What follows belongs to an exercise in optimizing a design on an open flow for small area; a production flow would make more cautious choices. In this exercise RTL edits were held to simulation tests only and were not proved equivalent to the original. Some runs may be left out. An edit can pass the tests and still lose a function that they never use.

==> flow/design.v <==
module bfsk_mod ( clk, rst, msg, dout, delay_cnt, ph1, ph2);
input  wire clk;
input  wire rst;
input  wire        [95:0] msg;
output wire signed [7:0]  dout;
output wire        [15:0] delay_cnt;
output wire        [31:0] ph1;
output wire        [31:0] ph2;
reg [15:0] sin_table1 [0:4095];
initial $readmemh("sin2.hex", sin_table1);
reg [15:0] sin_table2 [0:4095];
initial $readmemh("sin2.hex", sin_table2);
reg [31:0]  count;
reg [3:0]   state_fsk;
reg [95:0]  shift_reg;
reg         data_bit;
reg [7:0]   cnt_bits;
reg [31:0]  delay_bit;
reg         tx_en;
reg [7:0]   bitpos;
reg [7:0]   DAC_r;
reg [31:0]  ph1_1k2;
reg [31:0]  ph2_2k2;
reg [31:0]  ph1_inc;
reg [31:0]  ph2_inc;
reg [15:0]  sine1;
reg [15:0]  sine2;
assign dout      = DAC_r;
assign delay_cnt = delay_bit[15:0];
assign ph1       = ph1_1k2;
assign ph2       = ph2_2k2;
always@(posedge clk) begin
  if (rst) begin
    state_fsk   <=4'd0;
    shift_reg   <=96'd0;
    data_bit    <=1'b0;
    cnt_bits    <=8'd0;
    delay_bit   <=32'd0;
    bitpos      <=8'd0;
    tx_en       <=1'b0;
    count       <=32'd0;
    DAC_r       <=8'd128;
    ph1_1k2      <=0;
    ph2_2k2      <=0;
    ph1_inc      <=0;
    ph2_inc      <=0;
  end
  else begin
    count <=count+32'd1;
    case (count)
        32'd12000: begin
            count       <=32'd0;
            state_fsk   <=4'd2;
        end
    endcase
    case(state_fsk)
        4'd0: begin  
            DAC_r       <=8'd0;
            cnt_bits    <=8'd0;
            delay_bit   <=32'd0;
            bitpos      <=8'd0;
            tx_en       <=1'b0;
            shift_reg   <=msg;
            ph1_1k2     <=0;
            ph2_2k2     <=0;
            ph1_inc     <=32'd0;
            ph2_inc     <=32'd0;
        end
        4'd1: begin
            state_fsk <=4'd2;
        end
        4'd2: begin  
            case(shift_reg[95])
                1: begin
                    ph1_1k2 <=ph1_1k2 + 32'd10737418;  
                    if(delay_bit<32'd1599) begin
                        delay_bit   <=delay_bit+1'b1;
                    end
                    else begin
                        cnt_bits  <=cnt_bits+1'b1;
                        delay_bit <=0;
                        shift_reg <= {shift_reg[94:0],1'b0};
                        if(cnt_bits >= 8'd96)
                            state_fsk<=4'd0;
                    end
                    DAC_r <=sin_table2[ph1_1k2[31-:12]][15-:8]+128;
                end
                0: begin
                    ph2_2k2 <=ph2_2k2 + 32'd21474836;  
                    if(delay_bit<32'd1599) begin
                        delay_bit <=delay_bit+1'b1;
                    end
                    else begin
                        cnt_bits  <=cnt_bits+1'b1;
                        delay_bit <=0;
                        shift_reg <={shift_reg[94:0],1'b0};
                        if(cnt_bits >= 8'd96)
                            state_fsk<=4'd0;
                    end
                    DAC_r <=sin_table2[ph2_2k2[31-:12]][15-:8]-128;
                end
            endcase
        end
        4'd15: begin
        end
        default:state_fsk<=4'd0;
    endcase
  end
end
endmodule
==> flow/sin2.hex <==
8000
8032
8064
8096
80c9
80fb
812d
815f
8192
81c4
81f6
8229
825b
828d
82bf
82f2
8324
8356
8388
83bb
83ed
841f
8451
8484
84b6
84e8
851a
854d
857f
85b1
85e3
8615
8648
867a
86ac
86de
8711
8743
8775
87a7
87d9
880b
883e
8870
88a2
88d4
8906
8938
896b
899d
89cf
8a01
8a33
8a65
8a97
8ac9
8afc
8b2e
8b60
8b92
8bc4
8bf6
8c28
8c5a
8c8c
8cbe
8cf0
8d22
8d54
8d86
8db8
8dea
8e1c
8e4e
8e80
8eb2
8ee4
8f16
8f48
8f7a
8fac
8fdd
900f
9041
9073
90a5
90d7
9109
913a
916c
919e
91d0
9202
9233
9265
9297
92c9
92fa
932c
935e
938f
93c1
93f3
9425
9456
9488
94b9
94eb
951d
954e
9580
95b1
95e3
9614
9646
9677
96a9
96da
970c
973d
976f
97a0
97d2
9803
9834
9866
9897
98c8
98fa
992b
995c
998e
99bf
99f0
9a21
9a52
9a84
9ab5
9ae6
9b17
9b48
9b79
9baa
9bdc
9c0d
9c3e
9c6f
9ca0
9cd1
9d02
9d33
9d64
9d95
9dc5
9df6
9e27
9e58
9e89
9eba
9eea
9f1b
9f4c
9f7d
9fad
9fde
a00f
a040
a070
a0a1
a0d1
a102
a133
a163
a194
a1c4
a1f5
a225
a256
a286
a2b6
a2e7
a317
a347
a378
a3a8
a3d8
a409
a439
a469
a499
a4c9
a4fa
a52a
a55a
a58a
a5ba
a5ea
a61a
a64a
a67a
a6aa
a6da
a70a
a739
a769
a799
a7c9
a7f9
a828
a858
a888
a8b8
a8e7
a917
a946
a976
a9a6
a9d5
aa05
aa34
aa64
aa93
aac2
aaf2
ab21
ab50
ab80
abaf
abde
ac0d
ac3d
ac6c
ac9b
acca
acf9
ad28
ad57
ad86
adb5
ade4
ae13
ae42
ae71
aea0
aecf
aefd
af2c
af5b
af89
afb8
afe7
b015
b044
b073
b0a1
b0d0
b0fe
b12c
b15b
b189
b1b8
b1e6
b214
b242
b271
b29f
b2cd
b2fb
b329
b357
b385
b3b3
b3e1
b40f
b43d
b46b
b499
b4c7
b4f5
b522
b550
b57e
b5ab
b5d9
b607
b634
b662
b68f
b6bd
b6ea
b717
b745
b772
b79f
b7cd
b7fa
b827
b854
b881
b8af
b8dc
b909
b936
b963
b98f
b9bc
b9e9
ba16
ba43
ba70
ba9c
bac9
baf6
bb22
bb4f
bb7b
bba8
bbd4
bc01
bc2d
bc59
bc86
bcb2
bcde
bd0b
bd37
bd63
bd8f
bdbb
bde7
be13
be3f
be6b
be97
bec3
beee
bf1a
bf46
bf72
bf9d
bfc9
bff4
c020
c04b
c077
c0a2
c0ce
c0f9
c124
c150
c17b
c1a6
c1d1
c1fc
c227
c252
c27d
c2a8
c2d3
c2fe
c329
c354
c37e
c3a9
c3d4
c3fe
c429
c453
c47e
c4a8
c4d3
c4fd
c527
c552
c57c
c5a6
c5d0
c5fa
c624
c64f
c679
c6a2
c6cc
c6f6
c720
c74a
c774
c79d
c7c7
c7f1
c81a
c844
c86d
c897
c8c0
c8e9
c913
c93c
c965
c98e
c9b7
c9e0
ca09
ca32
ca5b
ca84
caad
cad6
caff
cb27
cb50
cb79
cba1
cbca
cbf2
cc1b
cc43
cc6c
cc94
ccbc
cce4
cd0c
cd35
cd5d
cd85
cdad
cdd5
cdfd
ce24
ce4c
ce74
ce9c
cec3
ceeb
cf12
cf3a
cf61
cf89
cfb0
cfd8
cfff
d026
d04d
d074
d09b
d0c2
d0e9
d110
d137
d15e
d185
d1ac
d1d2
d1f9
d220
d246
d26d
d293
d2b9
d2e0
d306
d32c
d352
d379
d39f
d3c5
d3eb
d411
d437
d45c
d482
d4a8
d4ce
d4f3
d519
d53e
d564
d589
d5af
d5d4
d5f9
d61e
d644
d669
d68e
d6b3
d6d8
d6fd
d721
d746
d76b
d790
d7b4
d7d9
d7fe
d822
d846
d86b
d88f
d8b3
d8d8
d8fc
d920
d944
d968
d98c
d9b0
d9d4
d9f7
da1b
da3f
da62
da86
daaa
dacd
daf0
db14
db37
db5a
db7e
dba1
dbc4
dbe7
dc0a
dc2d
dc50
dc72
dc95
dcb8
dcda
dcfd
dd1f
dd42
dd64
dd87
dda9
ddcb
dded
de10
de32
de54
de76
de97
deb9
dedb
defd
df1e
df40
df62
df83
dfa5
dfc6
dfe7
e009
e02a
e04b
e06c
e08d
e0ae
e0cf
e0f0
e111
e131
e152
e173
e193
e1b4
e1d4
e1f5
e215
e235
e255
e276
e296
e2b6
e2d6
e2f6
e315
e335
e355
e375
e394
e3b4
e3d3
e3f3
e412
e431
e451
e470
e48f
e4ae
e4cd
e4ec
e50b
e52a
e549
e567
e586
e5a5
e5c3
e5e2
e600
e61e
e63d
e65b
e679
e697
e6b5
e6d3
e6f1
e70f
e72d
e74a
e768
e786
e7a3
e7c1
e7de
e7fb
e819
e836
e853
e870
e88d
e8aa
e8c7
e8e4
e901
e91d
e93a
e957
e973
e990
e9ac
e9c8
e9e5
ea01
ea1d
ea39
ea55
ea71
ea8d
eaa9
eac5
eae0
eafc
eb17
eb33
eb4e
eb6a
eb85
eba0
ebbb
ebd7
ebf2
ec0d
ec28
ec42
ec5d
ec78
ec93
ecad
ecc8
ece2
ecfd
ed17
ed31
ed4b
ed65
ed80
ed9a
edb3
edcd
ede7
ee01
ee1b
ee34
ee4e
ee67
ee81
ee9a
eeb3
eecc
eee6
eeff
ef18
ef31
ef49
ef62
ef7b
ef94
efac
efc5
efdd
eff6
f00e
f026
f03e
f057
f06f
f087
f09f
f0b6
f0ce
f0e6
f0fe
f115
f12d
f144
f15c
f173
f18a
f1a1
f1b8
f1cf
f1e6
f1fd
f214
f22b
f242
f258
f26f
f285
f29c
f2b2
f2c8
f2df
f2f5
f30b
f321
f337
f34d
f362
f378
f38e
f3a3
f3b9
f3ce
f3e4
f3f9
f40e
f423
f438
f44e
f462
f477
f48c
f4a1
f4b6
f4ca
f4df
f4f3
f508
f51c
f530
f544
f558
f56d
f581
f594
f5a8
f5bc
f5d0
f5e3
f5f7
f60a
f61e
f631
f644
f658
f66b
f67e
f691
f6a4
f6b6
f6c9
f6dc
f6ee
f701
f714
f726
f738
f74a
f75d
f76f
f781
f793
f7a5
f7b7
f7c8
f7da
f7ec
f7fd
f80f
f820
f831
f843
f854
f865
f876
f887
f898
f8a9
f8b9
f8ca
f8db
f8eb
f8fc
f90c
f91c
f92c
f93d
f94d
f95d
f96d
f97d
f98c
f99c
f9ac
f9bb
f9cb
f9da
f9ea
f9f9
fa08
fa17
fa26
fa35
fa44
fa53
fa62
fa70
fa7f
fa8e
fa9c
faaa
fab9
fac7
fad5
fae3
faf1
faff
fb0d
fb1b
fb29
fb36
fb44
fb51
fb5f
fb6c
fb79
fb87
fb94
fba1
fbae
fbbb
fbc8
fbd4
fbe1
fbee
fbfa
fc07
fc13
fc1f
fc2c
fc38
fc44
fc50
fc5c
fc68
fc73
fc7f
fc8b
fc96
fca2
fcad
fcb9
fcc4
fccf
fcda
fce5
fcf0
fcfb
fd06
fd11
fd1b
fd26
fd30
fd3b
fd45
fd4f
fd5a
fd64
fd6e
fd78
fd82
fd8c
fd95
fd9f
fda9
fdb2
fdbc
fdc5
fdce
fdd7
fde1
fdea
fdf3
fdfc
fe04
fe0d
fe16
fe1e
fe27
fe30
fe38
fe40
fe48
fe51
fe59
fe61
fe69
fe70
fe78
fe80
fe88
fe8f
fe97
fe9e
fea5
fead
feb4
febb
fec2
fec9
fed0
fed6
fedd
fee4
feea
fef1
fef7
fefe
ff04
ff0a
ff10
ff16
ff1c
ff22
ff28
ff2d
ff33
ff39
ff3e
ff44
ff49
ff4e
ff53
ff58
ff5d
ff62
ff67
ff6c
ff71
ff75
ff7a
ff7e
ff83
ff87
ff8b
ff90
ff94
ff98
ff9c
ffa0
ffa3
ffa7
ffab
ffae
ffb2
ffb5
ffb9
ffbc
ffbf
ffc2
ffc5
ffc8
ffcb
ffce
ffd0
ffd3
ffd6
ffd8
ffdb
ffdd
ffdf
ffe1
ffe3
ffe5
ffe7
ffe9
ffeb
ffed
ffee
fff0
fff1
fff3
fff4
fff5
fff7
fff8
fff9
fffa
fffb
fffb
fffc
fffd
fffd
fffe
fffe
fffe
ffff
ffff
ffff
ffff
ffff
ffff
ffff
fffe
fffe
fffd
fffd
fffc
fffc
fffb
fffa
fff9
fff8
fff7
fff6
fff5
fff4
fff2
fff1
ffef
ffee
ffec
ffea
ffe8
ffe6
ffe4
ffe2
ffe0
ffde
ffdc
ffd9
ffd7
ffd4
ffd2
ffcf
ffcc
ffc9
ffc7
ffc4
ffc1
ffbd
ffba
ffb7
ffb4
ffb0
ffad
ffa9
ffa5
ffa1
ff9e
ff9a
ff96
ff92
ff8e
ff89
ff85
ff81
ff7c
ff78
ff73
ff6e
ff6a
ff65
ff60
ff5b
ff56
ff51
ff4b
ff46
ff41
ff3b
ff36
ff30
ff2b
ff25
ff1f
ff19
ff13
ff0d
ff07
ff01
fefa
fef4
feee
fee7
fee0
feda
fed3
fecc
fec5
febe
feb7
feb0
fea9
fea2
fe9a
fe93
fe8b
fe84
fe7c
fe74
fe6d
fe65
fe5d
fe55
fe4d
fe44
fe3c
fe34
fe2b
fe23
fe1a
fe12
fe09
fe00
fdf7
fdee
fde5
fddc
fdd3
fdca
fdc0
fdb7
fdad
fda4
fd9a
fd90
fd87
fd7d
fd73
fd69
fd5f
fd55
fd4a
fd40
fd36
fd2b
fd21
fd16
fd0b
fd00
fcf6
fceb
fce0
fcd5
fcc9
fcbe
fcb3
fca8
fc9c
fc91
fc85
fc79
fc6e
fc62
fc56
fc4a
fc3e
fc32
fc25
fc19
fc0d
fc00
fbf4
fbe7
fbdb
fbce
fbc1
fbb4
fba7
fb9a
fb8d
fb80
fb73
fb65
fb58
fb4b
fb3d
fb2f
fb22
fb14
fb06
faf8
faea
fadc
face
fac0
fab2
faa3
fa95
fa86
fa78
fa69
fa5a
fa4c
fa3d
fa2e
fa1f
fa10
fa00
f9f1
f9e2
f9d2
f9c3
f9b3
f9a4
f994
f984
f975
f965
f955
f945
f935
f924
f914
f904
f8f3
f8e3
f8d2
f8c2
f8b1
f8a0
f88f
f87e
f86d
f85c
f84b
f83a
f829
f817
f806
f7f4
f7e3
f7d1
f7bf
f7ae
f79c
f78a
f778
f766
f754
f741
f72f
f71d
f70a
f6f8
f6e5
f6d3
f6c0
f6ad
f69a
f687
f674
f661
f64e
f63b
f627
f614
f601
f5ed
f5da
f5c6
f5b2
f59e
f58a
f577
f563
f54e
f53a
f526
f512
f4fd
f4e9
f4d4
f4c0
f4ab
f497
f482
f46d
f458
f443
f42e
f419
f404
f3ee
f3d9
f3c4
f3ae
f399
f383
f36d
f357
f342
f32c
f316
f300
f2ea
f2d3
f2bd
f2a7
f290
f27a
f263
f24d
f236
f220
f209
f1f2
f1db
f1c4
f1ad
f196
f17e
f167
f150
f138
f121
f109
f0f2
f0da
f0c2
f0aa
f093
f07b
f063
f04b
f032
f01a
f002
efe9
efd1
efb9
efa0
ef87
ef6f
ef56
ef3d
ef24
ef0b
eef2
eed9
eec0
eea7
ee8d
ee74
ee5a
ee41
ee27
ee0e
edf4
edda
edc0
eda7
ed8d
ed73
ed58
ed3e
ed24
ed0a
ecef
ecd5
ecba
eca0
ec85
ec6b
ec50
ec35
ec1a
ebff
ebe4
ebc9
ebae
eb93
eb77
eb5c
eb41
eb25
eb0a
eaee
ead2
eab7
ea9b
ea7f
ea63
ea47
ea2b
ea0f
e9f3
e9d7
e9ba
e99e
e981
e965
e948
e92c
e90f
e8f2
e8d5
e8b9
e89c
e87f
e862
e844
e827
e80a
e7ed
e7cf
e7b2
e794
e777
e759
e73b
e71e
e700
e6e2
e6c4
e6a6
e688
e66a
e64c
e62d
e60f
e5f1
e5d2
e5b4
e595
e577
e558
e539
e51a
e4fc
e4dd
e4be
e49f
e480
e460
e441
e422
e402
e3e3
e3c4
e3a4
e384
e365
e345
e325
e306
e2e6
e2c6
e2a6
e286
e266
e245
e225
e205
e1e4
e1c4
e1a4
e183
e162
e142
e121
e100
e0df
e0bf
e09e
e07d
e05b
e03a
e019
dff8
dfd7
dfb5
df94
df72
df51
df2f
df0e
deec
deca
dea8
de87
de65
de43
de21
ddfe
dddc
ddba
dd98
dd76
dd53
dd31
dd0e
dcec
dcc9
dca6
dc84
dc61
dc3e
dc1b
dbf8
dbd5
dbb2
db8f
db6c
db49
db25
db02
dadf
dabb
da98
da74
da51
da2d
da09
d9e6
d9c2
d99e
d97a
d956
d932
d90e
d8ea
d8c6
d8a1
d87d
d859
d834
d810
d7eb
d7c7
d7a2
d77d
d759
d734
d70f
d6ea
d6c5
d6a0
d67b
d656
d631
d60c
d5e7
d5c1
d59c
d576
d551
d52c
d506
d4e0
d4bb
d495
d46f
d449
d424
d3fe
d3d8
d3b2
d38c
d366
d33f
d319
d2f3
d2cd
d2a6
d280
d259
d233
d20c
d1e6
d1bf
d198
d171
d14b
d124
d0fd
d0d6
d0af
d088
d061
d03a
d012
cfeb
cfc4
cf9d
cf75
cf4e
cf26
ceff
ced7
ceaf
ce88
ce60
ce38
ce10
cde9
cdc1
cd99
cd71
cd49
cd21
ccf8
ccd0
cca8
cc80
cc57
cc2f
cc07
cbde
cbb6
cb8d
cb64
cb3c
cb13
caea
cac2
ca99
ca70
ca47
ca1e
c9f5
c9cc
c9a3
c97a
c950
c927
c8fe
c8d5
c8ab
c882
c858
c82f
c805
c7dc
c7b2
c788
c75f
c735
c70b
c6e1
c6b7
c68e
c664
c63a
c60f
c5e5
c5bb
c591
c567
c53d
c512
c4e8
c4be
c493
c469
c43e
c414
c3e9
c3be
c394
c369
c33e
c313
c2e9
c2be
c293
c268
c23d
c212
c1e7
c1bc
c190
c165
c13a
c10f
c0e3
c0b8
c08d
c061
c036
c00a
bfdf
bfb3
bf87
bf5c
bf30
bf04
bed8
bead
be81
be55
be29
bdfd
bdd1
bda5
bd79
bd4d
bd21
bcf4
bcc8
bc9c
bc70
bc43
bc17
bbea
bbbe
bb92
bb65
bb38
bb0c
badf
bab3
ba86
ba59
ba2c
ba00
b9d3
b9a6
b979
b94c
b91f
b8f2
b8c5
b898
b86b
b83e
b811
b7e3
b7b6
b789
b75b
b72e
b701
b6d3
b6a6
b678
b64b
b61d
b5f0
b5c2
b595
b567
b539
b50b
b4de
b4b0
b482
b454
b426
b3f8
b3ca
b39c
b36e
b340
b312
b2e4
b2b6
b288
b25a
b22b
b1fd
b1cf
b1a0
b172
b144
b115
b0e7
b0b8
b08a
b05b
b02d
affe
afcf
afa1
af72
af43
af15
aee6
aeb7
ae88
ae59
ae2b
adfc
adcd
ad9e
ad6f
ad40
ad11
ace2
acb3
ac83
ac54
ac25
abf6
abc7
ab97
ab68
ab39
ab09
aada
aaab
aa7b
aa4c
aa1c
a9ed
a9bd
a98e
a95e
a92f
a8ff
a8cf
a8a0
a870
a840
a811
a7e1
a7b1
a781
a751
a722
a6f2
a6c2
a692
a662
a632
a602
a5d2
a5a2
a572
a542
a512
a4e1
a4b1
a481
a451
a421
a3f0
a3c0
a390
a360
a32f
a2ff
a2cf
a29e
a26e
a23d
a20d
a1dc
a1ac
a17b
a14b
a11a
a0ea
a0b9
a088
a058
a027
9ff7
9fc6
9f95
9f64
9f34
9f03
9ed2
9ea1
9e70
9e40
9e0f
9dde
9dad
9d7c
9d4b
9d1a
9ce9
9cb8
9c87
9c56
9c25
9bf4
9bc3
9b92
9b61
9b30
9aff
9acd
9a9c
9a6b
9a3a
9a09
99d7
99a6
9975
9944
9912
98e1
98b0
987e
984d
981c
97ea
97b9
9787
9756
9725
96f3
96c2
9690
965f
962d
95fc
95ca
9599
9567
9535
9504
94d2
94a1
946f
943d
940c
93da
93a8
9377
9345
9313
92e2
92b0
927e
924c
921b
91e9
91b7
9185
9153
9122
90f0
90be
908c
905a
9028
8ff6
8fc5
8f93
8f61
8f2f
8efd
8ecb
8e99
8e67
8e35
8e03
8dd1
8d9f
8d6d
8d3b
8d09
8cd7
8ca5
8c73
8c41
8c0f
8bdd
8bab
8b79
8b47
8b15
8ae3
8ab0
8a7e
8a4c
8a1a
89e8
89b6
8984
8952
891f
88ed
88bb
8889
8857
8825
87f2
87c0
878e
875c
872a
86f7
86c5
8693
8661
862f
85fc
85ca
8598
8566
8533
8501
84cf
849d
846b
8438
8406
83d4
83a1
836f
833d
830b
82d8
82a6
8274
8242
820f
81dd
81ab
8179
8146
8114
80e2
80af
807d
804b
8019
7fe6
7fb4
7f82
7f50
7f1d
7eeb
7eb9
7e86
7e54
7e22
7df0
7dbd
7d8b
7d59
7d27
7cf4
7cc2
7c90
7c5e
7c2b
7bf9
7bc7
7b94
7b62
7b30
7afe
7acc
7a99
7a67
7a35
7a03
79d0
799e
796c
793a
7908
78d5
78a3
7871
783f
780d
77da
77a8
7776
7744
7712
76e0
76ad
767b
7649
7617
75e5
75b3
7581
754f
751c
74ea
74b8
7486
7454
7422
73f0
73be
738c
735a
7328
72f6
72c4
7292
7260
722e
71fc
71ca
7198
7166
7134
7102
70d0
709e
706c
703a
7009
6fd7
6fa5
6f73
6f41
6f0f
6edd
6eac
6e7a
6e48
6e16
6de4
6db3
6d81
6d4f
6d1d
6cec
6cba
6c88
6c57
6c25
6bf3
6bc2
6b90
6b5e
6b2d
6afb
6aca
6a98
6a66
6a35
6a03
69d2
69a0
696f
693d
690c
68da
68a9
6878
6846
6815
67e3
67b2
6781
674f
671e
66ed
66bb
668a
6659
6628
65f6
65c5
6594
6563
6532
6500
64cf
649e
646d
643c
640b
63da
63a9
6378
6347
6316
62e5
62b4
6283
6252
6221
61f0
61bf
618f
615e
612d
60fc
60cb
609b
606a
6039
6008
5fd8
5fa7
5f77
5f46
5f15
5ee5
5eb4
5e84
5e53
5e23
5df2
5dc2
5d91
5d61
5d30
5d00
5cd0
5c9f
5c6f
5c3f
5c0f
5bde
5bae
5b7e
5b4e
5b1e
5aed
5abd
5a8d
5a5d
5a2d
59fd
59cd
599d
596d
593d
590d
58dd
58ae
587e
584e
581e
57ee
57bf
578f
575f
5730
5700
56d0
56a1
5671
5642
5612
55e3
55b3
5584
5554
5525
54f6
54c6
5497
5468
5438
5409
53da
53ab
537c
534c
531d
52ee
52bf
5290
5261
5232
5203
51d4
51a6
5177
5148
5119
50ea
50bc
508d
505e
5030
5001
4fd2
4fa4
4f75
4f47
4f18
4eea
4ebb
4e8d
4e5f
4e30
4e02
4dd4
4da5
4d77
4d49
4d1b
4ced
4cbf
4c91
4c63
4c35
4c07
4bd9
4bab
4b7d
4b4f
4b21
4af4
4ac6
4a98
4a6a
4a3d
4a0f
49e2
49b4
4987
4959
492c
48fe
48d1
48a4
4876
4849
481c
47ee
47c1
4794
4767
473a
470d
46e0
46b3
4686
4659
462c
45ff
45d3
45a6
4579
454c
4520
44f3
44c7
449a
446d
4441
4415
43e8
43bc
438f
4363
4337
430b
42de
42b2
4286
425a
422e
4202
41d6
41aa
417e
4152
4127
40fb
40cf
40a3
4078
404c
4020
3ff5
3fc9
3f9e
3f72
3f47
3f1c
3ef0
3ec5
3e9a
3e6f
3e43
3e18
3ded
3dc2
3d97
3d6c
3d41
3d16
3cec
3cc1
3c96
3c6b
3c41
3c16
3beb
3bc1
3b96
3b6c
3b41
3b17
3aed
3ac2
3a98
3a6e
3a44
3a1a
39f0
39c5
399b
3971
3948
391e
38f4
38ca
38a0
3877
384d
3823
37fa
37d0
37a7
377d
3754
372a
3701
36d8
36af
3685
365c
3633
360a
35e1
35b8
358f
3566
353d
3515
34ec
34c3
349b
3472
3449
3421
33f8
33d0
33a8
337f
3357
332f
3307
32de
32b6
328e
3266
323e
3216
31ef
31c7
319f
3177
3150
3128
3100
30d9
30b1
308a
3062
303b
3014
2fed
2fc5
2f9e
2f77
2f50
2f29
2f02
2edb
2eb4
2e8e
2e67
2e40
2e19
2df3
2dcc
2da6
2d7f
2d59
2d32
2d0c
2ce6
2cc0
2c99
2c73
2c4d
2c27
2c01
2bdb
2bb6
2b90
2b6a
2b44
2b1f
2af9
2ad3
2aae
2a89
2a63
2a3e
2a18
29f3
29ce
29a9
2984
295f
293a
2915
28f0
28cb
28a6
2882
285d
2838
2814
27ef
27cb
27a6
2782
275e
2739
2715
26f1
26cd
26a9
2685
2661
263d
2619
25f6
25d2
25ae
258b
2567
2544
2520
24fd
24da
24b6
2493
2470
244d
242a
2407
23e4
23c1
239e
237b
2359
2336
2313
22f1
22ce
22ac
2289
2267
2245
2223
2201
21de
21bc
219a
2178
2157
2135
2113
20f1
20d0
20ae
208d
206b
204a
2028
2007
1fe6
1fc5
1fa4
1f82
1f61
1f40
1f20
1eff
1ede
1ebd
1e9d
1e7c
1e5b
1e3b
1e1b
1dfa
1dda
1dba
1d99
1d79
1d59
1d39
1d19
1cf9
1cda
1cba
1c9a
1c7b
1c5b
1c3b
1c1c
1bfd
1bdd
1bbe
1b9f
1b7f
1b60
1b41
1b22
1b03
1ae5
1ac6
1aa7
1a88
1a6a
1a4b
1a2d
1a0e
19f0
19d2
19b3
1995
1977
1959
193b
191d
18ff
18e1
18c4
18a6
1888
186b
184d
1830
1812
17f5
17d8
17bb
179d
1780
1763
1746
172a
170d
16f0
16d3
16b7
169a
167e
1661
1645
1628
160c
15f0
15d4
15b8
159c
1580
1564
1548
152d
1511
14f5
14da
14be
14a3
1488
146c
1451
1436
141b
1400
13e5
13ca
13af
1394
137a
135f
1345
132a
1310
12f5
12db
12c1
12a7
128c
1272
1258
123f
1225
120b
11f1
11d8
11be
11a5
118b
1172
1158
113f
1126
110d
10f4
10db
10c2
10a9
1090
1078
105f
1046
102e
1016
ffd
fe5
fcd
fb4
f9c
f84
f6c
f55
f3d
f25
f0d
ef6
ede
ec7
eaf
e98
e81
e69
e52
e3b
e24
e0d
df6
ddf
dc9
db2
d9c
d85
d6f
d58
d42
d2c
d15
cff
ce9
cd3
cbd
ca8
c92
c7c
c66
c51
c3b
c26
c11
bfb
be6
bd1
bbc
ba7
b92
b7d
b68
b54
b3f
b2b
b16
b02
aed
ad9
ac5
ab1
a9c
a88
a75
a61
a4d
a39
a25
a12
9fe
9eb
9d8
9c4
9b1
99e
98b
978
965
952
93f
92c
91a
907
8f5
8e2
8d0
8be
8ab
899
887
875
863
851
840
82e
81c
80b
7f9
7e8
7d6
7c5
7b4
7a3
792
781
770
75f
74e
73d
72d
71c
70c
6fb
6eb
6db
6ca
6ba
6aa
69a
68a
67b
66b
65b
64c
63c
62d
61d
60e
5ff
5ef
5e0
5d1
5c2
5b3
5a5
596
587
579
56a
55c
54d
53f
531
523
515
507
4f9
4eb
4dd
4d0
4c2
4b4
4a7
49a
48c
47f
472
465
458
44b
43e
431
424
418
40b
3ff
3f2
3e6
3da
3cd
3c1
3b5
3a9
39d
391
386
37a
36e
363
357
34c
341
336
32a
31f
314
309
2ff
2f4
2e9
2de
2d4
2c9
2bf
2b5
2aa
2a0
296
28c
282
278
26f
265
25b
252
248
23f
235
22c
223
21a
211
208
1ff
1f6
1ed
1e5
1dc
1d4
1cb
1c3
1bb
1b2
1aa
1a2
19a
192
18b
183
17b
174
16c
165
15d
156
14f
148
141
13a
133
12c
125
11f
118
111
10b
105
fe
f8
f2
ec
e6
e0
da
d4
cf
c9
c4
be
b9
b4
ae
a9
a4
9f
9a
95
91
8c
87
83
7e
7a
76
71
6d
69
65
61
5e
5a
56
52
4f
4b
48
45
42
3e
3b
38
36
33
30
2d
2b
28
26
23
21
1f
1d
1b
19
17
15
13
11
10
e
d
b
a
9
8
7
6
5
4
3
3
2
2
1
1
0
0
0
0
0
0
0
1
1
1
2
2
3
4
4
5
6
7
8
a
b
c
e
f
11
12
14
16
18
1a
1c
1e
20
22
24
27
29
2c
2f
31
34
37
3a
3d
40
43
46
4a
4d
51
54
58
5c
5f
63
67
6b
6f
74
78
7c
81
85
8a
8e
93
98
9d
a2
a7
ac
b1
b6
bb
c1
c6
cc
d2
d7
dd
e3
e9
ef
f5
fb
101
108
10e
115
11b
122
129
12f
136
13d
144
14b
152
15a
161
168
170
177
17f
187
18f
196
19e
1a6
1ae
1b7
1bf
1c7
1cf
1d8
1e1
1e9
1f2
1fb
203
20c
215
21e
228
231
23a
243
24d
256
260
26a
273
27d
287
291
29b
2a5
2b0
2ba
2c4
2cf
2d9
2e4
2ee
2f9
304
30f
31a
325
330
33b
346
352
35d
369
374
380
38c
397
3a3
3af
3bb
3c7
3d3
3e0
3ec
3f8
405
411
41e
42b
437
444
451
45e
46b
478
486
493
4a0
4ae
4bb
4c9
4d6
4e4
4f2
500
50e
51c
52a
538
546
555
563
571
580
58f
59d
5ac
5bb
5ca
5d9
5e8
5f7
606
615
625
634
644
653
663
673
682
692
6a2
6b2
6c2
6d3
6e3
6f3
703
714
724
735
746
756
767
778
789
79a
7ab
7bc
7ce
7df
7f0
802
813
825
837
848
85a
86c
87e
890
8a2
8b5
8c7
8d9
8eb
8fe
911
923
936
949
95b
96e
981
994
9a7
9bb
9ce
9e1
9f5
a08
a1c
a2f
a43
a57
a6b
a7e
a92
aa7
abb
acf
ae3
af7
b0c
b20
b35
b49
b5e
b73
b88
b9d
bb1
bc7
bdc
bf1
c06
c1b
c31
c46
c5c
c71
c87
c9d
cb2
cc8
cde
cf4
d0a
d20
d37
d4d
d63
d7a
d90
da7
dbd
dd4
deb
e02
e19
e30
e47
e5e
e75
e8c
ea3
ebb
ed2
eea
f01
f19
f31
f49
f60
f78
f90
fa8
fc1
fd9
ff1
1009
1022
103a
1053
106b
1084
109d
10b6
10ce
10e7
1100
1119
1133
114c
1165
117e
1198
11b1
11cb
11e4
11fe
1218
1232
124c
1265
127f
129a
12b4
12ce
12e8
1302
131d
1337
1352
136c
1387
13a2
13bd
13d7
13f2
140d
1428
1444
145f
147a
1495
14b1
14cc
14e8
1503
151f
153a
1556
1572
158e
15aa
15c6
15e2
15fe
161a
1637
1653
166f
168c
16a8
16c5
16e2
16fe
171b
1738
1755
1772
178f
17ac
17c9
17e6
1804
1821
183e
185c
1879
1897
18b5
18d2
18f0
190e
192c
194a
1968
1986
19a4
19c2
19e1
19ff
1a1d
1a3c
1a5a
1a79
1a98
1ab6
1ad5
1af4
1b13
1b32
1b51
1b70
1b8f
1bae
1bce
1bed
1c0c
1c2c
1c4b
1c6b
1c8a
1caa
1cca
1cea
1d09
1d29
1d49
1d69
1d89
1daa
1dca
1dea
1e0a
1e2b
1e4b
1e6c
1e8c
1ead
1ece
1eee
1f0f
1f30
1f51
1f72
1f93
1fb4
1fd5
1ff6
2018
2039
205a
207c
209d
20bf
20e1
2102
2124
2146
2168
2189
21ab
21cd
21ef
2212
2234
2256
2278
229b
22bd
22e0
2302
2325
2347
236a
238d
23af
23d2
23f5
2418
243b
245e
2481
24a5
24c8
24eb
250f
2532
2555
2579
259d
25c0
25e4
2608
262b
264f
2673
2697
26bb
26df
2703
2727
274c
2770
2794
27b9
27dd
2801
2826
284b
286f
2894
28b9
28de
2902
2927
294c
2971
2996
29bb
29e1
2a06
2a2b
2a50
2a76
2a9b
2ac1
2ae6
2b0c
2b31
2b57
2b7d
2ba3
2bc8
2bee
2c14
2c3a
2c60
2c86
2cad
2cd3
2cf9
2d1f
2d46
2d6c
2d92
2db9
2ddf
2e06
2e2d
2e53
2e7a
2ea1
2ec8
2eef
2f16
2f3d
2f64
2f8b
2fb2
2fd9
3000
3027
304f
3076
309e
30c5
30ed
3114
313c
3163
318b
31b3
31db
3202
322a
3252
327a
32a2
32ca
32f3
331b
3343
336b
3393
33bc
33e4
340d
3435
345e
3486
34af
34d8
3500
3529
3552
357b
35a4
35cd
35f6
361f
3648
3671
369a
36c3
36ec
3716
373f
3768
3792
37bb
37e5
380e
3838
3862
388b
38b5
38df
3909
3933
395d
3986
39b0
39db
3a05
3a2f
3a59
3a83
3aad
3ad8
3b02
3b2c
3b57
3b81
3bac
3bd6
3c01
3c2b
3c56
3c81
3cab
3cd6
3d01
3d2c
3d57
3d82
3dad
3dd8
3e03
3e2e
3e59
3e84
3eaf
3edb
3f06
3f31
3f5d
3f88
3fb4
3fdf
400b
4036
4062
408d
40b9
40e5
4111
413c
4168
4194
41c0
41ec
4218
4244
4270
429c
42c8
42f4
4321
434d
4379
43a6
43d2
43fe
442b
4457
4484
44b0
44dd
4509
4536
4563
458f
45bc
45e9
4616
4643
4670
469c
46c9
46f6
4723
4750
477e
47ab
47d8
4805
4832
4860
488d
48ba
48e8
4915
4942
4970
499d
49cb
49f8
4a26
4a54
4a81
4aaf
4add
4b0a
4b38
4b66
4b94
4bc2
4bf0
4c1e
4c4c
4c7a
4ca8
4cd6
4d04
4d32
4d60
4d8e
4dbd
4deb
4e19
4e47
4e76
4ea4
4ed3
4f01
4f2f
4f5e
4f8c
4fbb
4fea
5018
5047
5076
50a4
50d3
5102
5130
515f
518e
51bd
51ec
521b
524a
5279
52a8
52d7
5306
5335
5364
5393
53c2
53f2
5421
5450
547f
54af
54de
550d
553d
556c
559b
55cb
55fa
562a
5659
5689
56b9
56e8
5718
5747
5777
57a7
57d7
5806
5836
5866
5896
58c6
58f5
5925
5955
5985
59b5
59e5
5a15
5a45
5a75
5aa5
5ad5
5b05
5b36
5b66
5b96
5bc6
5bf6
5c27
5c57
5c87
5cb8
5ce8
5d18
5d49
5d79
5da9
5dda
5e0a
5e3b
5e6b
5e9c
5ecc
5efd
5f2e
5f5e
5f8f
5fbf
5ff0
6021
6052
6082
60b3
60e4
6115
6145
6176
61a7
61d8
6209
623a
626a
629b
62cc
62fd
632e
635f
6390
63c1
63f2
6423
6455
6486
64b7
64e8
6519
654a
657b
65ad
65de
660f
6640
6671
66a3
66d4
6705
6737
6768
6799
67cb
67fc
682d
685f
6890
68c2
68f3
6925
6956
6988
69b9
69eb
6a1c
6a4e
6a7f
6ab1
6ae2
6b14
6b46
6b77
6ba9
6bda
6c0c
6c3e
6c70
6ca1
6cd3
6d05
6d36
6d68
6d9a
6dcc
6dfd
6e2f
6e61
6e93
6ec5
6ef6
6f28
6f5a
6f8c
6fbe
6ff0
7022
7053
7085
70b7
70e9
711b
714d
717f
71b1
71e3
7215
7247
7279
72ab
72dd
730f
7341
7373
73a5
73d7
7409
743b
746d
749f
74d1
7503
7536
7568
759a
75cc
75fe
7630
7662
7694
76c7
76f9
772b
775d
778f
77c1
77f4
7826
7858
788a
78bc
78ee
7921
7953
7985
79b7
79ea
7a1c
7a4e
7a80
7ab2
7ae5
7b17
7b49
7b7b
7bae
7be0
7c12
7c44
7c77
7ca9
7cdb
7d0d
7d40
7d72
7da4
7dd6
7e09
7e3b
7e6d
7ea0
7ed2
7f04
7f36
7f69
7f9b
7fcd
8000
==> flow/run.sh <==
#!/bin/bash
# synth_recipe.tcl (not shown) runs the flow's synth.tcl, then flattens the netlist and writes it again
# the make line also repeats each setting of config.mk as NAME=value (left out here)
make -C /OpenROAD-flow-scripts/flow DESIGN_CONFIG=/design/flow/config.mk WORK_HOME=/design/flow/orfs CLKGATE_MAP_FILE= SYNTH_SCRIPT=/design/flow/synth_recipe.tcl finish
==> flow/config.mk <==
export PLATFORM = sky130hd
export DESIGN_NAME = bfsk_mod
export DESIGN_NICKNAME = bfsk_mod
export VERILOG_FILES = /design/flow/design.v
export SDC_FILE = /design/flow/constraint.sdc
export NUM_CORES = 4
export LEC_CHECK = 0
export CAP_MARGIN = 20
export CORE_MARGIN = 2
export CORE_UTILIZATION = 40
export SLEW_MARGIN = 20
export SYNTH_MEMORY_MAX_BITS = 131072
==> flow/constraint.sdc <==
create_clock -name core_clock -period 8.0 [get_ports {clk}]
set_input_delay 1.6000 -clock core_clock [delete_from_list [all_inputs] [get_ports {clk}]]
set_output_delay 1.6000 -clock core_clock [all_outputs]
set_load 0.01 [all_outputs]
==> run_1/m1.png <==
Drawn at 2 px/um. Supply wires on this layer in gray.
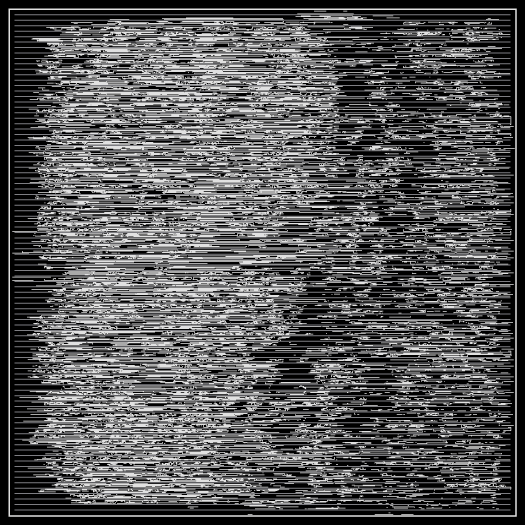
main direction	horizontal
wire length on this layer	55.5 mm
longest straight run	84.6 um
share of all routed wire	39%
drt total wl: 142600 um
routing usage on met1: 55.15%
vias: 33090

==> run_1/m2.png <==
Drawn at 2 px/um. Cells faint in the background.
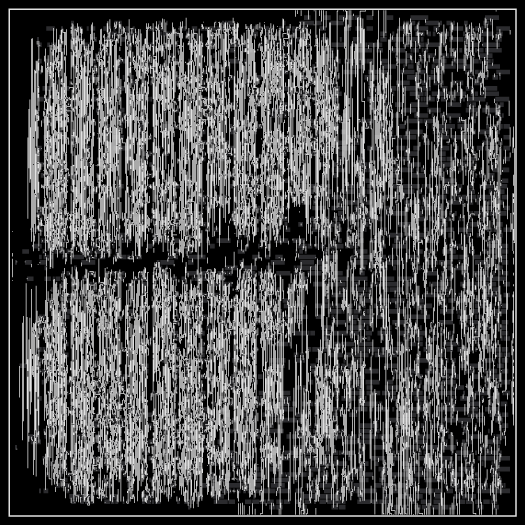
nets with wire on the layer	3037
share of all routed wire	39%
Global Route met2 Usage: 59.59%

==> run_1/m3.png <==
Drawn at 2 px/um.
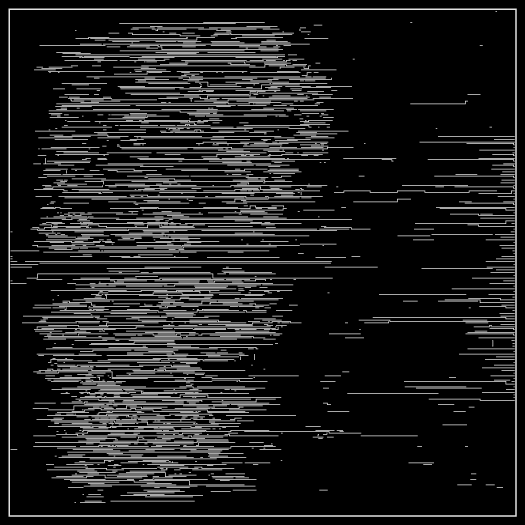
longest straight run	153 um
nets with wire on the layer	719

==> run_results.csv, run 1 <==
group,metric,value,unit
run_status,status,"finished clean",
worst_hold_path,hold_class,"reg -> reg",
global_route,grt_first_pass_wirelength,206600,um
detailed_routing,drtIter0Drc,6154,
layout,fin_nets,3827,
setup_path,cp_slowest_cell,"a2111oi_0",
synth,yosys.area_share.simple,25.20,%
run,drv_cap,0,
layout,n_clock_buffer,41,
detailed_routing,drc,0,
global_route,grt_max_degree,118,
detailed_routing,first_pass_iters,11,
setup_path,cp-start-kind,"register",
setup_path,required,8430,ps
clock_tree,cts-root-buf,"clkbuf_16",
clock_tree,cts_buffer_depth,3,
setup_path,worstPathMaxFanout,48,
detailed_routing,viasPerCell,7.297,
synth,postSynthCellCount,3749,
placement,gp_congestion,1.103,
synth,yosys.cell_count.top_type,"nor2_1",
clock_tree,cts_sinks,257,
clock_tree,htree_num_levels,1,
sta,maxSlewHeadroom,18.38,%
global_route,grt_pass1_vias,30350,
layout,drive_above_1_share,8.405,%
sta,worst_hold_slack,462.4,ps
layout,multi_input_area,17760,um^2
sta,finalSetupViolations,0,
die,fp.dieArea,63840,um^2
sta,drv_slew,0,
placement,port_buffers,182,
setup_path,max_stage_delay,870,ps
sta,hold_viol,0,
setup_path,crit_family,"compound AO/OA/AOI/OAI gates",
die,rows,91,
setup_path,arrival,6580,ps
synth,synth_fa_ha_area_share,0.7587,%
layout,largest_reg_flops,96,
detailed_routing,wire_per_inst,31.45,um
sta,fin_crit,6152,ps
global_route,antenna_found_initial,9,
global_route,track_usage,42.54,%
synth,synth_area_per_cell,6.598,um^2
setup_path,crit_chain,"or3_4, nor2_1, a41oi_1, o211ai_4, inv_2, a21oi_2, a21oi_1, a2111oi_0, nor4_1, o21ai_0, a21oi_1, a32oi_1",
layout,largestClassByArea,"multi-input gates",
layout,seq_cells,257,
synth,yosys_warnings,1,
sta,post-route-period-util,76.91,%
clock_tree,cts_setup_buffers,0,
global_route,overflow,0,
setup_path,worst-path-stages,12,
die,core-area,61370,um^2
layout,buffers,327,
synth,synth_top_cell_by_area,"dfxtp_1",
clock_tree,cts_tree,"built",
synth,ys_seq_area_share,20.80,%
setup_path,crit_type,"reg -> reg",
layout,layout_commonest_cell,"nor2_1",
layout,seq-cell-share,18.35,%
synth,yosys-top-cells-area,"dfxtp_1 (21%), nor2_1 (9.6%), a21oi_1 (8.4%), o21ai_0 (5.8%), nand2_1 (4.4%)",
layout,seqCellArea,5149,um^2
die,tap_cells,790,
setup_path,path_common_cell,"a21oi_1",
layout,fillers,6485,
placement,dp_hpwl,97000,um
clock_tree,cts_made_buffers,31,
synth,synth_compound_area_share,41.26,%
clock_tree,clk_latency,640,ps
sta,tns,0,ps
synth,muxShareOfSynthArea,1.163,%
synth,syn_area,24740,um^2
sta,worstMarginPinSlew,1218,ps
layout,diodes,8,
sta,timing.fmax,162.5,MHz
layout,final_cell_mix,"nor2_1 (628), a21oi_1 (413), o21ai_0 (288), nand2_1 (288), dfxtp_1 (256)",
synth,synthFlopType,"dfxtp_1",
layout,inv_count,48,
layout,buf_share,10.61,%
detailed_routing,antenna_left,0,
layout,area_growth,13.41,%
synth,synth-seq-cells,257,
layout,final-clk-cell-share,3.492,%
die,die_w,252.7,um
setup_path,critPathBufInv,1,
clock_tree,clk_pin_slew_worst_paths,70,ps
layout,multi_input_cells,3049,
synth,synth_top_family_by_area,"compound AO/OA/AOI/OAI gates",
worst_hold_path,whs_path_depth,1,
setup_path,end_kind,"register",
synth,yosysUniqueCellTypes,112,
setup_path,rr_worst_depth,12,
synth,synth-edff-count,0,
synth,ys_async_sr_fraction,0,%
die,fp.dieH,252.7,um
die,pin_count,186,
sta,skew,65.00,ps
sta,rsz0062_at_grt,"no",
synth,synth_top_area_share,20.80,%
layout,multi_input_area_share,63.29,%
synth,synthTopCellsByCount,"nor2_1 (633), a21oi_1 (415), nand2_1 (289), o21ai_0 (289), dfxtp_1 (257)",
die,initial_core_util,40.31,%
clock_tree,hold_buffers,0,
synth,synthXorXnorAreaFrac,2.822,%
clock_tree,cts-resized-gates,0,
## run 1: stage by stage
| step | cell area (um^2) | cells | util [%] | worst slack [ps] |
|---|---|---|---|---|
| 6_report | 28050 | 4534 | 45.71 | 1848 |
| 5_1_grt | 28030 | 4526 | 45.68 | 1751 |
| 3_3_place_gp | 27010 | 4468 | 44.01 | 1900 |
| 3_5_place_dp | 27010 | 4468 | 44.02 | 1909 |
| 4_1_cts | 27990 | 4523 | 45.61 | 2263 |
| 2_1_floorplan | 24740 | 3751 | - | 3464 |
## run 1: worst paths after layout
path                                                  from                    endpoint  slack, ps
worst max-delay path               state_fsk[0]$_SDFF_PP0_                    register       1850
worst min-delay path            delay_bit[19]$_SDFFE_PP0N_  delay_bit[19]$_SDFFE_PP0N_        460
worst max register to register     state_fsk[0]$_SDFF_PP0_                    register       1850
worst min register to register  delay_bit[19]$_SDFFE_PP0N_  delay_bit[19]$_SDFFE_PP0N_        460
## run 1: routing by layer
layer | share of wire (%) | track usage (%)
met1 | 39 | 55.15
met2 | 39 | 59.59
met3 | 16 | 17.87
met4 | 6.2 | 21.84
met5 | 0.081 | 0.1544
==> run_1/m4.png <==
Drawn at 3 px/um. Supply wires on this layer in gray. Cells faint in the background.
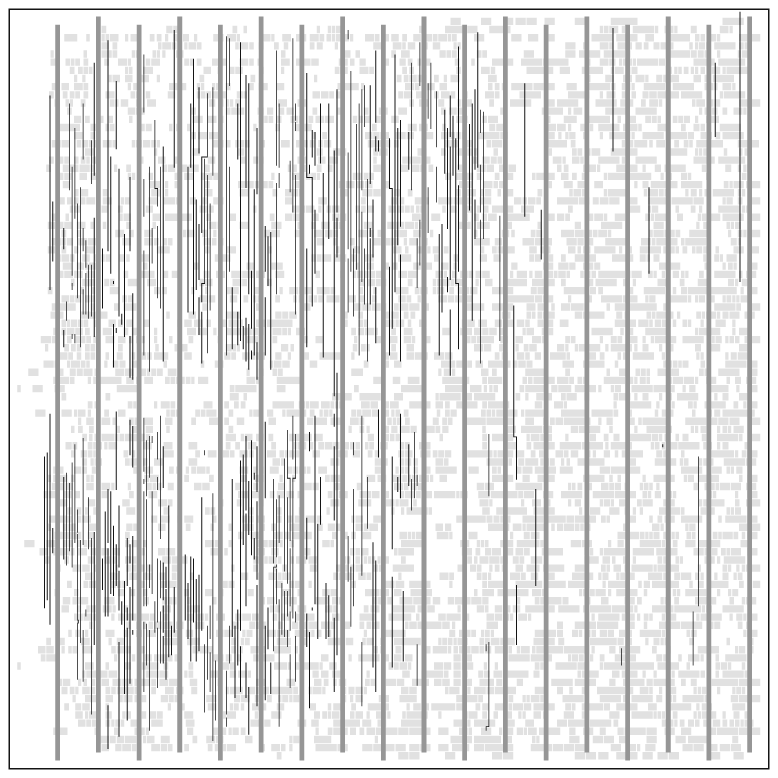

==> run 2: a larger rewrite; changed files in full <==
removed: flow/sin2.hex
removed: flow/run.sh
==> flow/design.v <==
module bfsk_mod ( clk, rst, msg, dout, delay_cnt, ph1, ph2);
input  wire clk;
input  wire rst;
input  wire        [95:0] msg;
output wire signed [7:0]  dout;
output wire        [15:0] delay_cnt;
output wire        [31:0] ph1;
output wire        [31:0] ph2;
reg  [13:0] lf;          
reg         tx;          
reg  [95:0] shift_reg;
reg  [10:0] delay_bit;   
reg  [7:0]  DAC_r;
reg  [31:1] ph1_r;       
reg  [31:2] ph2_r;       
assign dout      = DAC_r;
assign delay_cnt = {5'd0, delay_bit};
assign ph1       = {ph1_r, 1'b0};
assign ph2       = {ph2_r, 2'b00};
wire t_wrap = ~lf[13] & lf[12] & ~lf[11] & ~lf[10] & lf[8] & lf[7] & ~lf[6] & lf[5] & ~lf[4] & lf[3] & lf[2] & lf[1] & lf[0];
wire d_last = &{delay_bit[10:9], delay_bit[5:0]};
wire f_last = ~lf[7] & ~lf[4] & lf[2] & ~lf[1] & ~lf[0];
wire lf_fb  = ~(lf[13] ^ lf[1] ^ lf[0]);
wire        bit_cur = shift_reg[95];
wire [11:0] addr = bit_cur ? ph1_r[31:20] : ph2_r[31:20];
wire [7:0] sample;
wire rom_n21, rom_n22, rom_n23, rom_n24, rom_n25, rom_n26, rom_n27, rom_n28;
wire rom_n29, rom_n30, rom_n31, rom_n32, rom_n33, rom_n34, rom_n35, rom_n36;
wire rom_n37, rom_n38, rom_n39, rom_n40, rom_n41, rom_n42, rom_n43, rom_n44;
wire rom_n45, rom_n46, rom_n47, rom_n48, rom_n49, rom_n50, rom_n51, rom_n52;
wire rom_n53, rom_n54, rom_n55, rom_n56, rom_n57, rom_n58, rom_n59, rom_n60;
wire rom_n61, rom_n62, rom_n63, rom_n64, rom_n65, rom_n66, rom_n67, rom_n68;
wire rom_n69, rom_n70, rom_n71, rom_n72, rom_n73, rom_n74, rom_n75, rom_n76;
wire rom_n77, rom_n78, rom_n79, rom_n80, rom_n81, rom_n82, rom_n83, rom_n84;
wire rom_n85, rom_n86, rom_n87, rom_n88, rom_n89, rom_n90, rom_n91, rom_n92;
wire rom_n93, rom_n94, rom_n95, rom_n96, rom_n97, rom_n98, rom_n99, rom_n100;
wire rom_n101, rom_n102, rom_n103, rom_n104, rom_n105, rom_n106, rom_n107, rom_n108;
wire rom_n109, rom_n110, rom_n111, rom_n112, rom_n113, rom_n114, rom_n115, rom_n116;
wire rom_n117, rom_n118, rom_n119, rom_n120, rom_n121, rom_n122, rom_n123, rom_n124;
wire rom_n125, rom_n126, rom_n127, rom_n128, rom_n129, rom_n130, rom_n131, rom_n132;
wire rom_n133, rom_n134, rom_n135, rom_n136, rom_n137, rom_n138, rom_n139, rom_n140;
wire rom_n141, rom_n142, rom_n143, rom_n144, rom_n145, rom_n146, rom_n147, rom_n148;
wire rom_n149, rom_n150, rom_n151, rom_n152, rom_n153, rom_n154, rom_n155, rom_n156;
wire rom_n157, rom_n158, rom_n159, rom_n160, rom_n161, rom_n162, rom_n163, rom_n164;
wire rom_n165, rom_n166, rom_n167, rom_n168, rom_n169, rom_n170, rom_n171, rom_n172;
wire rom_n173, rom_n174, rom_n175, rom_n176, rom_n177, rom_n178, rom_n179, rom_n180;
wire rom_n181, rom_n182, rom_n183, rom_n184, rom_n185, rom_n186, rom_n187, rom_n188;
wire rom_n189, rom_n190, rom_n191, rom_n192, rom_n193, rom_n194, rom_n195, rom_n196;
wire rom_n197, rom_n198, rom_n199, rom_n200, rom_n201, rom_n202, rom_n203, rom_n204;
wire rom_n205, rom_n206, rom_n207, rom_n208, rom_n209, rom_n210, rom_n211, rom_n212;
wire rom_n213, rom_n214, rom_n215, rom_n216, rom_n217, rom_n218, rom_n219, rom_n220;
wire rom_n221, rom_n222, rom_n223, rom_n224, rom_n225, rom_n226, rom_n227, rom_n228;
wire rom_n229, rom_n230, rom_n231, rom_n232, rom_n233, rom_n234, rom_n235, rom_n236;
wire rom_n237, rom_n238, rom_n239, rom_n240, rom_n241, rom_n242, rom_n243, rom_n244;
wire rom_n245, rom_n246, rom_n247, rom_n248, rom_n249, rom_n250, rom_n251, rom_n252;
wire rom_n253, rom_n254, rom_n255, rom_n256, rom_n257, rom_n258, rom_n259, rom_n260;
wire rom_n261, rom_n262, rom_n263, rom_n264, rom_n265, rom_n266, rom_n267, rom_n268;
wire rom_n269, rom_n270, rom_n271, rom_n272, rom_n273, rom_n274, rom_n275, rom_n276;
wire rom_n277, rom_n278, rom_n279, rom_n280, rom_n281, rom_n282, rom_n283, rom_n284;
wire rom_n285, rom_n286, rom_n287, rom_n288, rom_n289, rom_n290, rom_n291, rom_n292;
wire rom_n293, rom_n294, rom_n295, rom_n296, rom_n297, rom_n298, rom_n299, rom_n300;
wire rom_n301, rom_n302, rom_n303, rom_n304, rom_n305, rom_n306, rom_n307, rom_n308;
wire rom_n309, rom_n310, rom_n311, rom_n312, rom_n313, rom_n314, rom_n315, rom_n316;
wire rom_n317, rom_n318, rom_n319, rom_n320, rom_n321, rom_n322, rom_n323, rom_n324;
wire rom_n325, rom_n326, rom_n327, rom_n328, rom_n329, rom_n330, rom_n331, rom_n332;
wire rom_n333, rom_n334, rom_n335, rom_n336, rom_n337, rom_n338, rom_n339, rom_n340;
wire rom_n341, rom_n342, rom_n343, rom_n344, rom_n345, rom_n346, rom_n347, rom_n348;
wire rom_n349, rom_n350, rom_n351, rom_n352, rom_n353, rom_n354, rom_n355, rom_n356;
wire rom_n357, rom_n358, rom_n359, rom_n360, rom_n361, rom_n362, rom_n363, rom_n364;
wire rom_n365, rom_n366, rom_n367, rom_n368, rom_n369, rom_n370, rom_n371, rom_n372;
wire rom_n373, rom_n374, rom_n375, rom_n376, rom_n377, rom_n378, rom_n379, rom_n380;
wire rom_n381, rom_n382, rom_n383, rom_n384, rom_n385, rom_n386, rom_n387, rom_n389;
wire rom_n391, rom_n392, rom_n393, rom_n394, rom_n395, rom_n396, rom_n397, rom_n398;
wire rom_n399, rom_n400, rom_n401, rom_n402, rom_n403, rom_n404, rom_n405, rom_n406;
wire rom_n407, rom_n408, rom_n409, rom_n410, rom_n411, rom_n412, rom_n413, rom_n414;
wire rom_n415, rom_n416, rom_n417, rom_n418, rom_n419, rom_n420, rom_n421, rom_n422;
wire rom_n423, rom_n424, rom_n425, rom_n426, rom_n427, rom_n428, rom_n429, rom_n430;
wire rom_n431, rom_n432, rom_n434, rom_n435, rom_n436, rom_n437, rom_n438, rom_n439;
wire rom_n440, rom_n441, rom_n442, rom_n443, rom_n444, rom_n445, rom_n446, rom_n447;
wire rom_n448, rom_n449, rom_n450, rom_n451, rom_n452, rom_n453, rom_n454, rom_n455;
wire rom_n456, rom_n457, rom_n458, rom_n459, rom_n461, rom_n462, rom_n463, rom_n464;
wire rom_n465, rom_n466, rom_n467, rom_n468, rom_n469, rom_n470, rom_n471, rom_n472;
wire rom_n473, rom_n474, rom_n475, rom_n476, rom_n477, rom_n478, rom_n479, rom_n480;
wire rom_n481, rom_n482, rom_n484, rom_n485, rom_n486, rom_n487, rom_n488, rom_n489;
wire rom_n490, rom_n491, rom_n492, rom_n493, rom_n494, rom_n495, rom_n496, rom_n497;
wire rom_n498, rom_n499, rom_n500, rom_n501, rom_n503, rom_n504, rom_n505, rom_n506;
wire rom_n507, rom_n508, rom_n509, rom_n510, rom_n511, rom_n512, rom_n514, rom_n515;
wire rom_n516, rom_n517, rom_n518, rom_n519, rom_n520;
assign rom_n21 = ~addr[4]& ~addr[10];
assign rom_n22 = addr[4]& addr[10];
assign rom_n23 = ~rom_n21 & ~rom_n22;
assign rom_n24 = ~addr[5]& ~addr[10];
assign rom_n25 = addr[5]& addr[10];
assign rom_n26 = ~rom_n24 & ~rom_n25;
assign rom_n27 = rom_n23 & ~rom_n26;
assign rom_n28 = ~addr[2]& ~addr[10];
assign rom_n29 = addr[2]& addr[10];
assign rom_n30 = ~rom_n28 & ~rom_n29;
assign rom_n31 = ~addr[6]& ~addr[10];
assign rom_n32 = addr[6]& addr[10];
assign rom_n33 = ~rom_n31 & ~rom_n32;
assign rom_n34 = ~rom_n23 & ~rom_n26;
assign rom_n35 = rom_n33 & ~rom_n34;
assign rom_n36 = rom_n30 & rom_n35;
assign rom_n37 = ~addr[3]& ~addr[10];
assign rom_n38 = addr[3]& addr[10];
assign rom_n39 = ~rom_n37 & ~rom_n38;
assign rom_n40 = ~rom_n33 & rom_n39;
assign rom_n41 = ~rom_n30 & rom_n40;
assign rom_n42 = ~rom_n36 & ~rom_n41;
assign rom_n43 = rom_n27 & ~rom_n42;
assign rom_n44 = ~rom_n26 & ~rom_n33;
assign rom_n45 = ~rom_n30 & rom_n39;
assign rom_n46 = rom_n30 & ~rom_n39;
assign rom_n47 = ~rom_n45 & ~rom_n46;
assign rom_n48 = ~rom_n44 & rom_n47;
assign rom_n49 = ~rom_n23 & rom_n26;
assign rom_n50 = ~rom_n46 & rom_n49;
assign rom_n51 = addr[7]& addr[10];
assign rom_n52 = ~addr[7]& ~addr[10];
assign rom_n53 = ~rom_n51 & ~rom_n52;
assign rom_n54 = ~rom_n26 & ~rom_n30;
assign rom_n55 = ~rom_n33 & rom_n54;
assign rom_n56 = ~rom_n53 & ~rom_n55;
assign rom_n57 = ~rom_n50 & rom_n56;
assign rom_n58 = ~rom_n48 & rom_n57;
assign rom_n59 = ~rom_n43 & rom_n58;
assign rom_n60 = ~addr[8]& ~addr[10];
assign rom_n61 = addr[8]& addr[10];
assign rom_n62 = ~rom_n60 & ~rom_n61;
assign rom_n63 = rom_n26 & rom_n33;
assign rom_n64 = ~rom_n23 & ~rom_n39;
assign rom_n65 = ~rom_n47 & ~rom_n64;
assign rom_n66 = ~rom_n63 & ~rom_n65;
assign rom_n67 = rom_n30 & rom_n64;
assign rom_n68 = rom_n23 & rom_n39;
assign rom_n69 = rom_n63 & ~rom_n68;
assign rom_n70 = ~rom_n67 & rom_n69;
assign rom_n71 = rom_n53 & ~rom_n70;
assign rom_n72 = ~rom_n66 & rom_n71;
assign rom_n73 = rom_n62 & ~rom_n72;
assign rom_n74 = ~rom_n59 & rom_n73;
assign rom_n75 = ~rom_n44 & rom_n46;
assign rom_n76 = ~rom_n53 & ~rom_n62;
assign rom_n77 = ~rom_n75 & rom_n76;
assign rom_n78 = rom_n42 & rom_n77;
assign rom_n79 = ~rom_n23 & rom_n44;
assign rom_n80 = rom_n45 & ~rom_n79;
assign rom_n81 = rom_n30 & rom_n79;
assign rom_n82 = rom_n53 & ~rom_n62;
assign rom_n83 = ~rom_n81 & rom_n82;
assign rom_n84 = ~rom_n80 & rom_n83;
assign rom_n85 = addr[10]& ~addr[11];
assign rom_n86 = ~addr[10]& addr[11];
assign rom_n87 = ~rom_n85 & ~rom_n86;
assign rom_n88 = addr[9]& ~rom_n87;
assign rom_n89 = ~addr[9]& rom_n87;
assign rom_n90 = ~rom_n88 & ~rom_n89;
assign rom_n91 = ~addr[11]& ~rom_n90;
assign rom_n92 = addr[11]& rom_n90;
assign rom_n93 = ~rom_n91 & ~rom_n92;
assign rom_n94 = ~rom_n84 & ~rom_n93;
assign rom_n95 = ~rom_n78 & rom_n94;
assign rom_n96 = ~rom_n74 & rom_n95;
assign rom_n97 = rom_n39 & ~rom_n43;
assign rom_n98 = rom_n30 & rom_n49;
assign rom_n99 = ~rom_n33 & rom_n53;
assign rom_n100 = ~rom_n98 & rom_n99;
assign rom_n101 = ~rom_n97 & rom_n100;
assign rom_n102 = rom_n47 & ~rom_n53;
assign rom_n103 = rom_n33 & rom_n53;
assign rom_n104 = rom_n23 & rom_n26;
assign rom_n105 = ~rom_n39 & ~rom_n67;
assign rom_n106 = ~rom_n104 & ~rom_n105;
assign rom_n107 = rom_n103 & ~rom_n106;
assign rom_n108 = ~rom_n102 & ~rom_n107;
assign rom_n109 = ~rom_n101 & rom_n108;
assign rom_n110 = ~rom_n62 & ~rom_n109;
assign rom_n111 = rom_n40 & ~rom_n54;
assign rom_n112 = rom_n62 & ~rom_n111;
assign rom_n113 = ~rom_n34 & ~rom_n104;
assign rom_n114 = rom_n33 & ~rom_n113;
assign rom_n115 = ~rom_n30 & ~rom_n68;
assign rom_n116 = ~rom_n64 & ~rom_n115;
assign rom_n117 = rom_n114 & rom_n116;
assign rom_n118 = rom_n112 & ~rom_n117;
assign rom_n119 = rom_n53 & rom_n62;
assign rom_n120 = rom_n93 & ~rom_n119;
assign rom_n121 = ~rom_n118 & rom_n120;
assign rom_n122 = ~rom_n110 & rom_n121;
assign rom_n123 = ~rom_n96 & ~rom_n122;
assign rom_n124 = rom_n26 & rom_n53;
assign rom_n125 = ~rom_n23 & ~rom_n53;
assign rom_n126 = ~rom_n53 & rom_n63;
assign rom_n127 = ~rom_n125 & ~rom_n126;
assign rom_n128 = ~rom_n124 & rom_n127;
assign rom_n129 = rom_n33 & rom_n49;
assign rom_n130 = ~rom_n128 & ~rom_n129;
assign rom_n131 = rom_n62 & ~rom_n130;
assign rom_n132 = ~rom_n62 & ~rom_n125;
assign rom_n133 = rom_n23 & rom_n53;
assign rom_n134 = ~rom_n79 & ~rom_n133;
assign rom_n135 = rom_n132 & rom_n134;
assign rom_n136 = ~rom_n131 & ~rom_n135;
assign rom_n137 = ~rom_n93 & ~rom_n136;
assign rom_n138 = rom_n99 & rom_n113;
assign rom_n139 = rom_n127 & ~rom_n138;
assign rom_n140 = rom_n62 & ~rom_n139;
assign rom_n141 = ~rom_n62 & ~rom_n124;
assign rom_n142 = rom_n93 & ~rom_n141;
assign rom_n143 = ~rom_n140 & rom_n142;
assign rom_n144 = ~rom_n137 & ~rom_n143;
assign rom_n145 = rom_n123 & rom_n144;
assign rom_n146 = ~rom_n123 & ~rom_n144;
assign rom_n147 = ~rom_n145 & ~rom_n146;
assign rom_n148 = ~addr[1]& ~addr[10];
assign rom_n149 = addr[1]& addr[10];
assign rom_n150 = ~rom_n148 & ~rom_n149;
assign rom_n151 = ~addr[0]& ~addr[10];
assign rom_n152 = addr[0]& addr[10];
assign rom_n153 = ~rom_n151 & ~rom_n152;
assign rom_n154 = ~rom_n87 & rom_n153;
assign rom_n155 = ~rom_n150 & ~rom_n154;
assign rom_n156 = ~rom_n30 & rom_n150;
assign rom_n157 = rom_n150 & rom_n154;
assign rom_n158 = rom_n30 & rom_n157;
assign rom_n159 = ~rom_n156 & ~rom_n158;
assign rom_n160 = rom_n39 & ~rom_n159;
assign rom_n161 = rom_n34 & ~rom_n160;
assign rom_n162 = ~rom_n155 & ~rom_n161;
assign rom_n163 = ~rom_n30 & ~rom_n155;
assign rom_n164 = ~rom_n157 & ~rom_n163;
assign rom_n165 = rom_n154 & rom_n156;
assign rom_n166 = ~rom_n39 & ~rom_n165;
assign rom_n167 = ~rom_n164 & ~rom_n166;
assign rom_n168 = rom_n104 & ~rom_n167;
assign rom_n169 = rom_n39 & ~rom_n165;
assign rom_n170 = rom_n30 & ~rom_n155;
assign rom_n171 = ~rom_n39 & ~rom_n170;
assign rom_n172 = ~rom_n169 & ~rom_n171;
assign rom_n173 = rom_n27 & ~rom_n172;
assign rom_n174 = ~rom_n168 & ~rom_n173;
assign rom_n175 = rom_n162 & rom_n174;
assign rom_n176 = rom_n33 & ~rom_n175;
assign rom_n177 = rom_n87 & ~rom_n153;
assign rom_n178 = ~rom_n150 & rom_n177;
assign rom_n179 = ~rom_n30 & ~rom_n178;
assign rom_n180 = ~rom_n150 & ~rom_n179;
assign rom_n181 = rom_n150 & ~rom_n177;
assign rom_n182 = ~rom_n30 & rom_n181;
assign rom_n183 = ~rom_n39 & ~rom_n182;
assign rom_n184 = ~rom_n180 & ~rom_n183;
assign rom_n185 = rom_n104 & ~rom_n184;
assign rom_n186 = rom_n64 & ~rom_n180;
assign rom_n187 = rom_n23 & ~rom_n39;
assign rom_n188 = rom_n30 & rom_n187;
assign rom_n189 = rom_n181 & rom_n188;
assign rom_n190 = ~rom_n26 & ~rom_n189;
assign rom_n191 = ~rom_n23 & rom_n165;
assign rom_n192 = ~rom_n150 & ~rom_n153;
assign rom_n193 = ~rom_n30 & ~rom_n192;
assign rom_n194 = rom_n187 & rom_n193;
assign rom_n195 = ~rom_n191 & ~rom_n194;
assign rom_n196 = rom_n190 & rom_n195;
assign rom_n197 = ~rom_n186 & rom_n196;
assign rom_n198 = ~rom_n185 & ~rom_n197;
assign rom_n199 = ~rom_n33 & ~rom_n198;
assign rom_n200 = rom_n30 & ~rom_n192;
assign rom_n201 = rom_n39 & ~rom_n200;
assign rom_n202 = ~rom_n39 & rom_n164;
assign rom_n203 = ~rom_n201 & ~rom_n202;
assign rom_n204 = rom_n49 & ~rom_n203;
assign rom_n205 = ~rom_n199 & ~rom_n204;
assign rom_n206 = ~rom_n176 & rom_n205;
assign rom_n207 = ~rom_n53 & ~rom_n206;
assign rom_n208 = rom_n30 & ~rom_n153;
assign rom_n209 = ~rom_n180 & ~rom_n208;
assign rom_n210 = ~rom_n39 & ~rom_n156;
assign rom_n211 = rom_n209 & ~rom_n210;
assign rom_n212 = rom_n30 & rom_n39;
assign rom_n213 = rom_n181 & rom_n212;
assign rom_n214 = ~rom_n26 & rom_n213;
assign rom_n215 = rom_n23 & ~rom_n214;
assign rom_n216 = ~rom_n211 & rom_n215;
assign rom_n217 = ~rom_n39 & rom_n170;
assign rom_n218 = rom_n34 & ~rom_n217;
assign rom_n219 = ~rom_n39 & ~rom_n200;
assign rom_n220 = ~rom_n169 & ~rom_n219;
assign rom_n221 = rom_n49 & ~rom_n220;
assign rom_n222 = ~rom_n218 & ~rom_n221;
assign rom_n223 = ~rom_n216 & rom_n222;
assign rom_n224 = rom_n99 & ~rom_n223;
assign rom_n225 = rom_n49 & ~rom_n213;
assign rom_n226 = ~rom_n158 & ~rom_n179;
assign rom_n227 = ~rom_n39 & ~rom_n226;
assign rom_n228 = rom_n225 & ~rom_n227;
assign rom_n229 = rom_n30 & ~rom_n178;
assign rom_n230 = rom_n39 & ~rom_n229;
assign rom_n231 = ~rom_n171 & ~rom_n230;
assign rom_n232 = rom_n104 & ~rom_n231;
assign rom_n233 = rom_n153 & rom_n156;
assign rom_n234 = ~rom_n39 & ~rom_n233;
assign rom_n235 = rom_n163 & ~rom_n234;
assign rom_n236 = rom_n27 & ~rom_n235;
assign rom_n237 = ~rom_n218 & ~rom_n236;
assign rom_n238 = ~rom_n232 & rom_n237;
assign rom_n239 = ~rom_n228 & rom_n238;
assign rom_n240 = rom_n103 & ~rom_n239;
assign rom_n241 = rom_n62 & ~rom_n240;
assign rom_n242 = ~rom_n224 & rom_n241;
assign rom_n243 = ~rom_n207 & rom_n242;
assign rom_n244 = ~rom_n154 & ~rom_n184;
assign rom_n245 = ~rom_n234 & ~rom_n244;
assign rom_n246 = rom_n104 & ~rom_n245;
assign rom_n247 = rom_n46 & ~rom_n178;
assign rom_n248 = rom_n39 & ~rom_n155;
assign rom_n249 = rom_n209 & rom_n248;
assign rom_n250 = ~rom_n247 & ~rom_n249;
assign rom_n251 = rom_n27 & rom_n250;
assign rom_n252 = rom_n39 & ~rom_n182;
assign rom_n253 = ~rom_n158 & rom_n252;
assign rom_n254 = ~rom_n171 & ~rom_n253;
assign rom_n255 = rom_n34 & ~rom_n254;
assign rom_n256 = ~rom_n33 & ~rom_n49;
assign rom_n257 = ~rom_n150 & ~rom_n193;
assign rom_n258 = rom_n40 & ~rom_n257;
assign rom_n259 = ~rom_n256 & ~rom_n258;
assign rom_n260 = ~rom_n255 & ~rom_n259;
assign rom_n261 = ~rom_n251 & rom_n260;
assign rom_n262 = ~rom_n246 & rom_n261;
assign rom_n263 = ~rom_n158 & rom_n183;
assign rom_n264 = ~rom_n23 & ~rom_n201;
assign rom_n265 = ~rom_n263 & rom_n264;
assign rom_n266 = rom_n150 & rom_n187;
assign rom_n267 = ~rom_n208 & rom_n266;
assign rom_n268 = ~rom_n26 & ~rom_n267;
assign rom_n269 = ~rom_n265 & rom_n268;
assign rom_n270 = ~rom_n39 & ~rom_n163;
assign rom_n271 = ~rom_n181 & rom_n270;
assign rom_n272 = ~rom_n169 & ~rom_n271;
assign rom_n273 = rom_n49 & ~rom_n272;
assign rom_n274 = ~rom_n39 & rom_n257;
assign rom_n275 = rom_n39 & ~rom_n233;
assign rom_n276 = rom_n104 & rom_n275;
assign rom_n277 = rom_n33 & ~rom_n276;
assign rom_n278 = ~rom_n274 & rom_n277;
assign rom_n279 = ~rom_n273 & rom_n278;
assign rom_n280 = ~rom_n269 & rom_n279;
assign rom_n281 = ~rom_n53 & ~rom_n280;
assign rom_n282 = ~rom_n262 & rom_n281;
assign rom_n283 = rom_n161 & ~rom_n247;
assign rom_n284 = ~rom_n219 & ~rom_n252;
assign rom_n285 = ~rom_n160 & ~rom_n284;
assign rom_n286 = rom_n27 & rom_n285;
assign rom_n287 = rom_n49 & ~rom_n284;
assign rom_n288 = rom_n104 & rom_n171;
assign rom_n289 = ~rom_n276 & ~rom_n288;
assign rom_n290 = ~rom_n287 & rom_n289;
assign rom_n291 = ~rom_n286 & rom_n290;
assign rom_n292 = ~rom_n283 & rom_n291;
assign rom_n293 = rom_n103 & ~rom_n292;
assign rom_n294 = rom_n26 & rom_n285;
assign rom_n295 = ~rom_n219 & ~rom_n253;
assign rom_n296 = rom_n27 & ~rom_n295;
assign rom_n297 = rom_n34 & ~rom_n179;
assign rom_n298 = rom_n171 & rom_n297;
assign rom_n299 = rom_n34 & rom_n275;
assign rom_n300 = ~rom_n298 & ~rom_n299;
assign rom_n301 = ~rom_n296 & rom_n300;
assign rom_n302 = ~rom_n294 & rom_n301;
assign rom_n303 = rom_n99 & ~rom_n302;
assign rom_n304 = ~rom_n62 & ~rom_n303;
assign rom_n305 = ~rom_n293 & rom_n304;
assign rom_n306 = ~rom_n282 & rom_n305;
assign rom_n307 = ~rom_n243 & ~rom_n306;
assign rom_n308 = ~rom_n93 & ~rom_n307;
assign rom_n309 = rom_n68 & rom_n229;
assign rom_n310 = ~rom_n23 & ~rom_n270;
assign rom_n311 = rom_n193 & rom_n310;
assign rom_n312 = rom_n248 & rom_n311;
assign rom_n313 = ~rom_n309 & ~rom_n312;
assign rom_n314 = ~rom_n26 & ~rom_n313;
assign rom_n315 = rom_n181 & rom_n288;
assign rom_n316 = rom_n33 & ~rom_n315;
assign rom_n317 = ~rom_n314 & rom_n316;
assign rom_n318 = ~rom_n39 & rom_n158;
assign rom_n319 = rom_n26 & rom_n318;
assign rom_n320 = rom_n39 & rom_n156;
assign rom_n321 = ~rom_n68 & ~rom_n320;
assign rom_n322 = rom_n54 & ~rom_n178;
assign rom_n323 = ~rom_n34 & ~rom_n322;
assign rom_n324 = ~rom_n321 & ~rom_n323;
assign rom_n325 = ~rom_n33 & ~rom_n324;
assign rom_n326 = ~rom_n319 & rom_n325;
assign rom_n327 = ~rom_n53 & ~rom_n326;
assign rom_n328 = ~rom_n317 & rom_n327;
assign rom_n329 = ~rom_n23 & ~rom_n210;
assign rom_n330 = ~rom_n230 & rom_n329;
assign rom_n331 = rom_n30 & rom_n99;
assign rom_n332 = ~rom_n225 & rom_n331;
assign rom_n333 = rom_n330 & rom_n332;
assign rom_n334 = ~rom_n328 & ~rom_n333;
assign rom_n335 = rom_n62 & ~rom_n334;
assign rom_n336 = rom_n170 & ~rom_n250;
assign rom_n337 = ~rom_n23 & ~rom_n336;
assign rom_n338 = ~rom_n187 & ~rom_n323;
assign rom_n339 = ~rom_n337 & rom_n338;
assign rom_n340 = ~rom_n189 & ~rom_n330;
assign rom_n341 = rom_n26 & ~rom_n340;
assign rom_n342 = rom_n99 & ~rom_n341;
assign rom_n343 = ~rom_n339 & rom_n342;
assign rom_n344 = rom_n23 & rom_n179;
assign rom_n345 = ~rom_n311 & ~rom_n344;
assign rom_n346 = ~rom_n33 & ~rom_n299;
assign rom_n347 = rom_n34 & rom_n166;
assign rom_n348 = rom_n27 & ~rom_n320;
assign rom_n349 = ~rom_n182 & rom_n348;
assign rom_n350 = ~rom_n347 & ~rom_n349;
assign rom_n351 = rom_n346 & rom_n350;
assign rom_n352 = ~rom_n345 & rom_n351;
assign rom_n353 = ~rom_n252 & rom_n310;
assign rom_n354 = rom_n187 & rom_n233;
assign rom_n355 = rom_n26 & ~rom_n354;
assign rom_n356 = ~rom_n353 & rom_n355;
assign rom_n357 = rom_n27 & ~rom_n193;
assign rom_n358 = rom_n33 & ~rom_n357;
assign rom_n359 = ~rom_n297 & rom_n358;
assign rom_n360 = ~rom_n356 & rom_n359;
assign rom_n361 = ~rom_n53 & ~rom_n360;
assign rom_n362 = ~rom_n352 & rom_n361;
assign rom_n363 = ~rom_n230 & ~rom_n270;
assign rom_n364 = rom_n34 & ~rom_n363;
assign rom_n365 = rom_n27 & ~rom_n318;
assign rom_n366 = rom_n64 & rom_n165;
assign rom_n367 = rom_n26 & ~rom_n366;
assign rom_n368 = ~rom_n309 & rom_n367;
assign rom_n369 = ~rom_n365 & ~rom_n368;
assign rom_n370 = ~rom_n364 & rom_n369;
assign rom_n371 = rom_n103 & ~rom_n370;
assign rom_n372 = ~rom_n62 & ~rom_n371;
assign rom_n373 = ~rom_n362 & rom_n372;
assign rom_n374 = ~rom_n343 & rom_n373;
assign rom_n375 = ~rom_n335 & ~rom_n374;
assign rom_n376 = rom_n93 & ~rom_n375;
assign rom_n377 = ~rom_n308 & ~rom_n376;
assign rom_n378 = rom_n147 & rom_n377;
assign rom_n379 = ~rom_n147 & ~rom_n377;
assign rom_n380 = ~rom_n378 & ~rom_n379;
assign rom_n381 = addr[9]& rom_n32;
assign rom_n382 = rom_n34 & rom_n381;
assign rom_n383 = rom_n76 & rom_n192;
assign rom_n384 = rom_n382 & rom_n383;
assign rom_n385 = rom_n105 & rom_n384;
assign rom_n386 = ~addr[11]& ~rom_n385;
assign rom_n387 = ~rom_n380 & rom_n386;
assign sample[7] = addr[11]& ~rom_n385;
assign rom_n389 = rom_n380 & sample[7];
assign sample[0] = rom_n387 | rom_n389;
assign rom_n391 = rom_n53 & ~rom_n138;
assign rom_n392 = ~rom_n114 & rom_n391;
assign rom_n393 = rom_n132 & ~rom_n392;
assign rom_n394 = ~rom_n26 & ~rom_n99;
assign rom_n395 = ~rom_n27 & rom_n62;
assign rom_n396 = ~rom_n124 & rom_n395;
assign rom_n397 = ~rom_n394 & rom_n396;
assign rom_n398 = rom_n93 & ~rom_n397;
assign rom_n399 = ~rom_n393 & rom_n398;
assign rom_n400 = ~rom_n53 & rom_n113;
assign rom_n401 = ~rom_n392 & ~rom_n400;
assign rom_n402 = ~rom_n63 & ~rom_n401;
assign rom_n403 = rom_n62 & ~rom_n402;
assign rom_n404 = rom_n141 & ~rom_n400;
assign rom_n405 = ~rom_n93 & ~rom_n404;
assign rom_n406 = ~rom_n403 & rom_n405;
assign rom_n407 = ~rom_n399 & ~rom_n406;
assign rom_n408 = rom_n76 & rom_n212;
assign rom_n409 = rom_n72 & rom_n112;
assign rom_n410 = rom_n33 & ~rom_n82;
assign rom_n411 = ~rom_n76 & ~rom_n124;
assign rom_n412 = ~rom_n410 & ~rom_n411;
assign rom_n413 = rom_n62 & rom_n104;
assign rom_n414 = ~rom_n133 & ~rom_n413;
assign rom_n415 = ~rom_n412 & rom_n414;
assign rom_n416 = ~rom_n30 & ~rom_n415;
assign rom_n417 = rom_n33 & rom_n54;
assign rom_n418 = ~rom_n76 & rom_n417;
assign rom_n419 = rom_n39 & ~rom_n418;
assign rom_n420 = ~rom_n93 & rom_n419;
assign rom_n421 = ~rom_n416 & rom_n420;
assign rom_n422 = ~rom_n409 & rom_n421;
assign rom_n423 = ~rom_n408 & ~rom_n422;
assign rom_n424 = ~rom_n407 & ~rom_n423;
assign rom_n425 = rom_n407 & rom_n423;
assign rom_n426 = ~rom_n424 & ~rom_n425;
assign rom_n427 = ~rom_n145 & ~rom_n378;
assign rom_n428 = ~rom_n426 & rom_n427;
assign rom_n429 = rom_n426 & ~rom_n427;
assign rom_n430 = ~rom_n428 & ~rom_n429;
assign rom_n431 = rom_n386 & ~rom_n430;
assign rom_n432 = sample[7]& rom_n430;
assign sample[1] = rom_n431 | rom_n432;
assign rom_n434 = ~rom_n53 & ~rom_n113;
assign rom_n435 = ~rom_n104 & rom_n391;
assign rom_n436 = ~rom_n434 & ~rom_n435;
assign rom_n437 = ~rom_n62 & ~rom_n436;
assign rom_n438 = ~rom_n53 & ~rom_n63;
assign rom_n439 = ~rom_n44 & rom_n62;
assign rom_n440 = rom_n438 & rom_n439;
assign rom_n441 = rom_n93 & ~rom_n440;
assign rom_n442 = ~rom_n437 & rom_n441;
assign rom_n443 = ~rom_n62 & rom_n392;
assign rom_n444 = ~rom_n27 & ~rom_n114;
assign rom_n445 = rom_n119 & ~rom_n444;
assign rom_n446 = ~rom_n129 & ~rom_n256;
assign rom_n447 = ~rom_n53 & ~rom_n446;
assign rom_n448 = ~rom_n93 & ~rom_n447;
assign rom_n449 = ~rom_n445 & rom_n448;
assign rom_n450 = ~rom_n443 & rom_n449;
assign rom_n451 = ~rom_n442 & ~rom_n450;
assign rom_n452 = ~rom_n425 & rom_n427;
assign rom_n453 = ~rom_n424 & ~rom_n452;
assign rom_n454 = addr[11]& ~rom_n453;
assign rom_n455 = ~addr[11]& rom_n453;
assign rom_n456 = ~rom_n454 & ~rom_n455;
assign rom_n457 = ~rom_n451 & rom_n456;
assign rom_n458 = rom_n451 & ~rom_n456;
assign rom_n459 = ~rom_n385 & ~rom_n458;
assign sample[2] = ~rom_n457 & rom_n459;
assign rom_n461 = rom_n62 & rom_n435;
assign rom_n462 = ~rom_n33 & ~rom_n104;
assign rom_n463 = ~rom_n63 & ~rom_n462;
assign rom_n464 = ~rom_n53 & ~rom_n463;
assign rom_n465 = rom_n82 & ~rom_n462;
assign rom_n466 = ~rom_n35 & rom_n465;
assign rom_n467 = ~rom_n464 & ~rom_n466;
assign rom_n468 = ~rom_n461 & rom_n467;
assign rom_n469 = ~rom_n93 & ~rom_n468;
assign rom_n470 = rom_n76 & ~rom_n129;
assign rom_n471 = ~rom_n463 & rom_n470;
assign rom_n472 = ~rom_n99 & ~rom_n439;
assign rom_n473 = rom_n93 & rom_n472;
assign rom_n474 = ~rom_n471 & rom_n473;
assign rom_n475 = ~rom_n469 & ~rom_n474;
assign rom_n476 = ~rom_n451 & ~rom_n453;
assign rom_n477 = addr[11]& ~rom_n476;
assign rom_n478 = ~addr[11]& rom_n476;
assign rom_n479 = ~rom_n477 & ~rom_n478;
assign rom_n480 = ~rom_n475 & rom_n479;
assign rom_n481 = rom_n475 & ~rom_n479;
assign rom_n482 = ~rom_n385 & ~rom_n481;
assign sample[3] = ~rom_n480 & rom_n482;
assign rom_n484 = rom_n62 & rom_n438;
assign rom_n485 = ~rom_n62 & ~rom_n438;
assign rom_n486 = ~rom_n484 & ~rom_n485;
assign rom_n487 = ~rom_n93 & rom_n486;
assign rom_n488 = rom_n76 & rom_n462;
assign rom_n489 = ~rom_n62 & ~rom_n488;
assign rom_n490 = rom_n93 & rom_n489;
assign rom_n491 = ~rom_n487 & ~rom_n490;
assign rom_n492 = ~rom_n103 & ~rom_n491;
assign rom_n493 = ~rom_n93 & rom_n465;
assign rom_n494 = ~rom_n492 & ~rom_n493;
assign rom_n495 = rom_n475 & rom_n476;
assign rom_n496 = addr[11]& ~rom_n495;
assign rom_n497 = ~addr[11]& rom_n495;
assign rom_n498 = ~rom_n496 & ~rom_n497;
assign rom_n499 = ~rom_n494 & rom_n498;
assign rom_n500 = rom_n494 & ~rom_n498;
assign rom_n501 = ~rom_n385 & ~rom_n500;
assign sample[4] = ~rom_n499 & rom_n501;
assign rom_n503 = ~rom_n465 & ~rom_n484;
assign rom_n504 = ~rom_n93 & rom_n503;
assign rom_n505 = ~rom_n488 & ~rom_n504;
assign rom_n506 = rom_n494 & rom_n495;
assign rom_n507 = addr[11]& ~rom_n506;
assign rom_n508 = ~addr[11]& rom_n506;
assign rom_n509 = ~rom_n507 & ~rom_n508;
assign rom_n510 = ~rom_n505 & rom_n509;
assign rom_n511 = rom_n505 & ~rom_n509;
assign rom_n512 = ~rom_n385 & ~rom_n511;
assign sample[5] = ~rom_n510 & rom_n512;
assign rom_n514 = rom_n505 & rom_n506;
assign rom_n515 = rom_n62 & rom_n504;
assign rom_n516 = ~rom_n506 & rom_n515;
assign rom_n517 = ~rom_n514 & ~rom_n516;
assign rom_n518 = addr[11]& ~rom_n517;
assign rom_n519 = ~rom_n90 & rom_n517;
assign rom_n520 = ~rom_n385 & ~rom_n519;
assign sample[6] = ~rom_n518 & rom_n520;
always @(posedge clk) begin
  if (rst) begin
    lf        <= 14'd0;
    tx        <= 1'b0;
    delay_bit <= 11'd0;
    DAC_r     <= 8'h80;
    ph1_r     <= 31'd0;
    ph2_r     <= 30'd0;
  end else begin
    lf <= t_wrap ? 14'd0 : {lf[12:0], lf_fb};
    if (!tx) begin
      tx        <= t_wrap;
      DAC_r     <= 8'd0;
      delay_bit <= 11'd0;
      ph1_r     <= 31'd0;
      ph2_r     <= 30'd0;
    end else begin
      DAC_r     <= sample;
      delay_bit <= d_last ? 11'd0 : delay_bit + 11'd1;
      if (d_last && f_last) tx <= 1'b0;
      if (bit_cur) ph1_r <= ph1_r + 31'd5368709;    
      else         ph2_r <= ph2_r + 30'd5368709;    
    end
  end
end
wire sr_load  = ~tx;
wire sr_shift = tx & d_last;
wire sr_hold  = tx & ~d_last;
always @(posedge clk)
  shift_reg <= ({96{sr_load}}  & msg)
             | ({96{sr_shift}} & {shift_reg[94:0], 1'b0})
             | ({96{sr_hold}}  & shift_reg);
endmodule
==> flow/flow/run.sh <==
#!/bin/bash
# Own flow: the standard layout (standard.sh) with three changes:
#  - synthesis maps the logic with an area-oriented ABC script
#    (flow/synth.tcl, flow/abc_area.script); the registers are the same;
#  - port buffers are buf_1 cells instead of the delay cell buffer_ports picks;
#  - CTS builds the tree from clkbuf_8 cells and adds no dummy loads.
set -euo pipefail
W=$PWD
export OWN_FLOW_DIR=$W/flow
export BUFFER_PORTS_ARGS="-buffer_cell sky130_fd_sc_hd__buf_1"
export CTS_ARGS="-sink_clustering_enable -repair_clock_nets -dont_use_dummy_load -buf_list sky130_fd_sc_hd__clkbuf_8"
sed "s|SYNTH_SCRIPT=[^ ]*|SYNTH_SCRIPT=$W/flow/synth.tcl|" standard.sh > $W/standard_own.sh
bash $W/standard_own.sh > $W/flow_make.log 2>&1
==> flow/flow/abc_area.script <==
strash
dc2
&get -n
&deepsyn -T 300
&put
dch
amap
topo
==> flow/flow/synth.tcl <==
# Same synthesis as synth_recipe.tcl, but every abc call uses flow/abc_area.script.
proc abc {args} {
  set i [lsearch -exact $args -script]
  if { $i >= 0 } {
    lset args [expr { $i + 1 }] $::env(OWN_FLOW_DIR)/abc_area.script
  }
  puts "own abc: $args"
  yosys abc {*}$args
}
source $::env(OWN_FLOW_DIR)/../synth_recipe.tcl
==> flow/standard.sh <==
#!/bin/bash
# synth_recipe.tcl (not shown) runs the flow's synth.tcl, then flattens the netlist and writes it again
# the make line also repeats each setting of config.mk as NAME=value (left out here)
make -C /OpenROAD-flow-scripts/flow DESIGN_CONFIG=/design/flow/config.mk WORK_HOME=/design/flow/orfs CLKGATE_MAP_FILE= SYNTH_SCRIPT=/design/flow/synth_recipe.tcl "${@:-finish}"
==> flow/config.mk <==
export PLATFORM = sky130hd
export DESIGN_NAME = bfsk_mod
export DESIGN_NICKNAME = bfsk_mod
export VERILOG_FILES = /design/flow/design.v
export SDC_FILE = /design/flow/constraint.sdc
export NUM_CORES = 4
export LEC_CHECK = 0
export CAP_MARGIN = 20
export CORE_MARGIN = 2
export CORE_UTILIZATION = 55
export SLEW_MARGIN = 20
export SYNTH_MEMORY_MAX_BITS = 131072
==> run_2/m4.png <==
Drawn at 6 px/um. Supply wires on this layer in gray. Cells faint in the background.
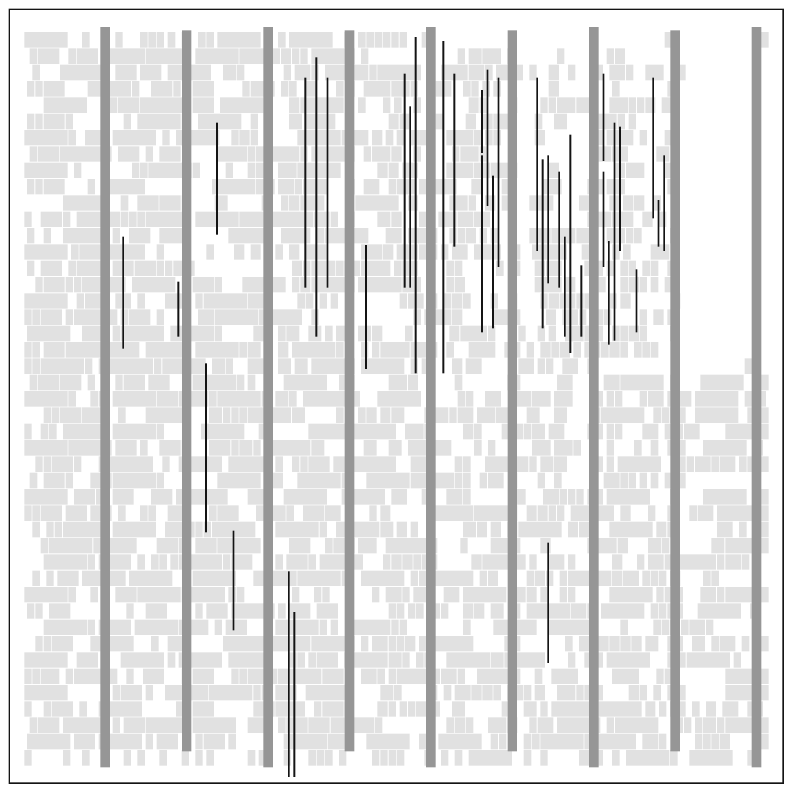
nets with wire on the layer	31
main direction	vertical
share of all routed wire	4.1%
vias: 8601
drt total wl: 23270 um

==> run_results.csv, run 2 <==
group,metric,value,unit
sta,maxSlewHeadroom,31.53,%
die,rows,45,
detailed_routing,wl_met1,9900,um
run_status,status,"finished clean",
layout,fillers,1405,
layout,final_core_util,64.13,%
die,fp.dieH,128.7,um
die,die_w,128.7,um
synth,synth-seq-cells,191,
clock_tree,hold_buffers,0,
placement,pre_cts_slack,1796,ps
setup_path,max_stage_delay,580,ps
run,drv_cap,0,
die,initial_core_util,56.29,%
sta,fin_crit,6376,ps
setup_path,crit_family,"compound AO/OA/AOI/OAI gates",
placement,place_inst,1407,
setup_path,critPathBufInv,6,
setup_path,rrSetupSlack,1620,ps
synth,yosys.cell_count.top_type,"nor2_1",
clock_tree,cts_made_buffers,17,
sta,post-route-period-util,79.70,%
synth,synth_top_cell_by_area,"dfxtp_1",
setup_path,arrival,6720,ps
layout,multi_input_area,4053,um^2
synth,yosysUniqueCellTypes,45,
synth,yosys-top-cells-area,"dfxtp_1 (45%), a222oi_1 (11%), nor2_1 (8.6%), clkinv_1 (7.7%), a211oi_1 (3.2%)",
global_route,gr-usage-met3,8.565,%
worst_hold_path,hold_class,"reg -> reg",
worst_hold_path,hold_path.startpoint,"lf[10]$_SDFF_PP0_",
sta,skew,35.60,ps
clock_tree,htree_num_levels,4,
detailed_routing,antenna_left,0,
placement,dpl_cell_area,9515,um^2
sta,setup_slack,1624,ps
setup_path,endpoint,"DAC_r[6]$_SDFF_PP0_",
sta,rsz0062_at_grt,"no",
layout,instances_no_fill,1424,
placement,gp_congestion,0.9967,
layout,area_growth,13.93,%
global_route,gr-usage-met1,36.19,%
setup_path,end_kind,"register",
synth,yosys_warnings,1,
synth,synthTopCellsByCount,"nor2_1 (197), dfxtp_1 (191), clkinv_1 (175)",
layout,final_cell_mix,"nor2_1 (196), dfxtp_1 (191), buf_1 (177)",
detailed_routing,wire_per_inst,16.34,um
global_route,use_met2,42.79,%
global_route,track_usage,27.97,%
detailed_routing,highest-signal-layer,"met4",
setup_path,cp_slowest_cell,"o22ai_1",
setup_path,required,8340,ps
synth,ys_async_sr_fraction,0,%
layout,diodes,0,
synth,ys_seq_area_share,44.68,%
setup_path,cp-start-kind,"register",
global_route,grt_max_degree,98,
global_route,overflow,0,
detailed_routing,viasPerCell,6.040,
sta,tns,0,ps
die,fp.dieArea,16570,um^2
placement,dp_hpwl,16600,um
worst_hold_path,holdPathEnd,"lf[11]$_SDFF_PP0_",
==> run_2/m2.png <==
Drawn at 4 px/um. Cells faint in the background.
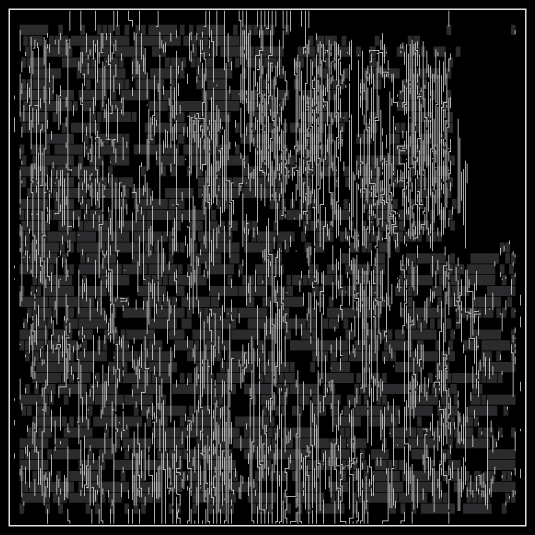
main direction	vertical
share of all routed wire	44%
longest straight run	38.6 um

-- run 2: cell types whose count changed after synthesis, moves of 77 or more --
cell      change
clkbuf_1    -212
o21ai_0     -234
o22ai_1     -125
a222oi_1     +93
o211ai_1     -77
nand2_1     -237
nand3_1     -124
a21oi_1     -368
clkinv_1    +174
nor2_1      -436
buf_2       -118
nor3_1       -81
-- run 2: cell families (layout without fill, tap and decap cells) --
family / after synthesis / after routing / synth area share (%)
compound gates: 327 / 327 / 29.01
simple gates: 314 / 314 / 15.37
flops: 191 / 191 / 44.68
buf+inv: 183 / 380 / 8.378
fa+ha+maj: 16 / 16 / 2.515
other cells: 1 / 8 / 0.04382
-- run 2: final cells by class --
type,instances,share of cell area (%)
Inverter,175,6.738
Tap cell,188,2.413
Sequential cell,191,39.22
Clock buffer,17,2.400
Multi-Input combinational cell,665,41.57
Timing Repair Buffer,188,7.662
-- run 2: tightest hold or removal path: cells and delay by family, from the launching register on --
family | cells | cell delay [ps]
flip-flops | 1 | 300
buffers and inverters | 1 | 50
AND/OR/NAND/NOR | 1 | 40
==> run_2/congestion_map.png <==
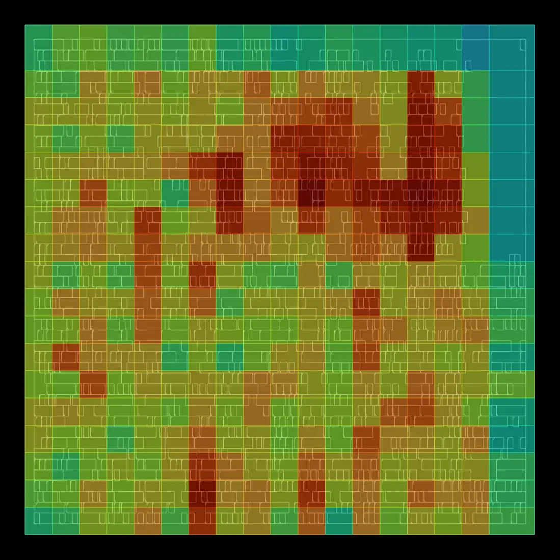

==> run 3: changes to the inputs <==
--- a/flow/flow/run.sh
+++ b/flow/flow/run.sh
@@ -5,3 +5,3 @@
 #  - port buffers are buf_1 cells instead of the delay cell buffer_ports picks;
-#  - CTS builds the tree from clkbuf_8 cells and adds no dummy loads.
+#  - CTS adds no dummy loads.
 set -euo pipefail
@@ -10,3 +10,3 @@
 export BUFFER_PORTS_ARGS="-buffer_cell sky130_fd_sc_hd__buf_1"
-export CTS_ARGS="-sink_clustering_enable -repair_clock_nets -dont_use_dummy_load -buf_list sky130_fd_sc_hd__clkbuf_8"
+export CTS_ARGS="-sink_clustering_enable -repair_clock_nets -dont_use_dummy_load"
 sed "s|SYNTH_SCRIPT=[^ ]*|SYNTH_SCRIPT=$W/flow/synth.tcl|" standard.sh > $W/standard_own.sh
==> run_3/congestion_map.png <==
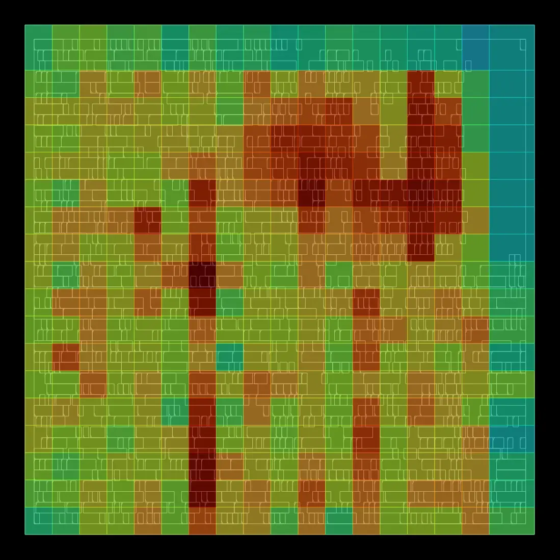
Top Usage Layer GRT: met2
GRT Total Usage: 28.38%

==> run_3/m1.png <==
Drawn at 4 px/um. Supply wires on this layer in gray.
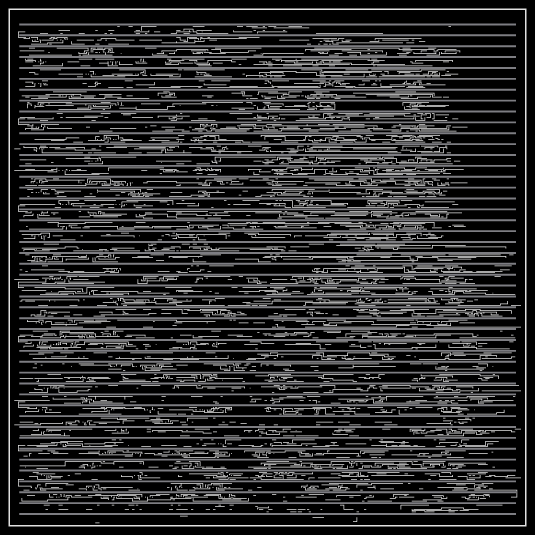
share of all routed wire	43%
nets with wire on the layer	1235
wire length on this layer	10100 um
longest straight run	36.3 um
routing usage on met1: 36.67%
vias: 8599

==> run_results.csv, run 3 <==
group,metric,value,unit
run,drv_cap,0,
synth,ys_seq_area_share,44.68,%
global_route,grt_pass1_vias,7686,
synth,synthTopCellsByCount,"nor2_1 (197), dfxtp_1 (191), clkinv_1 (175)",
setup_path,worstPathMaxFanout,32,
setup_path,rrSetupSlack,1610,ps
die,initial_core_util,56.29,%
sta,maxSlewHeadroom,31.29,%
clock_tree,cts_tree,"built",
clock_tree,cts_buffer_depth,2,
placement,dpl_cell_area,9515,um^2
die,core-area,15200,um^2
sta,fin_crit,6394,ps
setup_path,endpoint,"DAC_r[6]$_SDFF_PP0_",
setup_path,worst-path-stages,26,
detailed_routing,drc,0,
synth,syn_area,8557,um^2
sta,timing.fmax,156.4,MHz
synth,yosys-top-cells-area,"dfxtp_1 (45%), a222oi_1 (11%), nor2_1 (8.6%), clkinv_1 (7.7%), a211oi_1 (3.2%)",
layout,multi_input_area,4053,um^2
synth,yosys.cell_count.top_type,"nor2_1",
detailed_routing,first_pass_iters,9,
layout,drive_above_1_share,2.508,%
clock_tree,cts_setup_buffers,0,
clock_tree,cts-resized-gates,0,
layout,finalInstanceArea,9941,um^2
detailed_routing,drtIter0Drc,1045,
global_route,grt_first_pass_wirelength,37630,um
run_status,status,"finished clean",
detailed_routing,dr_wl_met2,10620,um
placement,dp_hpwl,16600,um
setup_path,end_kind,"register",
synth,ys_async_sr_fraction,0,%
layout,diodes,0,
die,rows,45,
clock_tree,cts_sinks,191,
synth,synthFlopType,"dfxtp_1",
clock_tree,clk_latency,430,ps
setup_path,required,8320,ps
setup_path,reg2reg_to,"DAC_r[6]$_SDFF_PP0_",
setup_path,crit_family,"compound AO/OA/AOI/OAI gates",
placement,port_buffers,177,
setup_path,arrival,6710,ps
sta,hold_viol,0,
worst_hold_path,hold_class,"reg -> reg",
setup_path,max_stage_delay,570,ps
sta,rsz0062_at_grt,"no",
sta,worstMarginPinSlew,1031,ps
synth,synth_top_cell_by_area,"dfxtp_1",
setup_path,critPathBufInv,6,
detailed_routing,antenna_left,0,
detailed_routing,wire_per_inst,16.63,um
sta,skew,23.06,ps
detailed_routing,highest-signal-layer,"met4",
synth,synth-seq-cells,191,
global_route,grt_max_degree,98,
synth,yosys_warnings,1,
layout,fillers,1379,
clock_tree,cts_made_buffers,17,
synth,yosysUniqueCellTypes,45,
[run 3: final cells by class]
class / count / area share, %
multi-input cells: 665 / 40.77
well taps: 188 / 2.366
flip-flops and latches: 191 / 38.46
repair buffers: 188 / 7.514
inverters: 175 / 6.608
clock buffers: 17 / 4.279
[run 3: through the flow]
stage	hold WS, ps	util, %	cells	setup slack (ps)
4_1_cts	420.7	65.39	1424	1780
6_report	418.5	65.39	1424	1606
3_3_place_gp	416.1	62.59	1407	1915
3_5_place_dp	423.2	62.59	1407	1796
2_1_floorplan	403.1	-	1039	1751
5_1_grt	440.6	65.39	1424	921.2
[run 3: cell families (layout without fill, tap and decap cells)]
family,Yosys count,after routing,synth area share [%]
buffers and inverters,183,380,8.378
AO/OA/AOI/OAI,327,327,29.01
other,1,8,0.04382
adder cells (fa/ha/maj),16,16,2.515
flip-flops,191,191,44.68
AND/OR/NAND/NOR,314,314,15.37
==> run_3/m4.png <==
Drawn at 6 px/um. Supply wires on this layer in gray. Cells faint in the background.
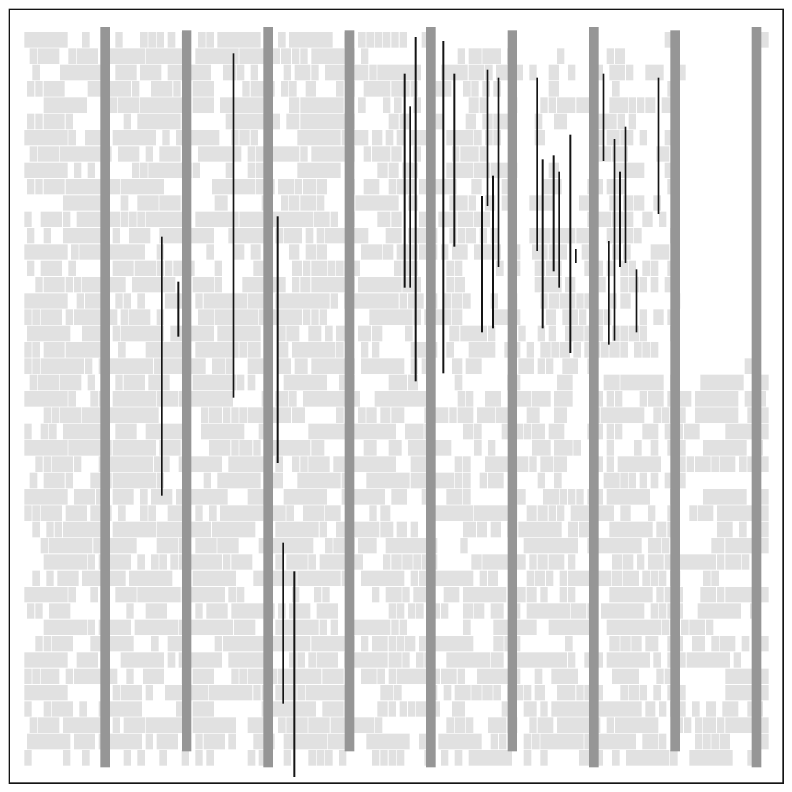

==> run 4: too many edits to list; what changed since run 3 <==
flow/design.v: 622 -> 496 lines; modules unchanged: 0
  bfsk_mod: edited, 622 -> 496 lines
==> flow/flow/run.sh (replaced) <==
#!/bin/bash
# Own flow: the standard layout (standard.sh) with three changes:
#  - synthesis maps the logic with an area-oriented ABC script
#    (flow/synth.tcl, flow/abc_area.script); the registers are the same;
#  - port buffers are buf_1 cells instead of the delay cell buffer_ports picks;
#  - CTS builds the tree from clkbuf_8 cells and adds no dummy loads.
set -euo pipefail
W=$PWD
export OWN_FLOW_DIR=$W/flow
export BUFFER_PORTS_ARGS="-buffer_cell sky130_fd_sc_hd__buf_1"
export CTS_ARGS="-sink_clustering_enable -repair_clock_nets -dont_use_dummy_load -buf_list sky130_fd_sc_hd__clkbuf_8"
sed "s|SYNTH_SCRIPT=[^ ]*|SYNTH_SCRIPT=$W/flow/synth.tcl|" standard.sh > $W/standard_own.sh
bash $W/standard_own.sh > $W/flow_make.log 2>&1
==> run_4/m4.png <==
Drawn at 6 px/um. Supply wires on this layer in gray. Cells faint in the background.
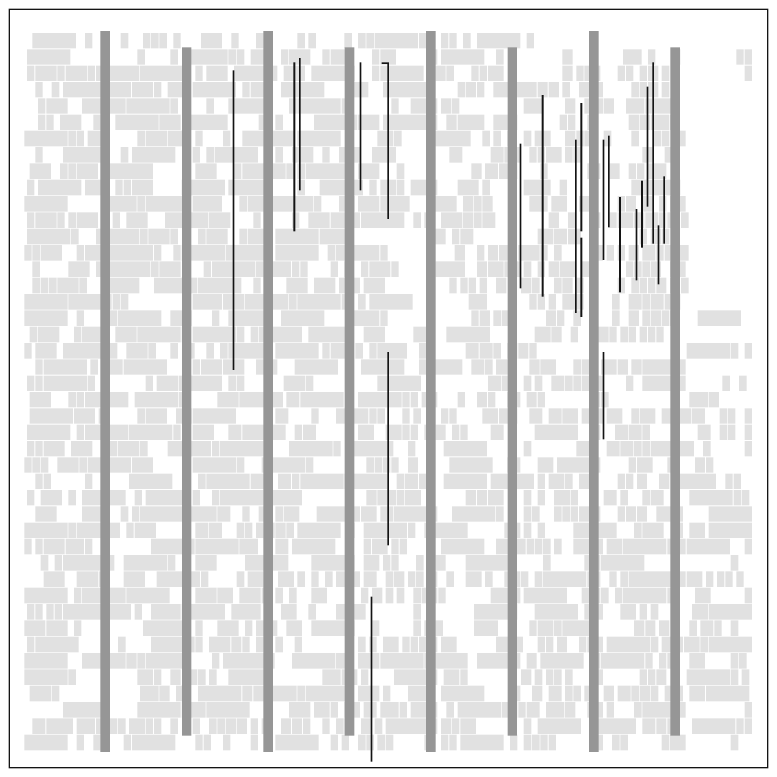
share of all routed wire	2.2%
nets with wire on the layer	22
longest straight run	49.6 um
main direction	vertical

==> run_results.csv, run 4 <==
group,metric,value,unit
sta,setup_slack,1284,ps
setup_path,reg2reg_to,"DAC_r[6]$_SDFF_PP0_",
setup_path,end_kind,"register",
layout,final_cell_mix,"nor2_1 (208), dfxtp_1 (191), buf_1 (177)",
detailed_routing,routed_wl,21920,um
clock_tree,clk_pin_slew_worst_paths,90,ps
run_status,status,"finished clean",
synth,synth_area_per_cell,8.349,um^2
detailed_routing,drc,0,
run,drv_cap,0,
synth,postSynthCellCount,983,
layout,multi_input_area,3776,um^2
global_route,gr-usage-met3,7.477,%
clock_tree,cts_made_buffers,17,
setup_path,cp_slowest_cell,"o22ai_1",
worst_hold_path,hold_path.startpoint,"lf[4]$_SDFF_PP0_",
synth,synth-seq-cells,191,
synth,synth_top_area_share,46.59,%
sta,worst_hold_slack,410.1,ps
synth,ys_async_sr_fraction,0,%
die,initial_core_util,56.47,%
die,die_w,126.2,um
clock_tree,cts_buffer_depth,2,
sta,skew,27.27,ps
placement,place_inst,1355,
placement,port_buffers,177,
layout,finalInstanceArea,9397,um^2
clock_tree,clk_latency,440,ps
setup_path,rrSetupSlack,1280,ps
layout,drive_above_1_share,2.694,%
layout,instances_no_fill,1372,
setup_path,crit_type,"reg -> reg",
die,fp.dieArea,15910,um^2
layout,seqCellArea,3824,um^2
synth,yosys.cell_count.top_type,"nor2_1",
setup_path,cp-start-kind,"register",
setup_path,worstPathMaxFanout,16,
setup_path,path_common_cell,"nor2_1",
layout,diodes,0,
sta,worstMarginPinSlew,1046,ps
die,fp.dieH,126.2,um
setup_path,worst-path-stages,27,
layout,fillers,1334,
global_route,antenna_found_initial,0,
global_route,overflow,0,
setup_path,rr_worst_depth,27,
synth,synthFlopType,"dfxtp_1",
layout,fin_nets,1296,
worst_hold_path,holdPathEnd,"lf[5]$_SDFF_PP0_",
synth,ys_seq_area_share,46.59,%
setup_path,cp-startpoint,"shift_reg[95]$_DFF_P_",
clock_tree,cts-resized-gates,0,
global_route,top_usage_layer,"met2",
global_route,grt_first_pass_wirelength,35640,um
worst_hold_path,whs_path_depth,2,
setup_path,required,8310,ps
setup_path,critPathBufInv,3,
detailed_routing,viasPerCell,5.953,
detailed_routing,antenna_left,0,
worst_hold_path,hold_class,"reg -> reg",
sta,finalSetupViolations,0,
setup_path,arrival,7030,ps
sta,hold_viol,0,
synth,synthTopCellsByCount,"nor2_1 (208), dfxtp_1 (191), clkinv_1 (154)",
die,pin_count,186,
clock_tree,cts_tree,"built",
synth,syn_area,8207,um^2
detailed_routing,first_pass_iters,10,
setup_path,crit_family,"compound AO/OA/AOI/OAI gates",
layout,largest_reg_flops,96,
die,rows,44,
synth,yosys_warnings,1,
sta,post-route-period-util,83.95,%
clock_tree,hold_buffers,0,
synth,synth-edff-count,0,
==> run_4/congestion_map.png <==
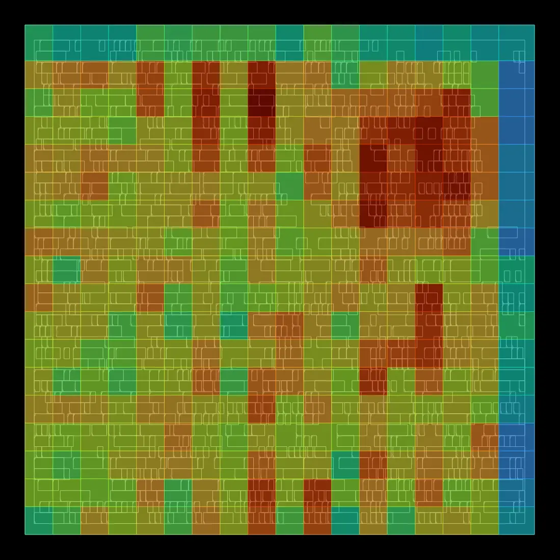
GRT Total Usage: 26.98%
Global Route met2 Usage: 40.61%
routing usage on met1: 37.79%
Final Core Density: 64.65%

==> run 4: changes by cell type in the layout (fill, tap and decap cells not counted), sizes merged, moves of 4 or more <==
cell | before | now
clkinv | 174 | 152
o21ai | 55 | 41
nor2 | 197 | 208
ha | 14 | 7
nand2 | 52 | 45
a211oi | 37 | 42
a21oi | 47 | 42
nor4 | 3 | 8
a221oi | 9 | 5
a22oi | 0 | 4
nor3 | 23 | 27
o211ai | 5 | 1
o21a | 7 | 3
==> run 4: final cells by class <==
type / count / share of cell area, %
flip-flops and latches: 191 / 40.69
multi-input cells: 637 / 40.19
repair buffers: 189 / 8.029
inverters: 154 / 6.152
clock buffers: 17 / 2.490
well taps: 184 / 2.450
==> run 4: cells by family after synthesis <==
| logic type | Yosys count | share of synthesized area [%] |
|---|---|---|
| and+or+nand+nor | 329 | 16.94 |
| other | 1 | 0.04569 |
| buffers and inverters | 162 | 7.776 |
| DFF | 191 | 46.59 |
| adders and majority gates | 8 | 1.311 |
| AOI/OAI and AO/OA | 292 | 27.34 |
==> run 4: routing by layer <==
metal | share of wire, % | routed length (um)
met1 | 44 | 9749
met2 | 44 | 9693
met3 | 9.1 | 1996
met4 | 2.2 | 483
met5 | 0 | 0
==> run_4/m1.png <==
Drawn at 4 px/um. Supply wires on this layer in gray.
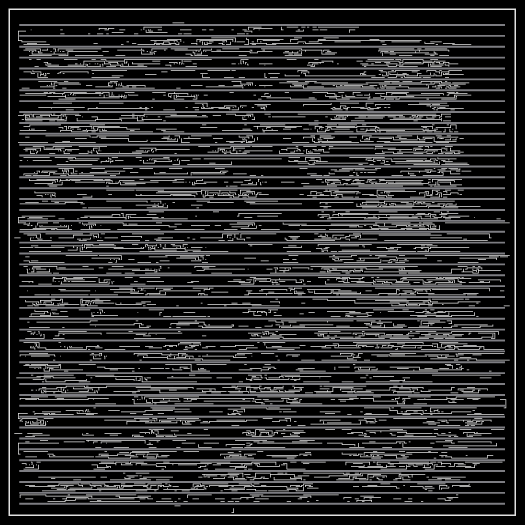

==> run 5: changes to the inputs <==
--- a/flow/config.mk
+++ b/flow/config.mk
@@ -7,6 +7,6 @@
 export LEC_CHECK = 0
-export CAP_MARGIN = 20
+export CAP_MARGIN = 10
 export CORE_MARGIN = 2
-export CORE_UTILIZATION = 55
-export SLEW_MARGIN = 20
+export CORE_UTILIZATION = 60
+export SLEW_MARGIN = 10
 export SYNTH_MEMORY_MAX_BITS = 131072
==> run_5/m1.png <==
Drawn at 4 px/um. Supply wires on this layer in gray.
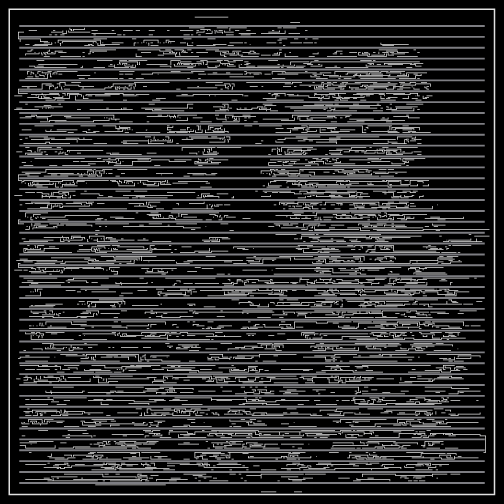
share of all routed wire	41%
longest straight run	27.1 um
nets with wire on the layer	1190
wire length on this layer	9220 um

==> run_results.csv, run 5 <==
group,metric,value,unit
synth,synth_top_area_share,46.59,%
synth,muxShareOfSynthArea,0,%
synth,synthTopCellsByCount,"nor2_1 (208), dfxtp_1 (191), clkinv_1 (154)",
clock_tree,clk_latency,460,ps
synth,synth-seq-cells,191,
detailed_routing,wl_met3,2100,um
placement,place_inst,1347,
layout,multi_input_area,3776,um^2
die,tap_cells,176,
worst_hold_path,hold_path.startpoint,"lf[10]$_SDFF_PP0_",
placement,port_buffers,177,
die,fp.dieArea,14630,um^2
clock_tree,cts-root-buf,"clkbuf_8",
run,drv_cap,0,
layout,final-clk-cell-share,2.493,%
synth,yosys.cell_count.top_type,"nor2_1",
setup_path,cp-start-kind,"register",
layout,multi_input_cells,637,
setup_path,worstPathMaxFanout,17,
global_route,grt_pass1_vias,7584,
layout,seq_cells,191,
layout,buf_share,8.038,%
detailed_routing,antenna_left,0,
synth,synth_compound_area_share,27.34,%
layout,largest_reg_flops,96,
detailed_routing,drtIter0Drc,1204,
die,initial_core_util,61.73,%
setup_path,path_common_cell,"nor2_1",
setup_path,max_stage_delay,810,ps
global_route,grt_max_degree,96,
clock_tree,cts_sinks,191,
run_status,status,"finished clean",
die,core-area,13300,um^2
die,die_w,121.0,um
clock_tree,cts_setup_buffers,0,
synth,synth_fa_ha_area_share,1.311,%
global_route,antenna_found_initial,0,
global_route,use_met2,48.24,%
worst_hold_path,whs_path_depth,2,
detailed_routing,drc,0,
layout,instances_no_fill,1364,
layout,drive_above_1_share,2.694,%
placement,dpl_cell_area,9153,um^2
synth,postSynthCellCount,983,
setup_path,rr_worst_depth,29,
layout,finalInstanceArea,9387,um^2
sta,worstMarginPinSlew,1107,ps
sta,maxSlewHeadroom,25.42,%
detailed_routing,first_pass_iters,13,
detailed_routing,wl_met1,9216,um
setup_path,critPathBufInv,5,
detailed_routing,vias,8394,
synth,syn_area,8207,um^2
sta,post-route-period-util,86.16,%
sta,timing.fmax,145.1,MHz
synth,synth_top_cell_by_area,"dfxtp_1",
synth,yosys-top-cells-area,"dfxtp_1 (47%), a222oi_1 (12%), nor2_1 (9.5%), clkinv_1 (7.0%), a211oi_1 (3.8%)",
clock_tree,cts_made_buffers,17,
layout,seqCellArea,3824,um^2
die,fp.dieH,121.0,um
placement,gp_congestion,1.004,
sta,skew,31.98,ps
placement,dp_hpwl,15610,um
global_route,top_usage_layer,"met2",
setup_path,crit_family,"compound AO/OA/AOI/OAI gates",
clock_tree,cts_buffer_depth,2,
clock_tree,clk_pin_slew_worst_paths,80,ps
detailed_routing,routed_wl,22280,um
setup_path,end_kind,"register",
sta,tns,0,ps
setup_path,arrival,7210,ps
layout,buffers,189,
layout,multi_input_area_share,40.23,%
==> run_5/congestion_map.png <==
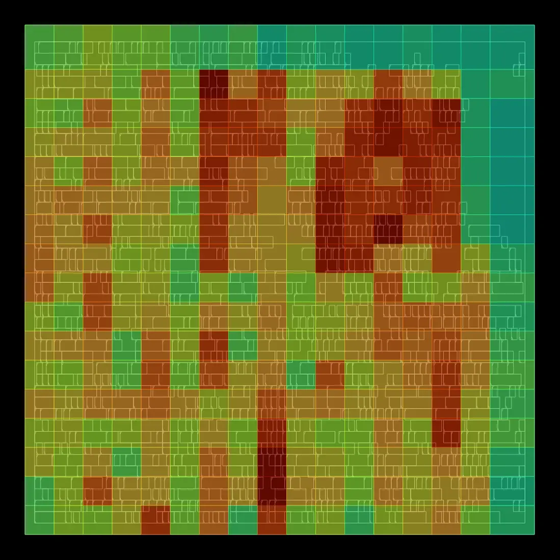
wire per inst: 16.33 um
met3 usage: 8.224%
routing usage on met1: 39.85%
GRT Total Usage: 30.42%
Final Core Density: 70.60%

==> run 5: cell types whose count changed in the layout (fill, tap and decap cells not counted) <==
cell,previous run,this run
o21ai_0,40,41
o21ai_1,1,0
==> run 5: per-stage QoR <==
step           hold WS [ps]  worst slack [ps]
2_1_floorplan         398.5             133.8
3_3_place_gp          404.5              1466
3_5_place_dp          413.0              1327
5_1_grt               429.3             505.5
4_1_cts               422.9              1302
6_report              418.1              1107
==> run 5: worst max path at each step <==
stage	startpoint	endpoint	cells after the start	slack, ps
finish	shift_reg[95]$_DFF_P_	DAC_r[6]$_SDFF_PP0_	29	1110
global route	shift_reg[95]$_DFF_P_	DAC_r[6]$_SDFF_PP0_	28	510
CTS	shift_reg[95]$_DFF_P_	DAC_r[6]$_SDFF_PP0_	29	1300
detailed placement	shift_reg[95]$_DFF_P_	DAC_r[6]$_SDFF_PP0_	28	1330
global placement	shift_reg[95]$_DFF_P_	DAC_r[6]$_SDFF_PP0_	28	1470
floorplan	shift_reg[95]$_DFF_P_	DAC_r[6]$_SDFF_PP0_	27	130
==> run_5/m3.png <==
Drawn at 4 px/um.
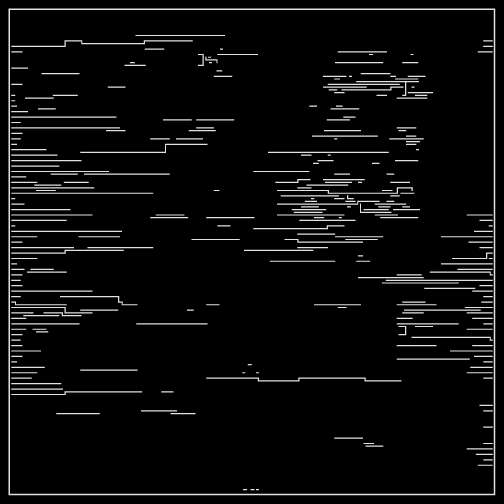

--- run 6: outline of the changes from run 5 ---
flow/design.v: 496 -> 2450 lines; modules unchanged: 0
  bfsk_mod: edited, 496 -> 2450 lines
==> flow/flow/run.sh (replaced) <==
#!/bin/bash
# Own flow: the standard layout (standard.sh) with three changes:
#  - synthesis maps the logic with an area-oriented ABC script
#    (flow/synth.tcl, flow/abc_area.script); the registers are the same;
#  - port buffers are buf_1 cells instead of the delay cell buffer_ports picks;
#  - CTS does not add dummy loads.
set -euo pipefail
W=$PWD
export OWN_FLOW_DIR=$W/flow
export BUFFER_PORTS_ARGS="-buffer_cell sky130_fd_sc_hd__buf_1"
export CTS_ARGS="-sink_clustering_enable -repair_clock_nets -dont_use_dummy_load"
sed "s|SYNTH_SCRIPT=[^ ]*|SYNTH_SCRIPT=$W/flow/synth.tcl|" standard.sh > $W/standard_own.sh
bash $W/standard_own.sh > $W/flow_make.log 2>&1
==> flow/flow/abc_area.script (replaced) <==
strash
dc2
dch
amap
topo
--- a/flow/config.mk
+++ b/flow/config.mk
@@ -6,7 +6,7 @@
 export NUM_CORES = 4
 export LEC_CHECK = 0
-export CAP_MARGIN = 10
+export CAP_MARGIN = 20
 export CORE_MARGIN = 2
 export CORE_UTILIZATION = 60
-export SLEW_MARGIN = 10
+export SLEW_MARGIN = 20
 export SYNTH_MEMORY_MAX_BITS = 131072
==> run_6/m3.png <==
Drawn at 4 px/um.
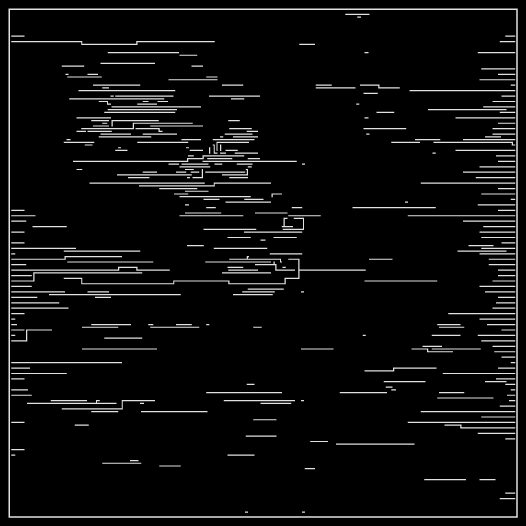
wire length on this layer	2570 um
nets with wire on the layer	235

==> run_6/congestion_map.png <==
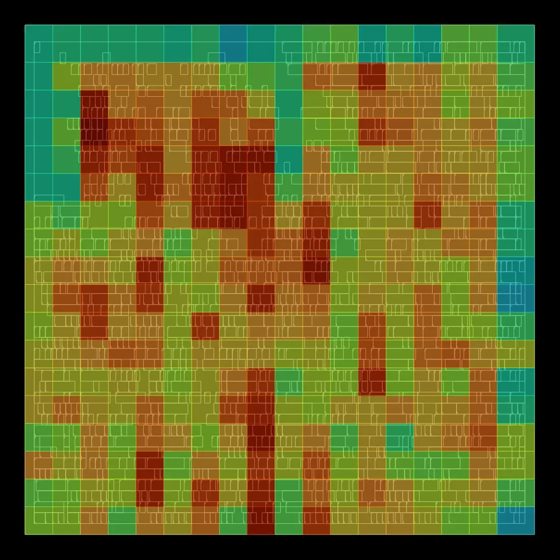
routing usage on met1: 41.52%
Global Route met2 Usage: 49.26%

==> run_results.csv, run 6 <==
group,metric,value,unit
sta,timing.fmax,142.0,MHz
synth,yosys.cell_count.top_type,"nor2_1",
layout,largest_reg_flops,96,
setup_path,r2r-start,"shift_reg[95]$_DFF_P_",
layout,fillers,1165,
synth,synth-seq-cells,191,
die,core-area,14590,um^2
global_route,track_usage,30.93,%
synth,syn_area,9015,um^2
global_route,antenna_found_initial,0,
placement,place_inst,1503,
sta,finalSetupViolations,0,
global_route,grt_pass1_vias,8691,
detailed_routing,drtIter0Drc,1287,
layout,buffers,194,
sta,tns,0,ps
sta,drv_slew,0,
detailed_routing,dr_wl_met2,11410,um
layout,seq_cells,191,
layout,final_cell_mix,"nor2_1 (226), dfxtp_1 (191), clkinv_1 (184)",
detailed_routing,wl_met1,10900,um
setup_path,worstPathMaxFanout,24,
clock_tree,cts-resized-gates,0,
layout,diodes,0,
placement,port_buffers,177,
worst_hold_path,hold_path.startpoint,"lf[5]$_SDFF_PP0_",
sta,fin_crit,7041,ps
detailed_routing,viasPerCell,6.253,
setup_path,crit_family,"buffers and inverters",
synth,synth_compound_area_share,28.44,%
detailed_routing,highest-signal-layer,"met4",
die,die_w,126.6,um
clock_tree,cts_sinks,191,
clock_tree,cts-root-buf,"clkbuf_16",
global_route,overflow,0,
layout,finalInstanceArea,10440,um^2
detailed_routing,wire_per_inst,16.77,um
global_route,top_usage_layer,"met2",
sta,rsz0062_at_grt,"no",
synth,yosys.area_share.simple,18.27,%
placement,dp_hpwl,17400,um
layout,multi_input_area_share,42.79,%
layout,fin_nets,1452,
setup_path,crit_type,"reg -> reg",
layout,multi_input_cells,747,
synth,synth_top_cell_by_area,"dfxtp_1",
layout,seq-cell-share,36.61,%
synth,yosysUniqueCellTypes,44,
global_route,grt_first_pass_wirelength,41220,um
clock_tree,cts_setup_buffers,0,
setup_path,required,8330,ps
die,fp.dieArea,16020,um^2
run,drv_cap,0,
placement,gp_congestion,1.016,
layout,multi_input_area,4469,um^2
clock_tree,cts_buffer_depth,2,
setup_path,end_kind,"register",
synth,synth_top_family_by_area,"compound AO/OA/AOI/OAI gates",
sta,skew,23.98,ps
layout,drive_above_1_share,2.919,%
layout,inv_count,187,
die,initial_core_util,61.79,%
clock_tree,clk_pin_slew_worst_paths,60,ps
layout,layout_commonest_cell,"nor2_1",
placement,pre_cts_slack,1166,ps
die,tap_cells,184,
clock_tree,cts_tree,"built",
detailed_routing,first_pass_iters,7,
layout,buf_share,7.584,%
sta,post-route-period-util,88.01,%
setup_path,max_stage_delay,640,ps
detailed_routing,wl_met3,2570,um
synth,ys_seq_area_share,42.41,%
synth,yosys-top-cells-area,"dfxtp_1 (42%), a222oi_1 (11%), nor2_1 (9.5%), clkinv_1 (7.8%), a211oi_1 (4.2%)",
synth,synth_fa_ha_area_share,2.387,%
setup_path,path_common_cell,"nor2_1",
global_route,grt_max_degree,98,
layout,final-clk-cell-share,4.073,%
detailed_routing,antenna_left,0,
placement,dpl_cell_area,10020,um^2
synth,synth-edff-count,0,
sta,worst_hold_slack,415.8,ps
sta,hold_viol,0,
sta,setup_slack,959.4,ps
synth,synthFlopType,"dfxtp_1",
synth,synthXorXnorAreaFrac,0,%
synth,synth_area_per_cell,8.006,um^2
detailed_routing,routed_wl,25500,um
synth,postSynthCellCount,1126,
synth,muxShareOfSynthArea,0,%
synth,ys_async_sr_fraction,0,%
layout,largestClassByArea,"multi-input gates",
setup_path,cp-start-kind,"register",
worst_hold_path,hold_class,"reg -> reg",
layout,seqCellArea,3824,um^2
run_status,status,"finished clean",
layout,final_core_util,71.59,%
setup_path,arrival,7370,ps
synth,synth_top_area_share,42.41,%
sta,maxSlewHeadroom,35.58,%
clock_tree,hold_buffers,0,
layout,n_clock_buffer,17,
setup_path,cp-startpoint,"shift_reg[95]$_DFF_P_",
clock_tree,htree_num_levels,4,
sta,worstMarginPinSlew,966.3,ps
detailed_routing,vias,9505,
die,fp.dieH,126.6,um
die,pin_count,186,
layout,instances_no_fill,1520,
global_route,gr-usage-met3,7.339,%
synth,yosys_warnings,1,
[run 6: changes by cell type in the layout (fill, tap and decap cells not counted), sizes merged, moves of 5 or more]
cell    delta
clkinv    +33
nor3      +20
nor2      +19
o21ai     +16
a21oi     +12
a211oi     +8
ha         +7
nand3      +7
o31ai      -6
or2        +6
buf        +5
[run 6: tightest hold or removal path, cell delays in order (launching register included)]
cell and delay, ps:
dfxtp_1 290, clkinv_1 50, nor2_1 40
[run 6: path summary, 6_finish.rpt]
kind         cells after the start  slack (ps)                  end
max                             30         960  DAC_r[6]$_SDFF_PP0_
min                              2         420     lf[6]$_SDFF_PP0_
max reg2reg                     30         960  DAC_r[6]$_SDFF_PP0_
min reg2reg                      2         420     lf[6]$_SDFF_PP0_
==> run_6/m1.png <==
Drawn at 4 px/um. Supply wires on this layer in gray.
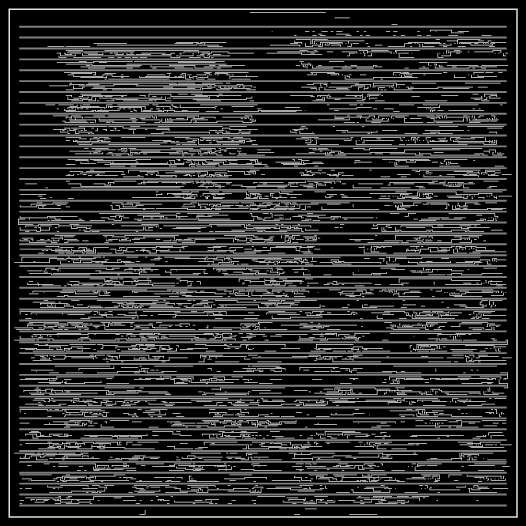

==> run 7: changes to the inputs <==
==> flow/flow/run.sh (replaced) <==
#!/bin/bash
# Own flow: the standard layout, with synthesis mapping the logic through
# an area-oriented ABC script (flow/abc_area.script) in place of ORFS's.
set -euo pipefail
W=$PWD
export OWN_FLOW_DIR=$W/flow
sed "s|SYNTH_SCRIPT=[^ ]*|SYNTH_SCRIPT=$W/flow/synth.tcl|" standard.sh > $W/standard_own.sh
bash $W/standard_own.sh > $W/flow_make.log 2>&1
--- a/flow/config.mk
+++ b/flow/config.mk
@@ -9,3 +9,3 @@
 export CORE_MARGIN = 2
-export CORE_UTILIZATION = 60
+export CORE_UTILIZATION = 40
 export SLEW_MARGIN = 20
==> run_7/m1.png <==
Drawn at 4 px/um. Supply wires on this layer in gray.
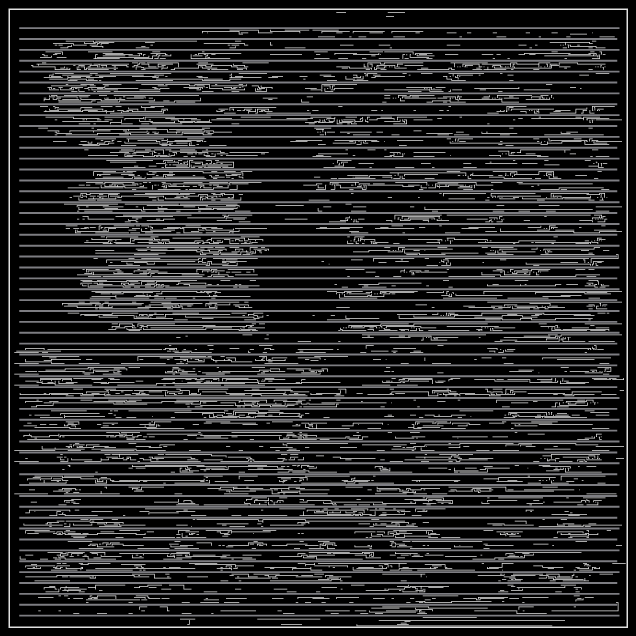
nets with wire on the layer	1378
wire length on this layer	12500 um
share of all routed wire	45%
longest straight run	48.8 um
main direction	horizontal
drt total wl: 28070 um
routing usage on met1: 30.26%

==> run_7/m2.png <==
Drawn at 4 px/um. Cells faint in the background.
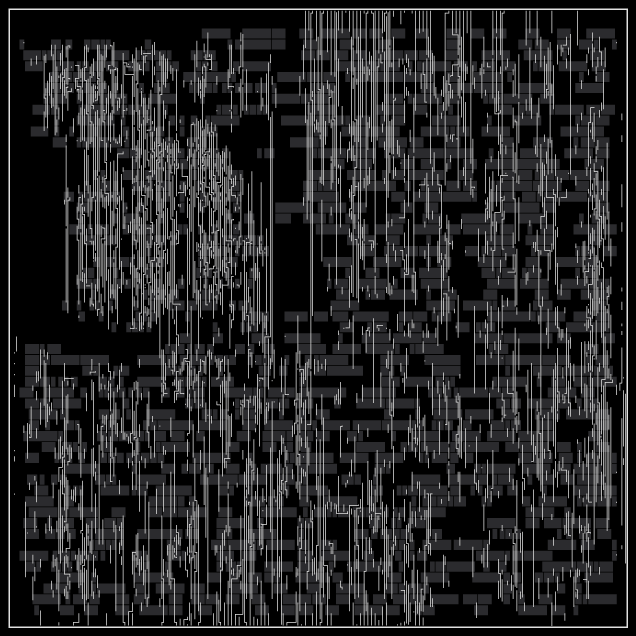
main direction	vertical
share of all routed wire	46%
wire length on this layer	12800 um
longest straight run	68.0 um
vias: 9288
Global Route met2 Usage: 36.58%

==> run_results.csv, run 7 <==
group,metric,value,unit
run_status,status,"finished clean",
detailed_routing,viasPerCell,5.691,
detailed_routing,wire_per_inst,17.20,um
synth,postSynthCellCount,1126,
setup_path,reg2reg_to,"DAC_r[6]$_SDFF_PP0_",
detailed_routing,antenna_left,0,
detailed_routing,first_pass_iters,7,
run,drv_cap,0,
detailed_routing,drc,0,
setup_path,end_kind,"register",
setup_path,rrSetupSlack,1060,ps
synth,synth-edff-count,0,
placement,place_inst,1599,
detailed_routing,wl_met1,12510,um
synth,synthFlopType,"dfxtp_1",
synth,syn_area,9015,um^2
setup_path,critPathBufInv,6,
placement,dp_hpwl,19810,um
clock_tree,htree_num_levels,4,
sta,timing.fmax,144.1,MHz
clock_tree,cts-root-buf,"clkbuf_16",
setup_path,worst-path-stages,27,
die,die_w,154.1,um
sta,rsz0062_at_grt,"no",
worst_hold_path,hold_class,"reg -> reg",
setup_path,cp_slowest_cell,"dfxtp_1",
clock_tree,cts_tree,"built",
detailed_routing,highest-signal-layer,"met4",
die,initial_core_util,41.05,%
die,pin_count,186,
sta,maxSlewHeadroom,28.03,%
global_route,top_usage_layer,"met2",
setup_path,endpoint,"DAC_r[6]$_SDFF_PP0_",
clock_tree,cts_buffer_depth,2,
clock_tree,cts_sinks,191,
placement,pre_cts_slack,1161,ps
synth,ys_seq_area_share,42.41,%
setup_path,cp-startpoint,"shift_reg[95]$_DFF_P_",
die,fp.dieArea,23750,um^2
synth,ys_async_sr_fraction,0,%
synth,yosysUniqueCellTypes,44,
clock_tree,cts_setup_buffers,0,
clock_tree,cts_made_buffers,17,
clock_tree,hold_buffers,0,
global_route,antenna_found_initial,1,
setup_path,crit_type,"reg -> reg",
die,fp.dieH,154.1,um
synth,synthTopCellsByCount,"nor2_1 (227), dfxtp_1 (191), clkinv_1 (187)",
setup_path,arrival,7280,ps
synth,yosys.cell_count.top_type,"nor2_1",
synth,synth_top_cell_by_area,"dfxtp_1",
sta,post-route-period-util,86.76,%
global_route,gr-usage-met3,5.045,%
global_route,grt_max_degree,98,
synth,synth_top_area_share,42.41,%
clock_tree,clk_latency,430,ps
worst_hold_path,whs_path_depth,2,
synth,synth-seq-cells,191,
layout,fin_nets,1452,
placement,gp_congestion,0.9772,
setup_path,cp-start-kind,"register",
detailed_routing,drtIter0Drc,1204,
worst_hold_path,holdPathEnd,"lf[11]$_SDFF_PP0_",
setup_path,r2r-start,"shift_reg[95]$_DFF_P_",
## run 7: changes by cell type in the layout (fill, tap and decap cells not counted), moves of 2 or more
cell,delta
clkinv_8,+3
clkdlybuf4s50_1,+177
inv_6,+2
clkinv_4,+2
buf_1,-177
inv_8,+4
clkbuf_1,+2
## run 7: logic make-up after synthesis
group	Yosys count	share of synthesized area (%)
and+or+nand+nor	382	18.27
buffers and inverters	195	8.452
DFF	191	42.42
other	1	0.04160
adders and majority gates	16	2.387
AOI/OAI and AO/OA	341	28.44
## run 7: layout make-up
| class | instances | area (um^2) | share of cell area, % |
|---|---|---|---|
| Inverter | 187 | 703.2 | 5.944 |
| Tap cell | 280 | 350.3 | 2.961 |
| Antenna cell | 1 | 2.502 | 0.02115 |
| Timing Repair Buffer | 194 | 1899 | 16.05 |
| Sequential cell | 191 | 3824 | 32.32 |
| Clock buffer | 19 | 432.9 | 3.659 |
| Clock inverter | 13 | 141.4 | 1.195 |
| Multi-Input combinational cell | 747 | 4477 | 37.84 |

-- static timing again, ports no longer ideal --
Ports are ideal in the flow. The routed layouts listed here were re-timed in OpenROAD.
Step 1 (the two cells are an assumption about what drives the block):
set clk [get_ports {clk}]
set_driving_cell -lib_cell sky130_fd_sc_hd__clkbuf_16 $clk
set_driving_cell -lib_cell sky130_fd_sc_hd__buf_2 [delete_from_list [all_inputs] $clk]
Step 2 also shifts input and output timing later by t, the mid clock arrival at the registers, as if the neighbouring blocks saw the same clock.
a / b / c = ideal / step 1 / step 2; a / b = the first two.
run	t (ns)	setup slack, ns	worst hold slack (ns)	worst register clock-pin slew, ns
run 1	0.667	1.848 / 1.848 / 1.679	0.462 / 0.462 / 0.462	0.09 / 0.09
run 2	0.490	1.624 / 1.624 / 1.624	0.409 / 0.409 / 0.409	0.10 / 0.10
run 3	0.462	1.606 / 1.606 / 1.606	0.419 / 0.419 / 0.419	0.07 / 0.07
run 4	0.466	1.284 / 1.284 / 1.284	0.410 / 0.410 / 0.410	0.10 / 0.10
run 5	0.487	1.107 / 1.107 / 1.107	0.418 / 0.418 / 0.418	0.10 / 0.10
run 6	0.459	0.959 / 0.959 / 0.959	0.416 / 0.416 / 0.416	0.07 / 0.07
run 7	0.469	1.059 / 1.059 / 1.059	0.424 / 0.424 / 0.424	0.08 / 0.08
After both steps setup and hold are still met in every run listed. For run 1, which loses most, drivers alone change the setup slack by 0.000 ns; drivers and shift together by -0.169 ns.
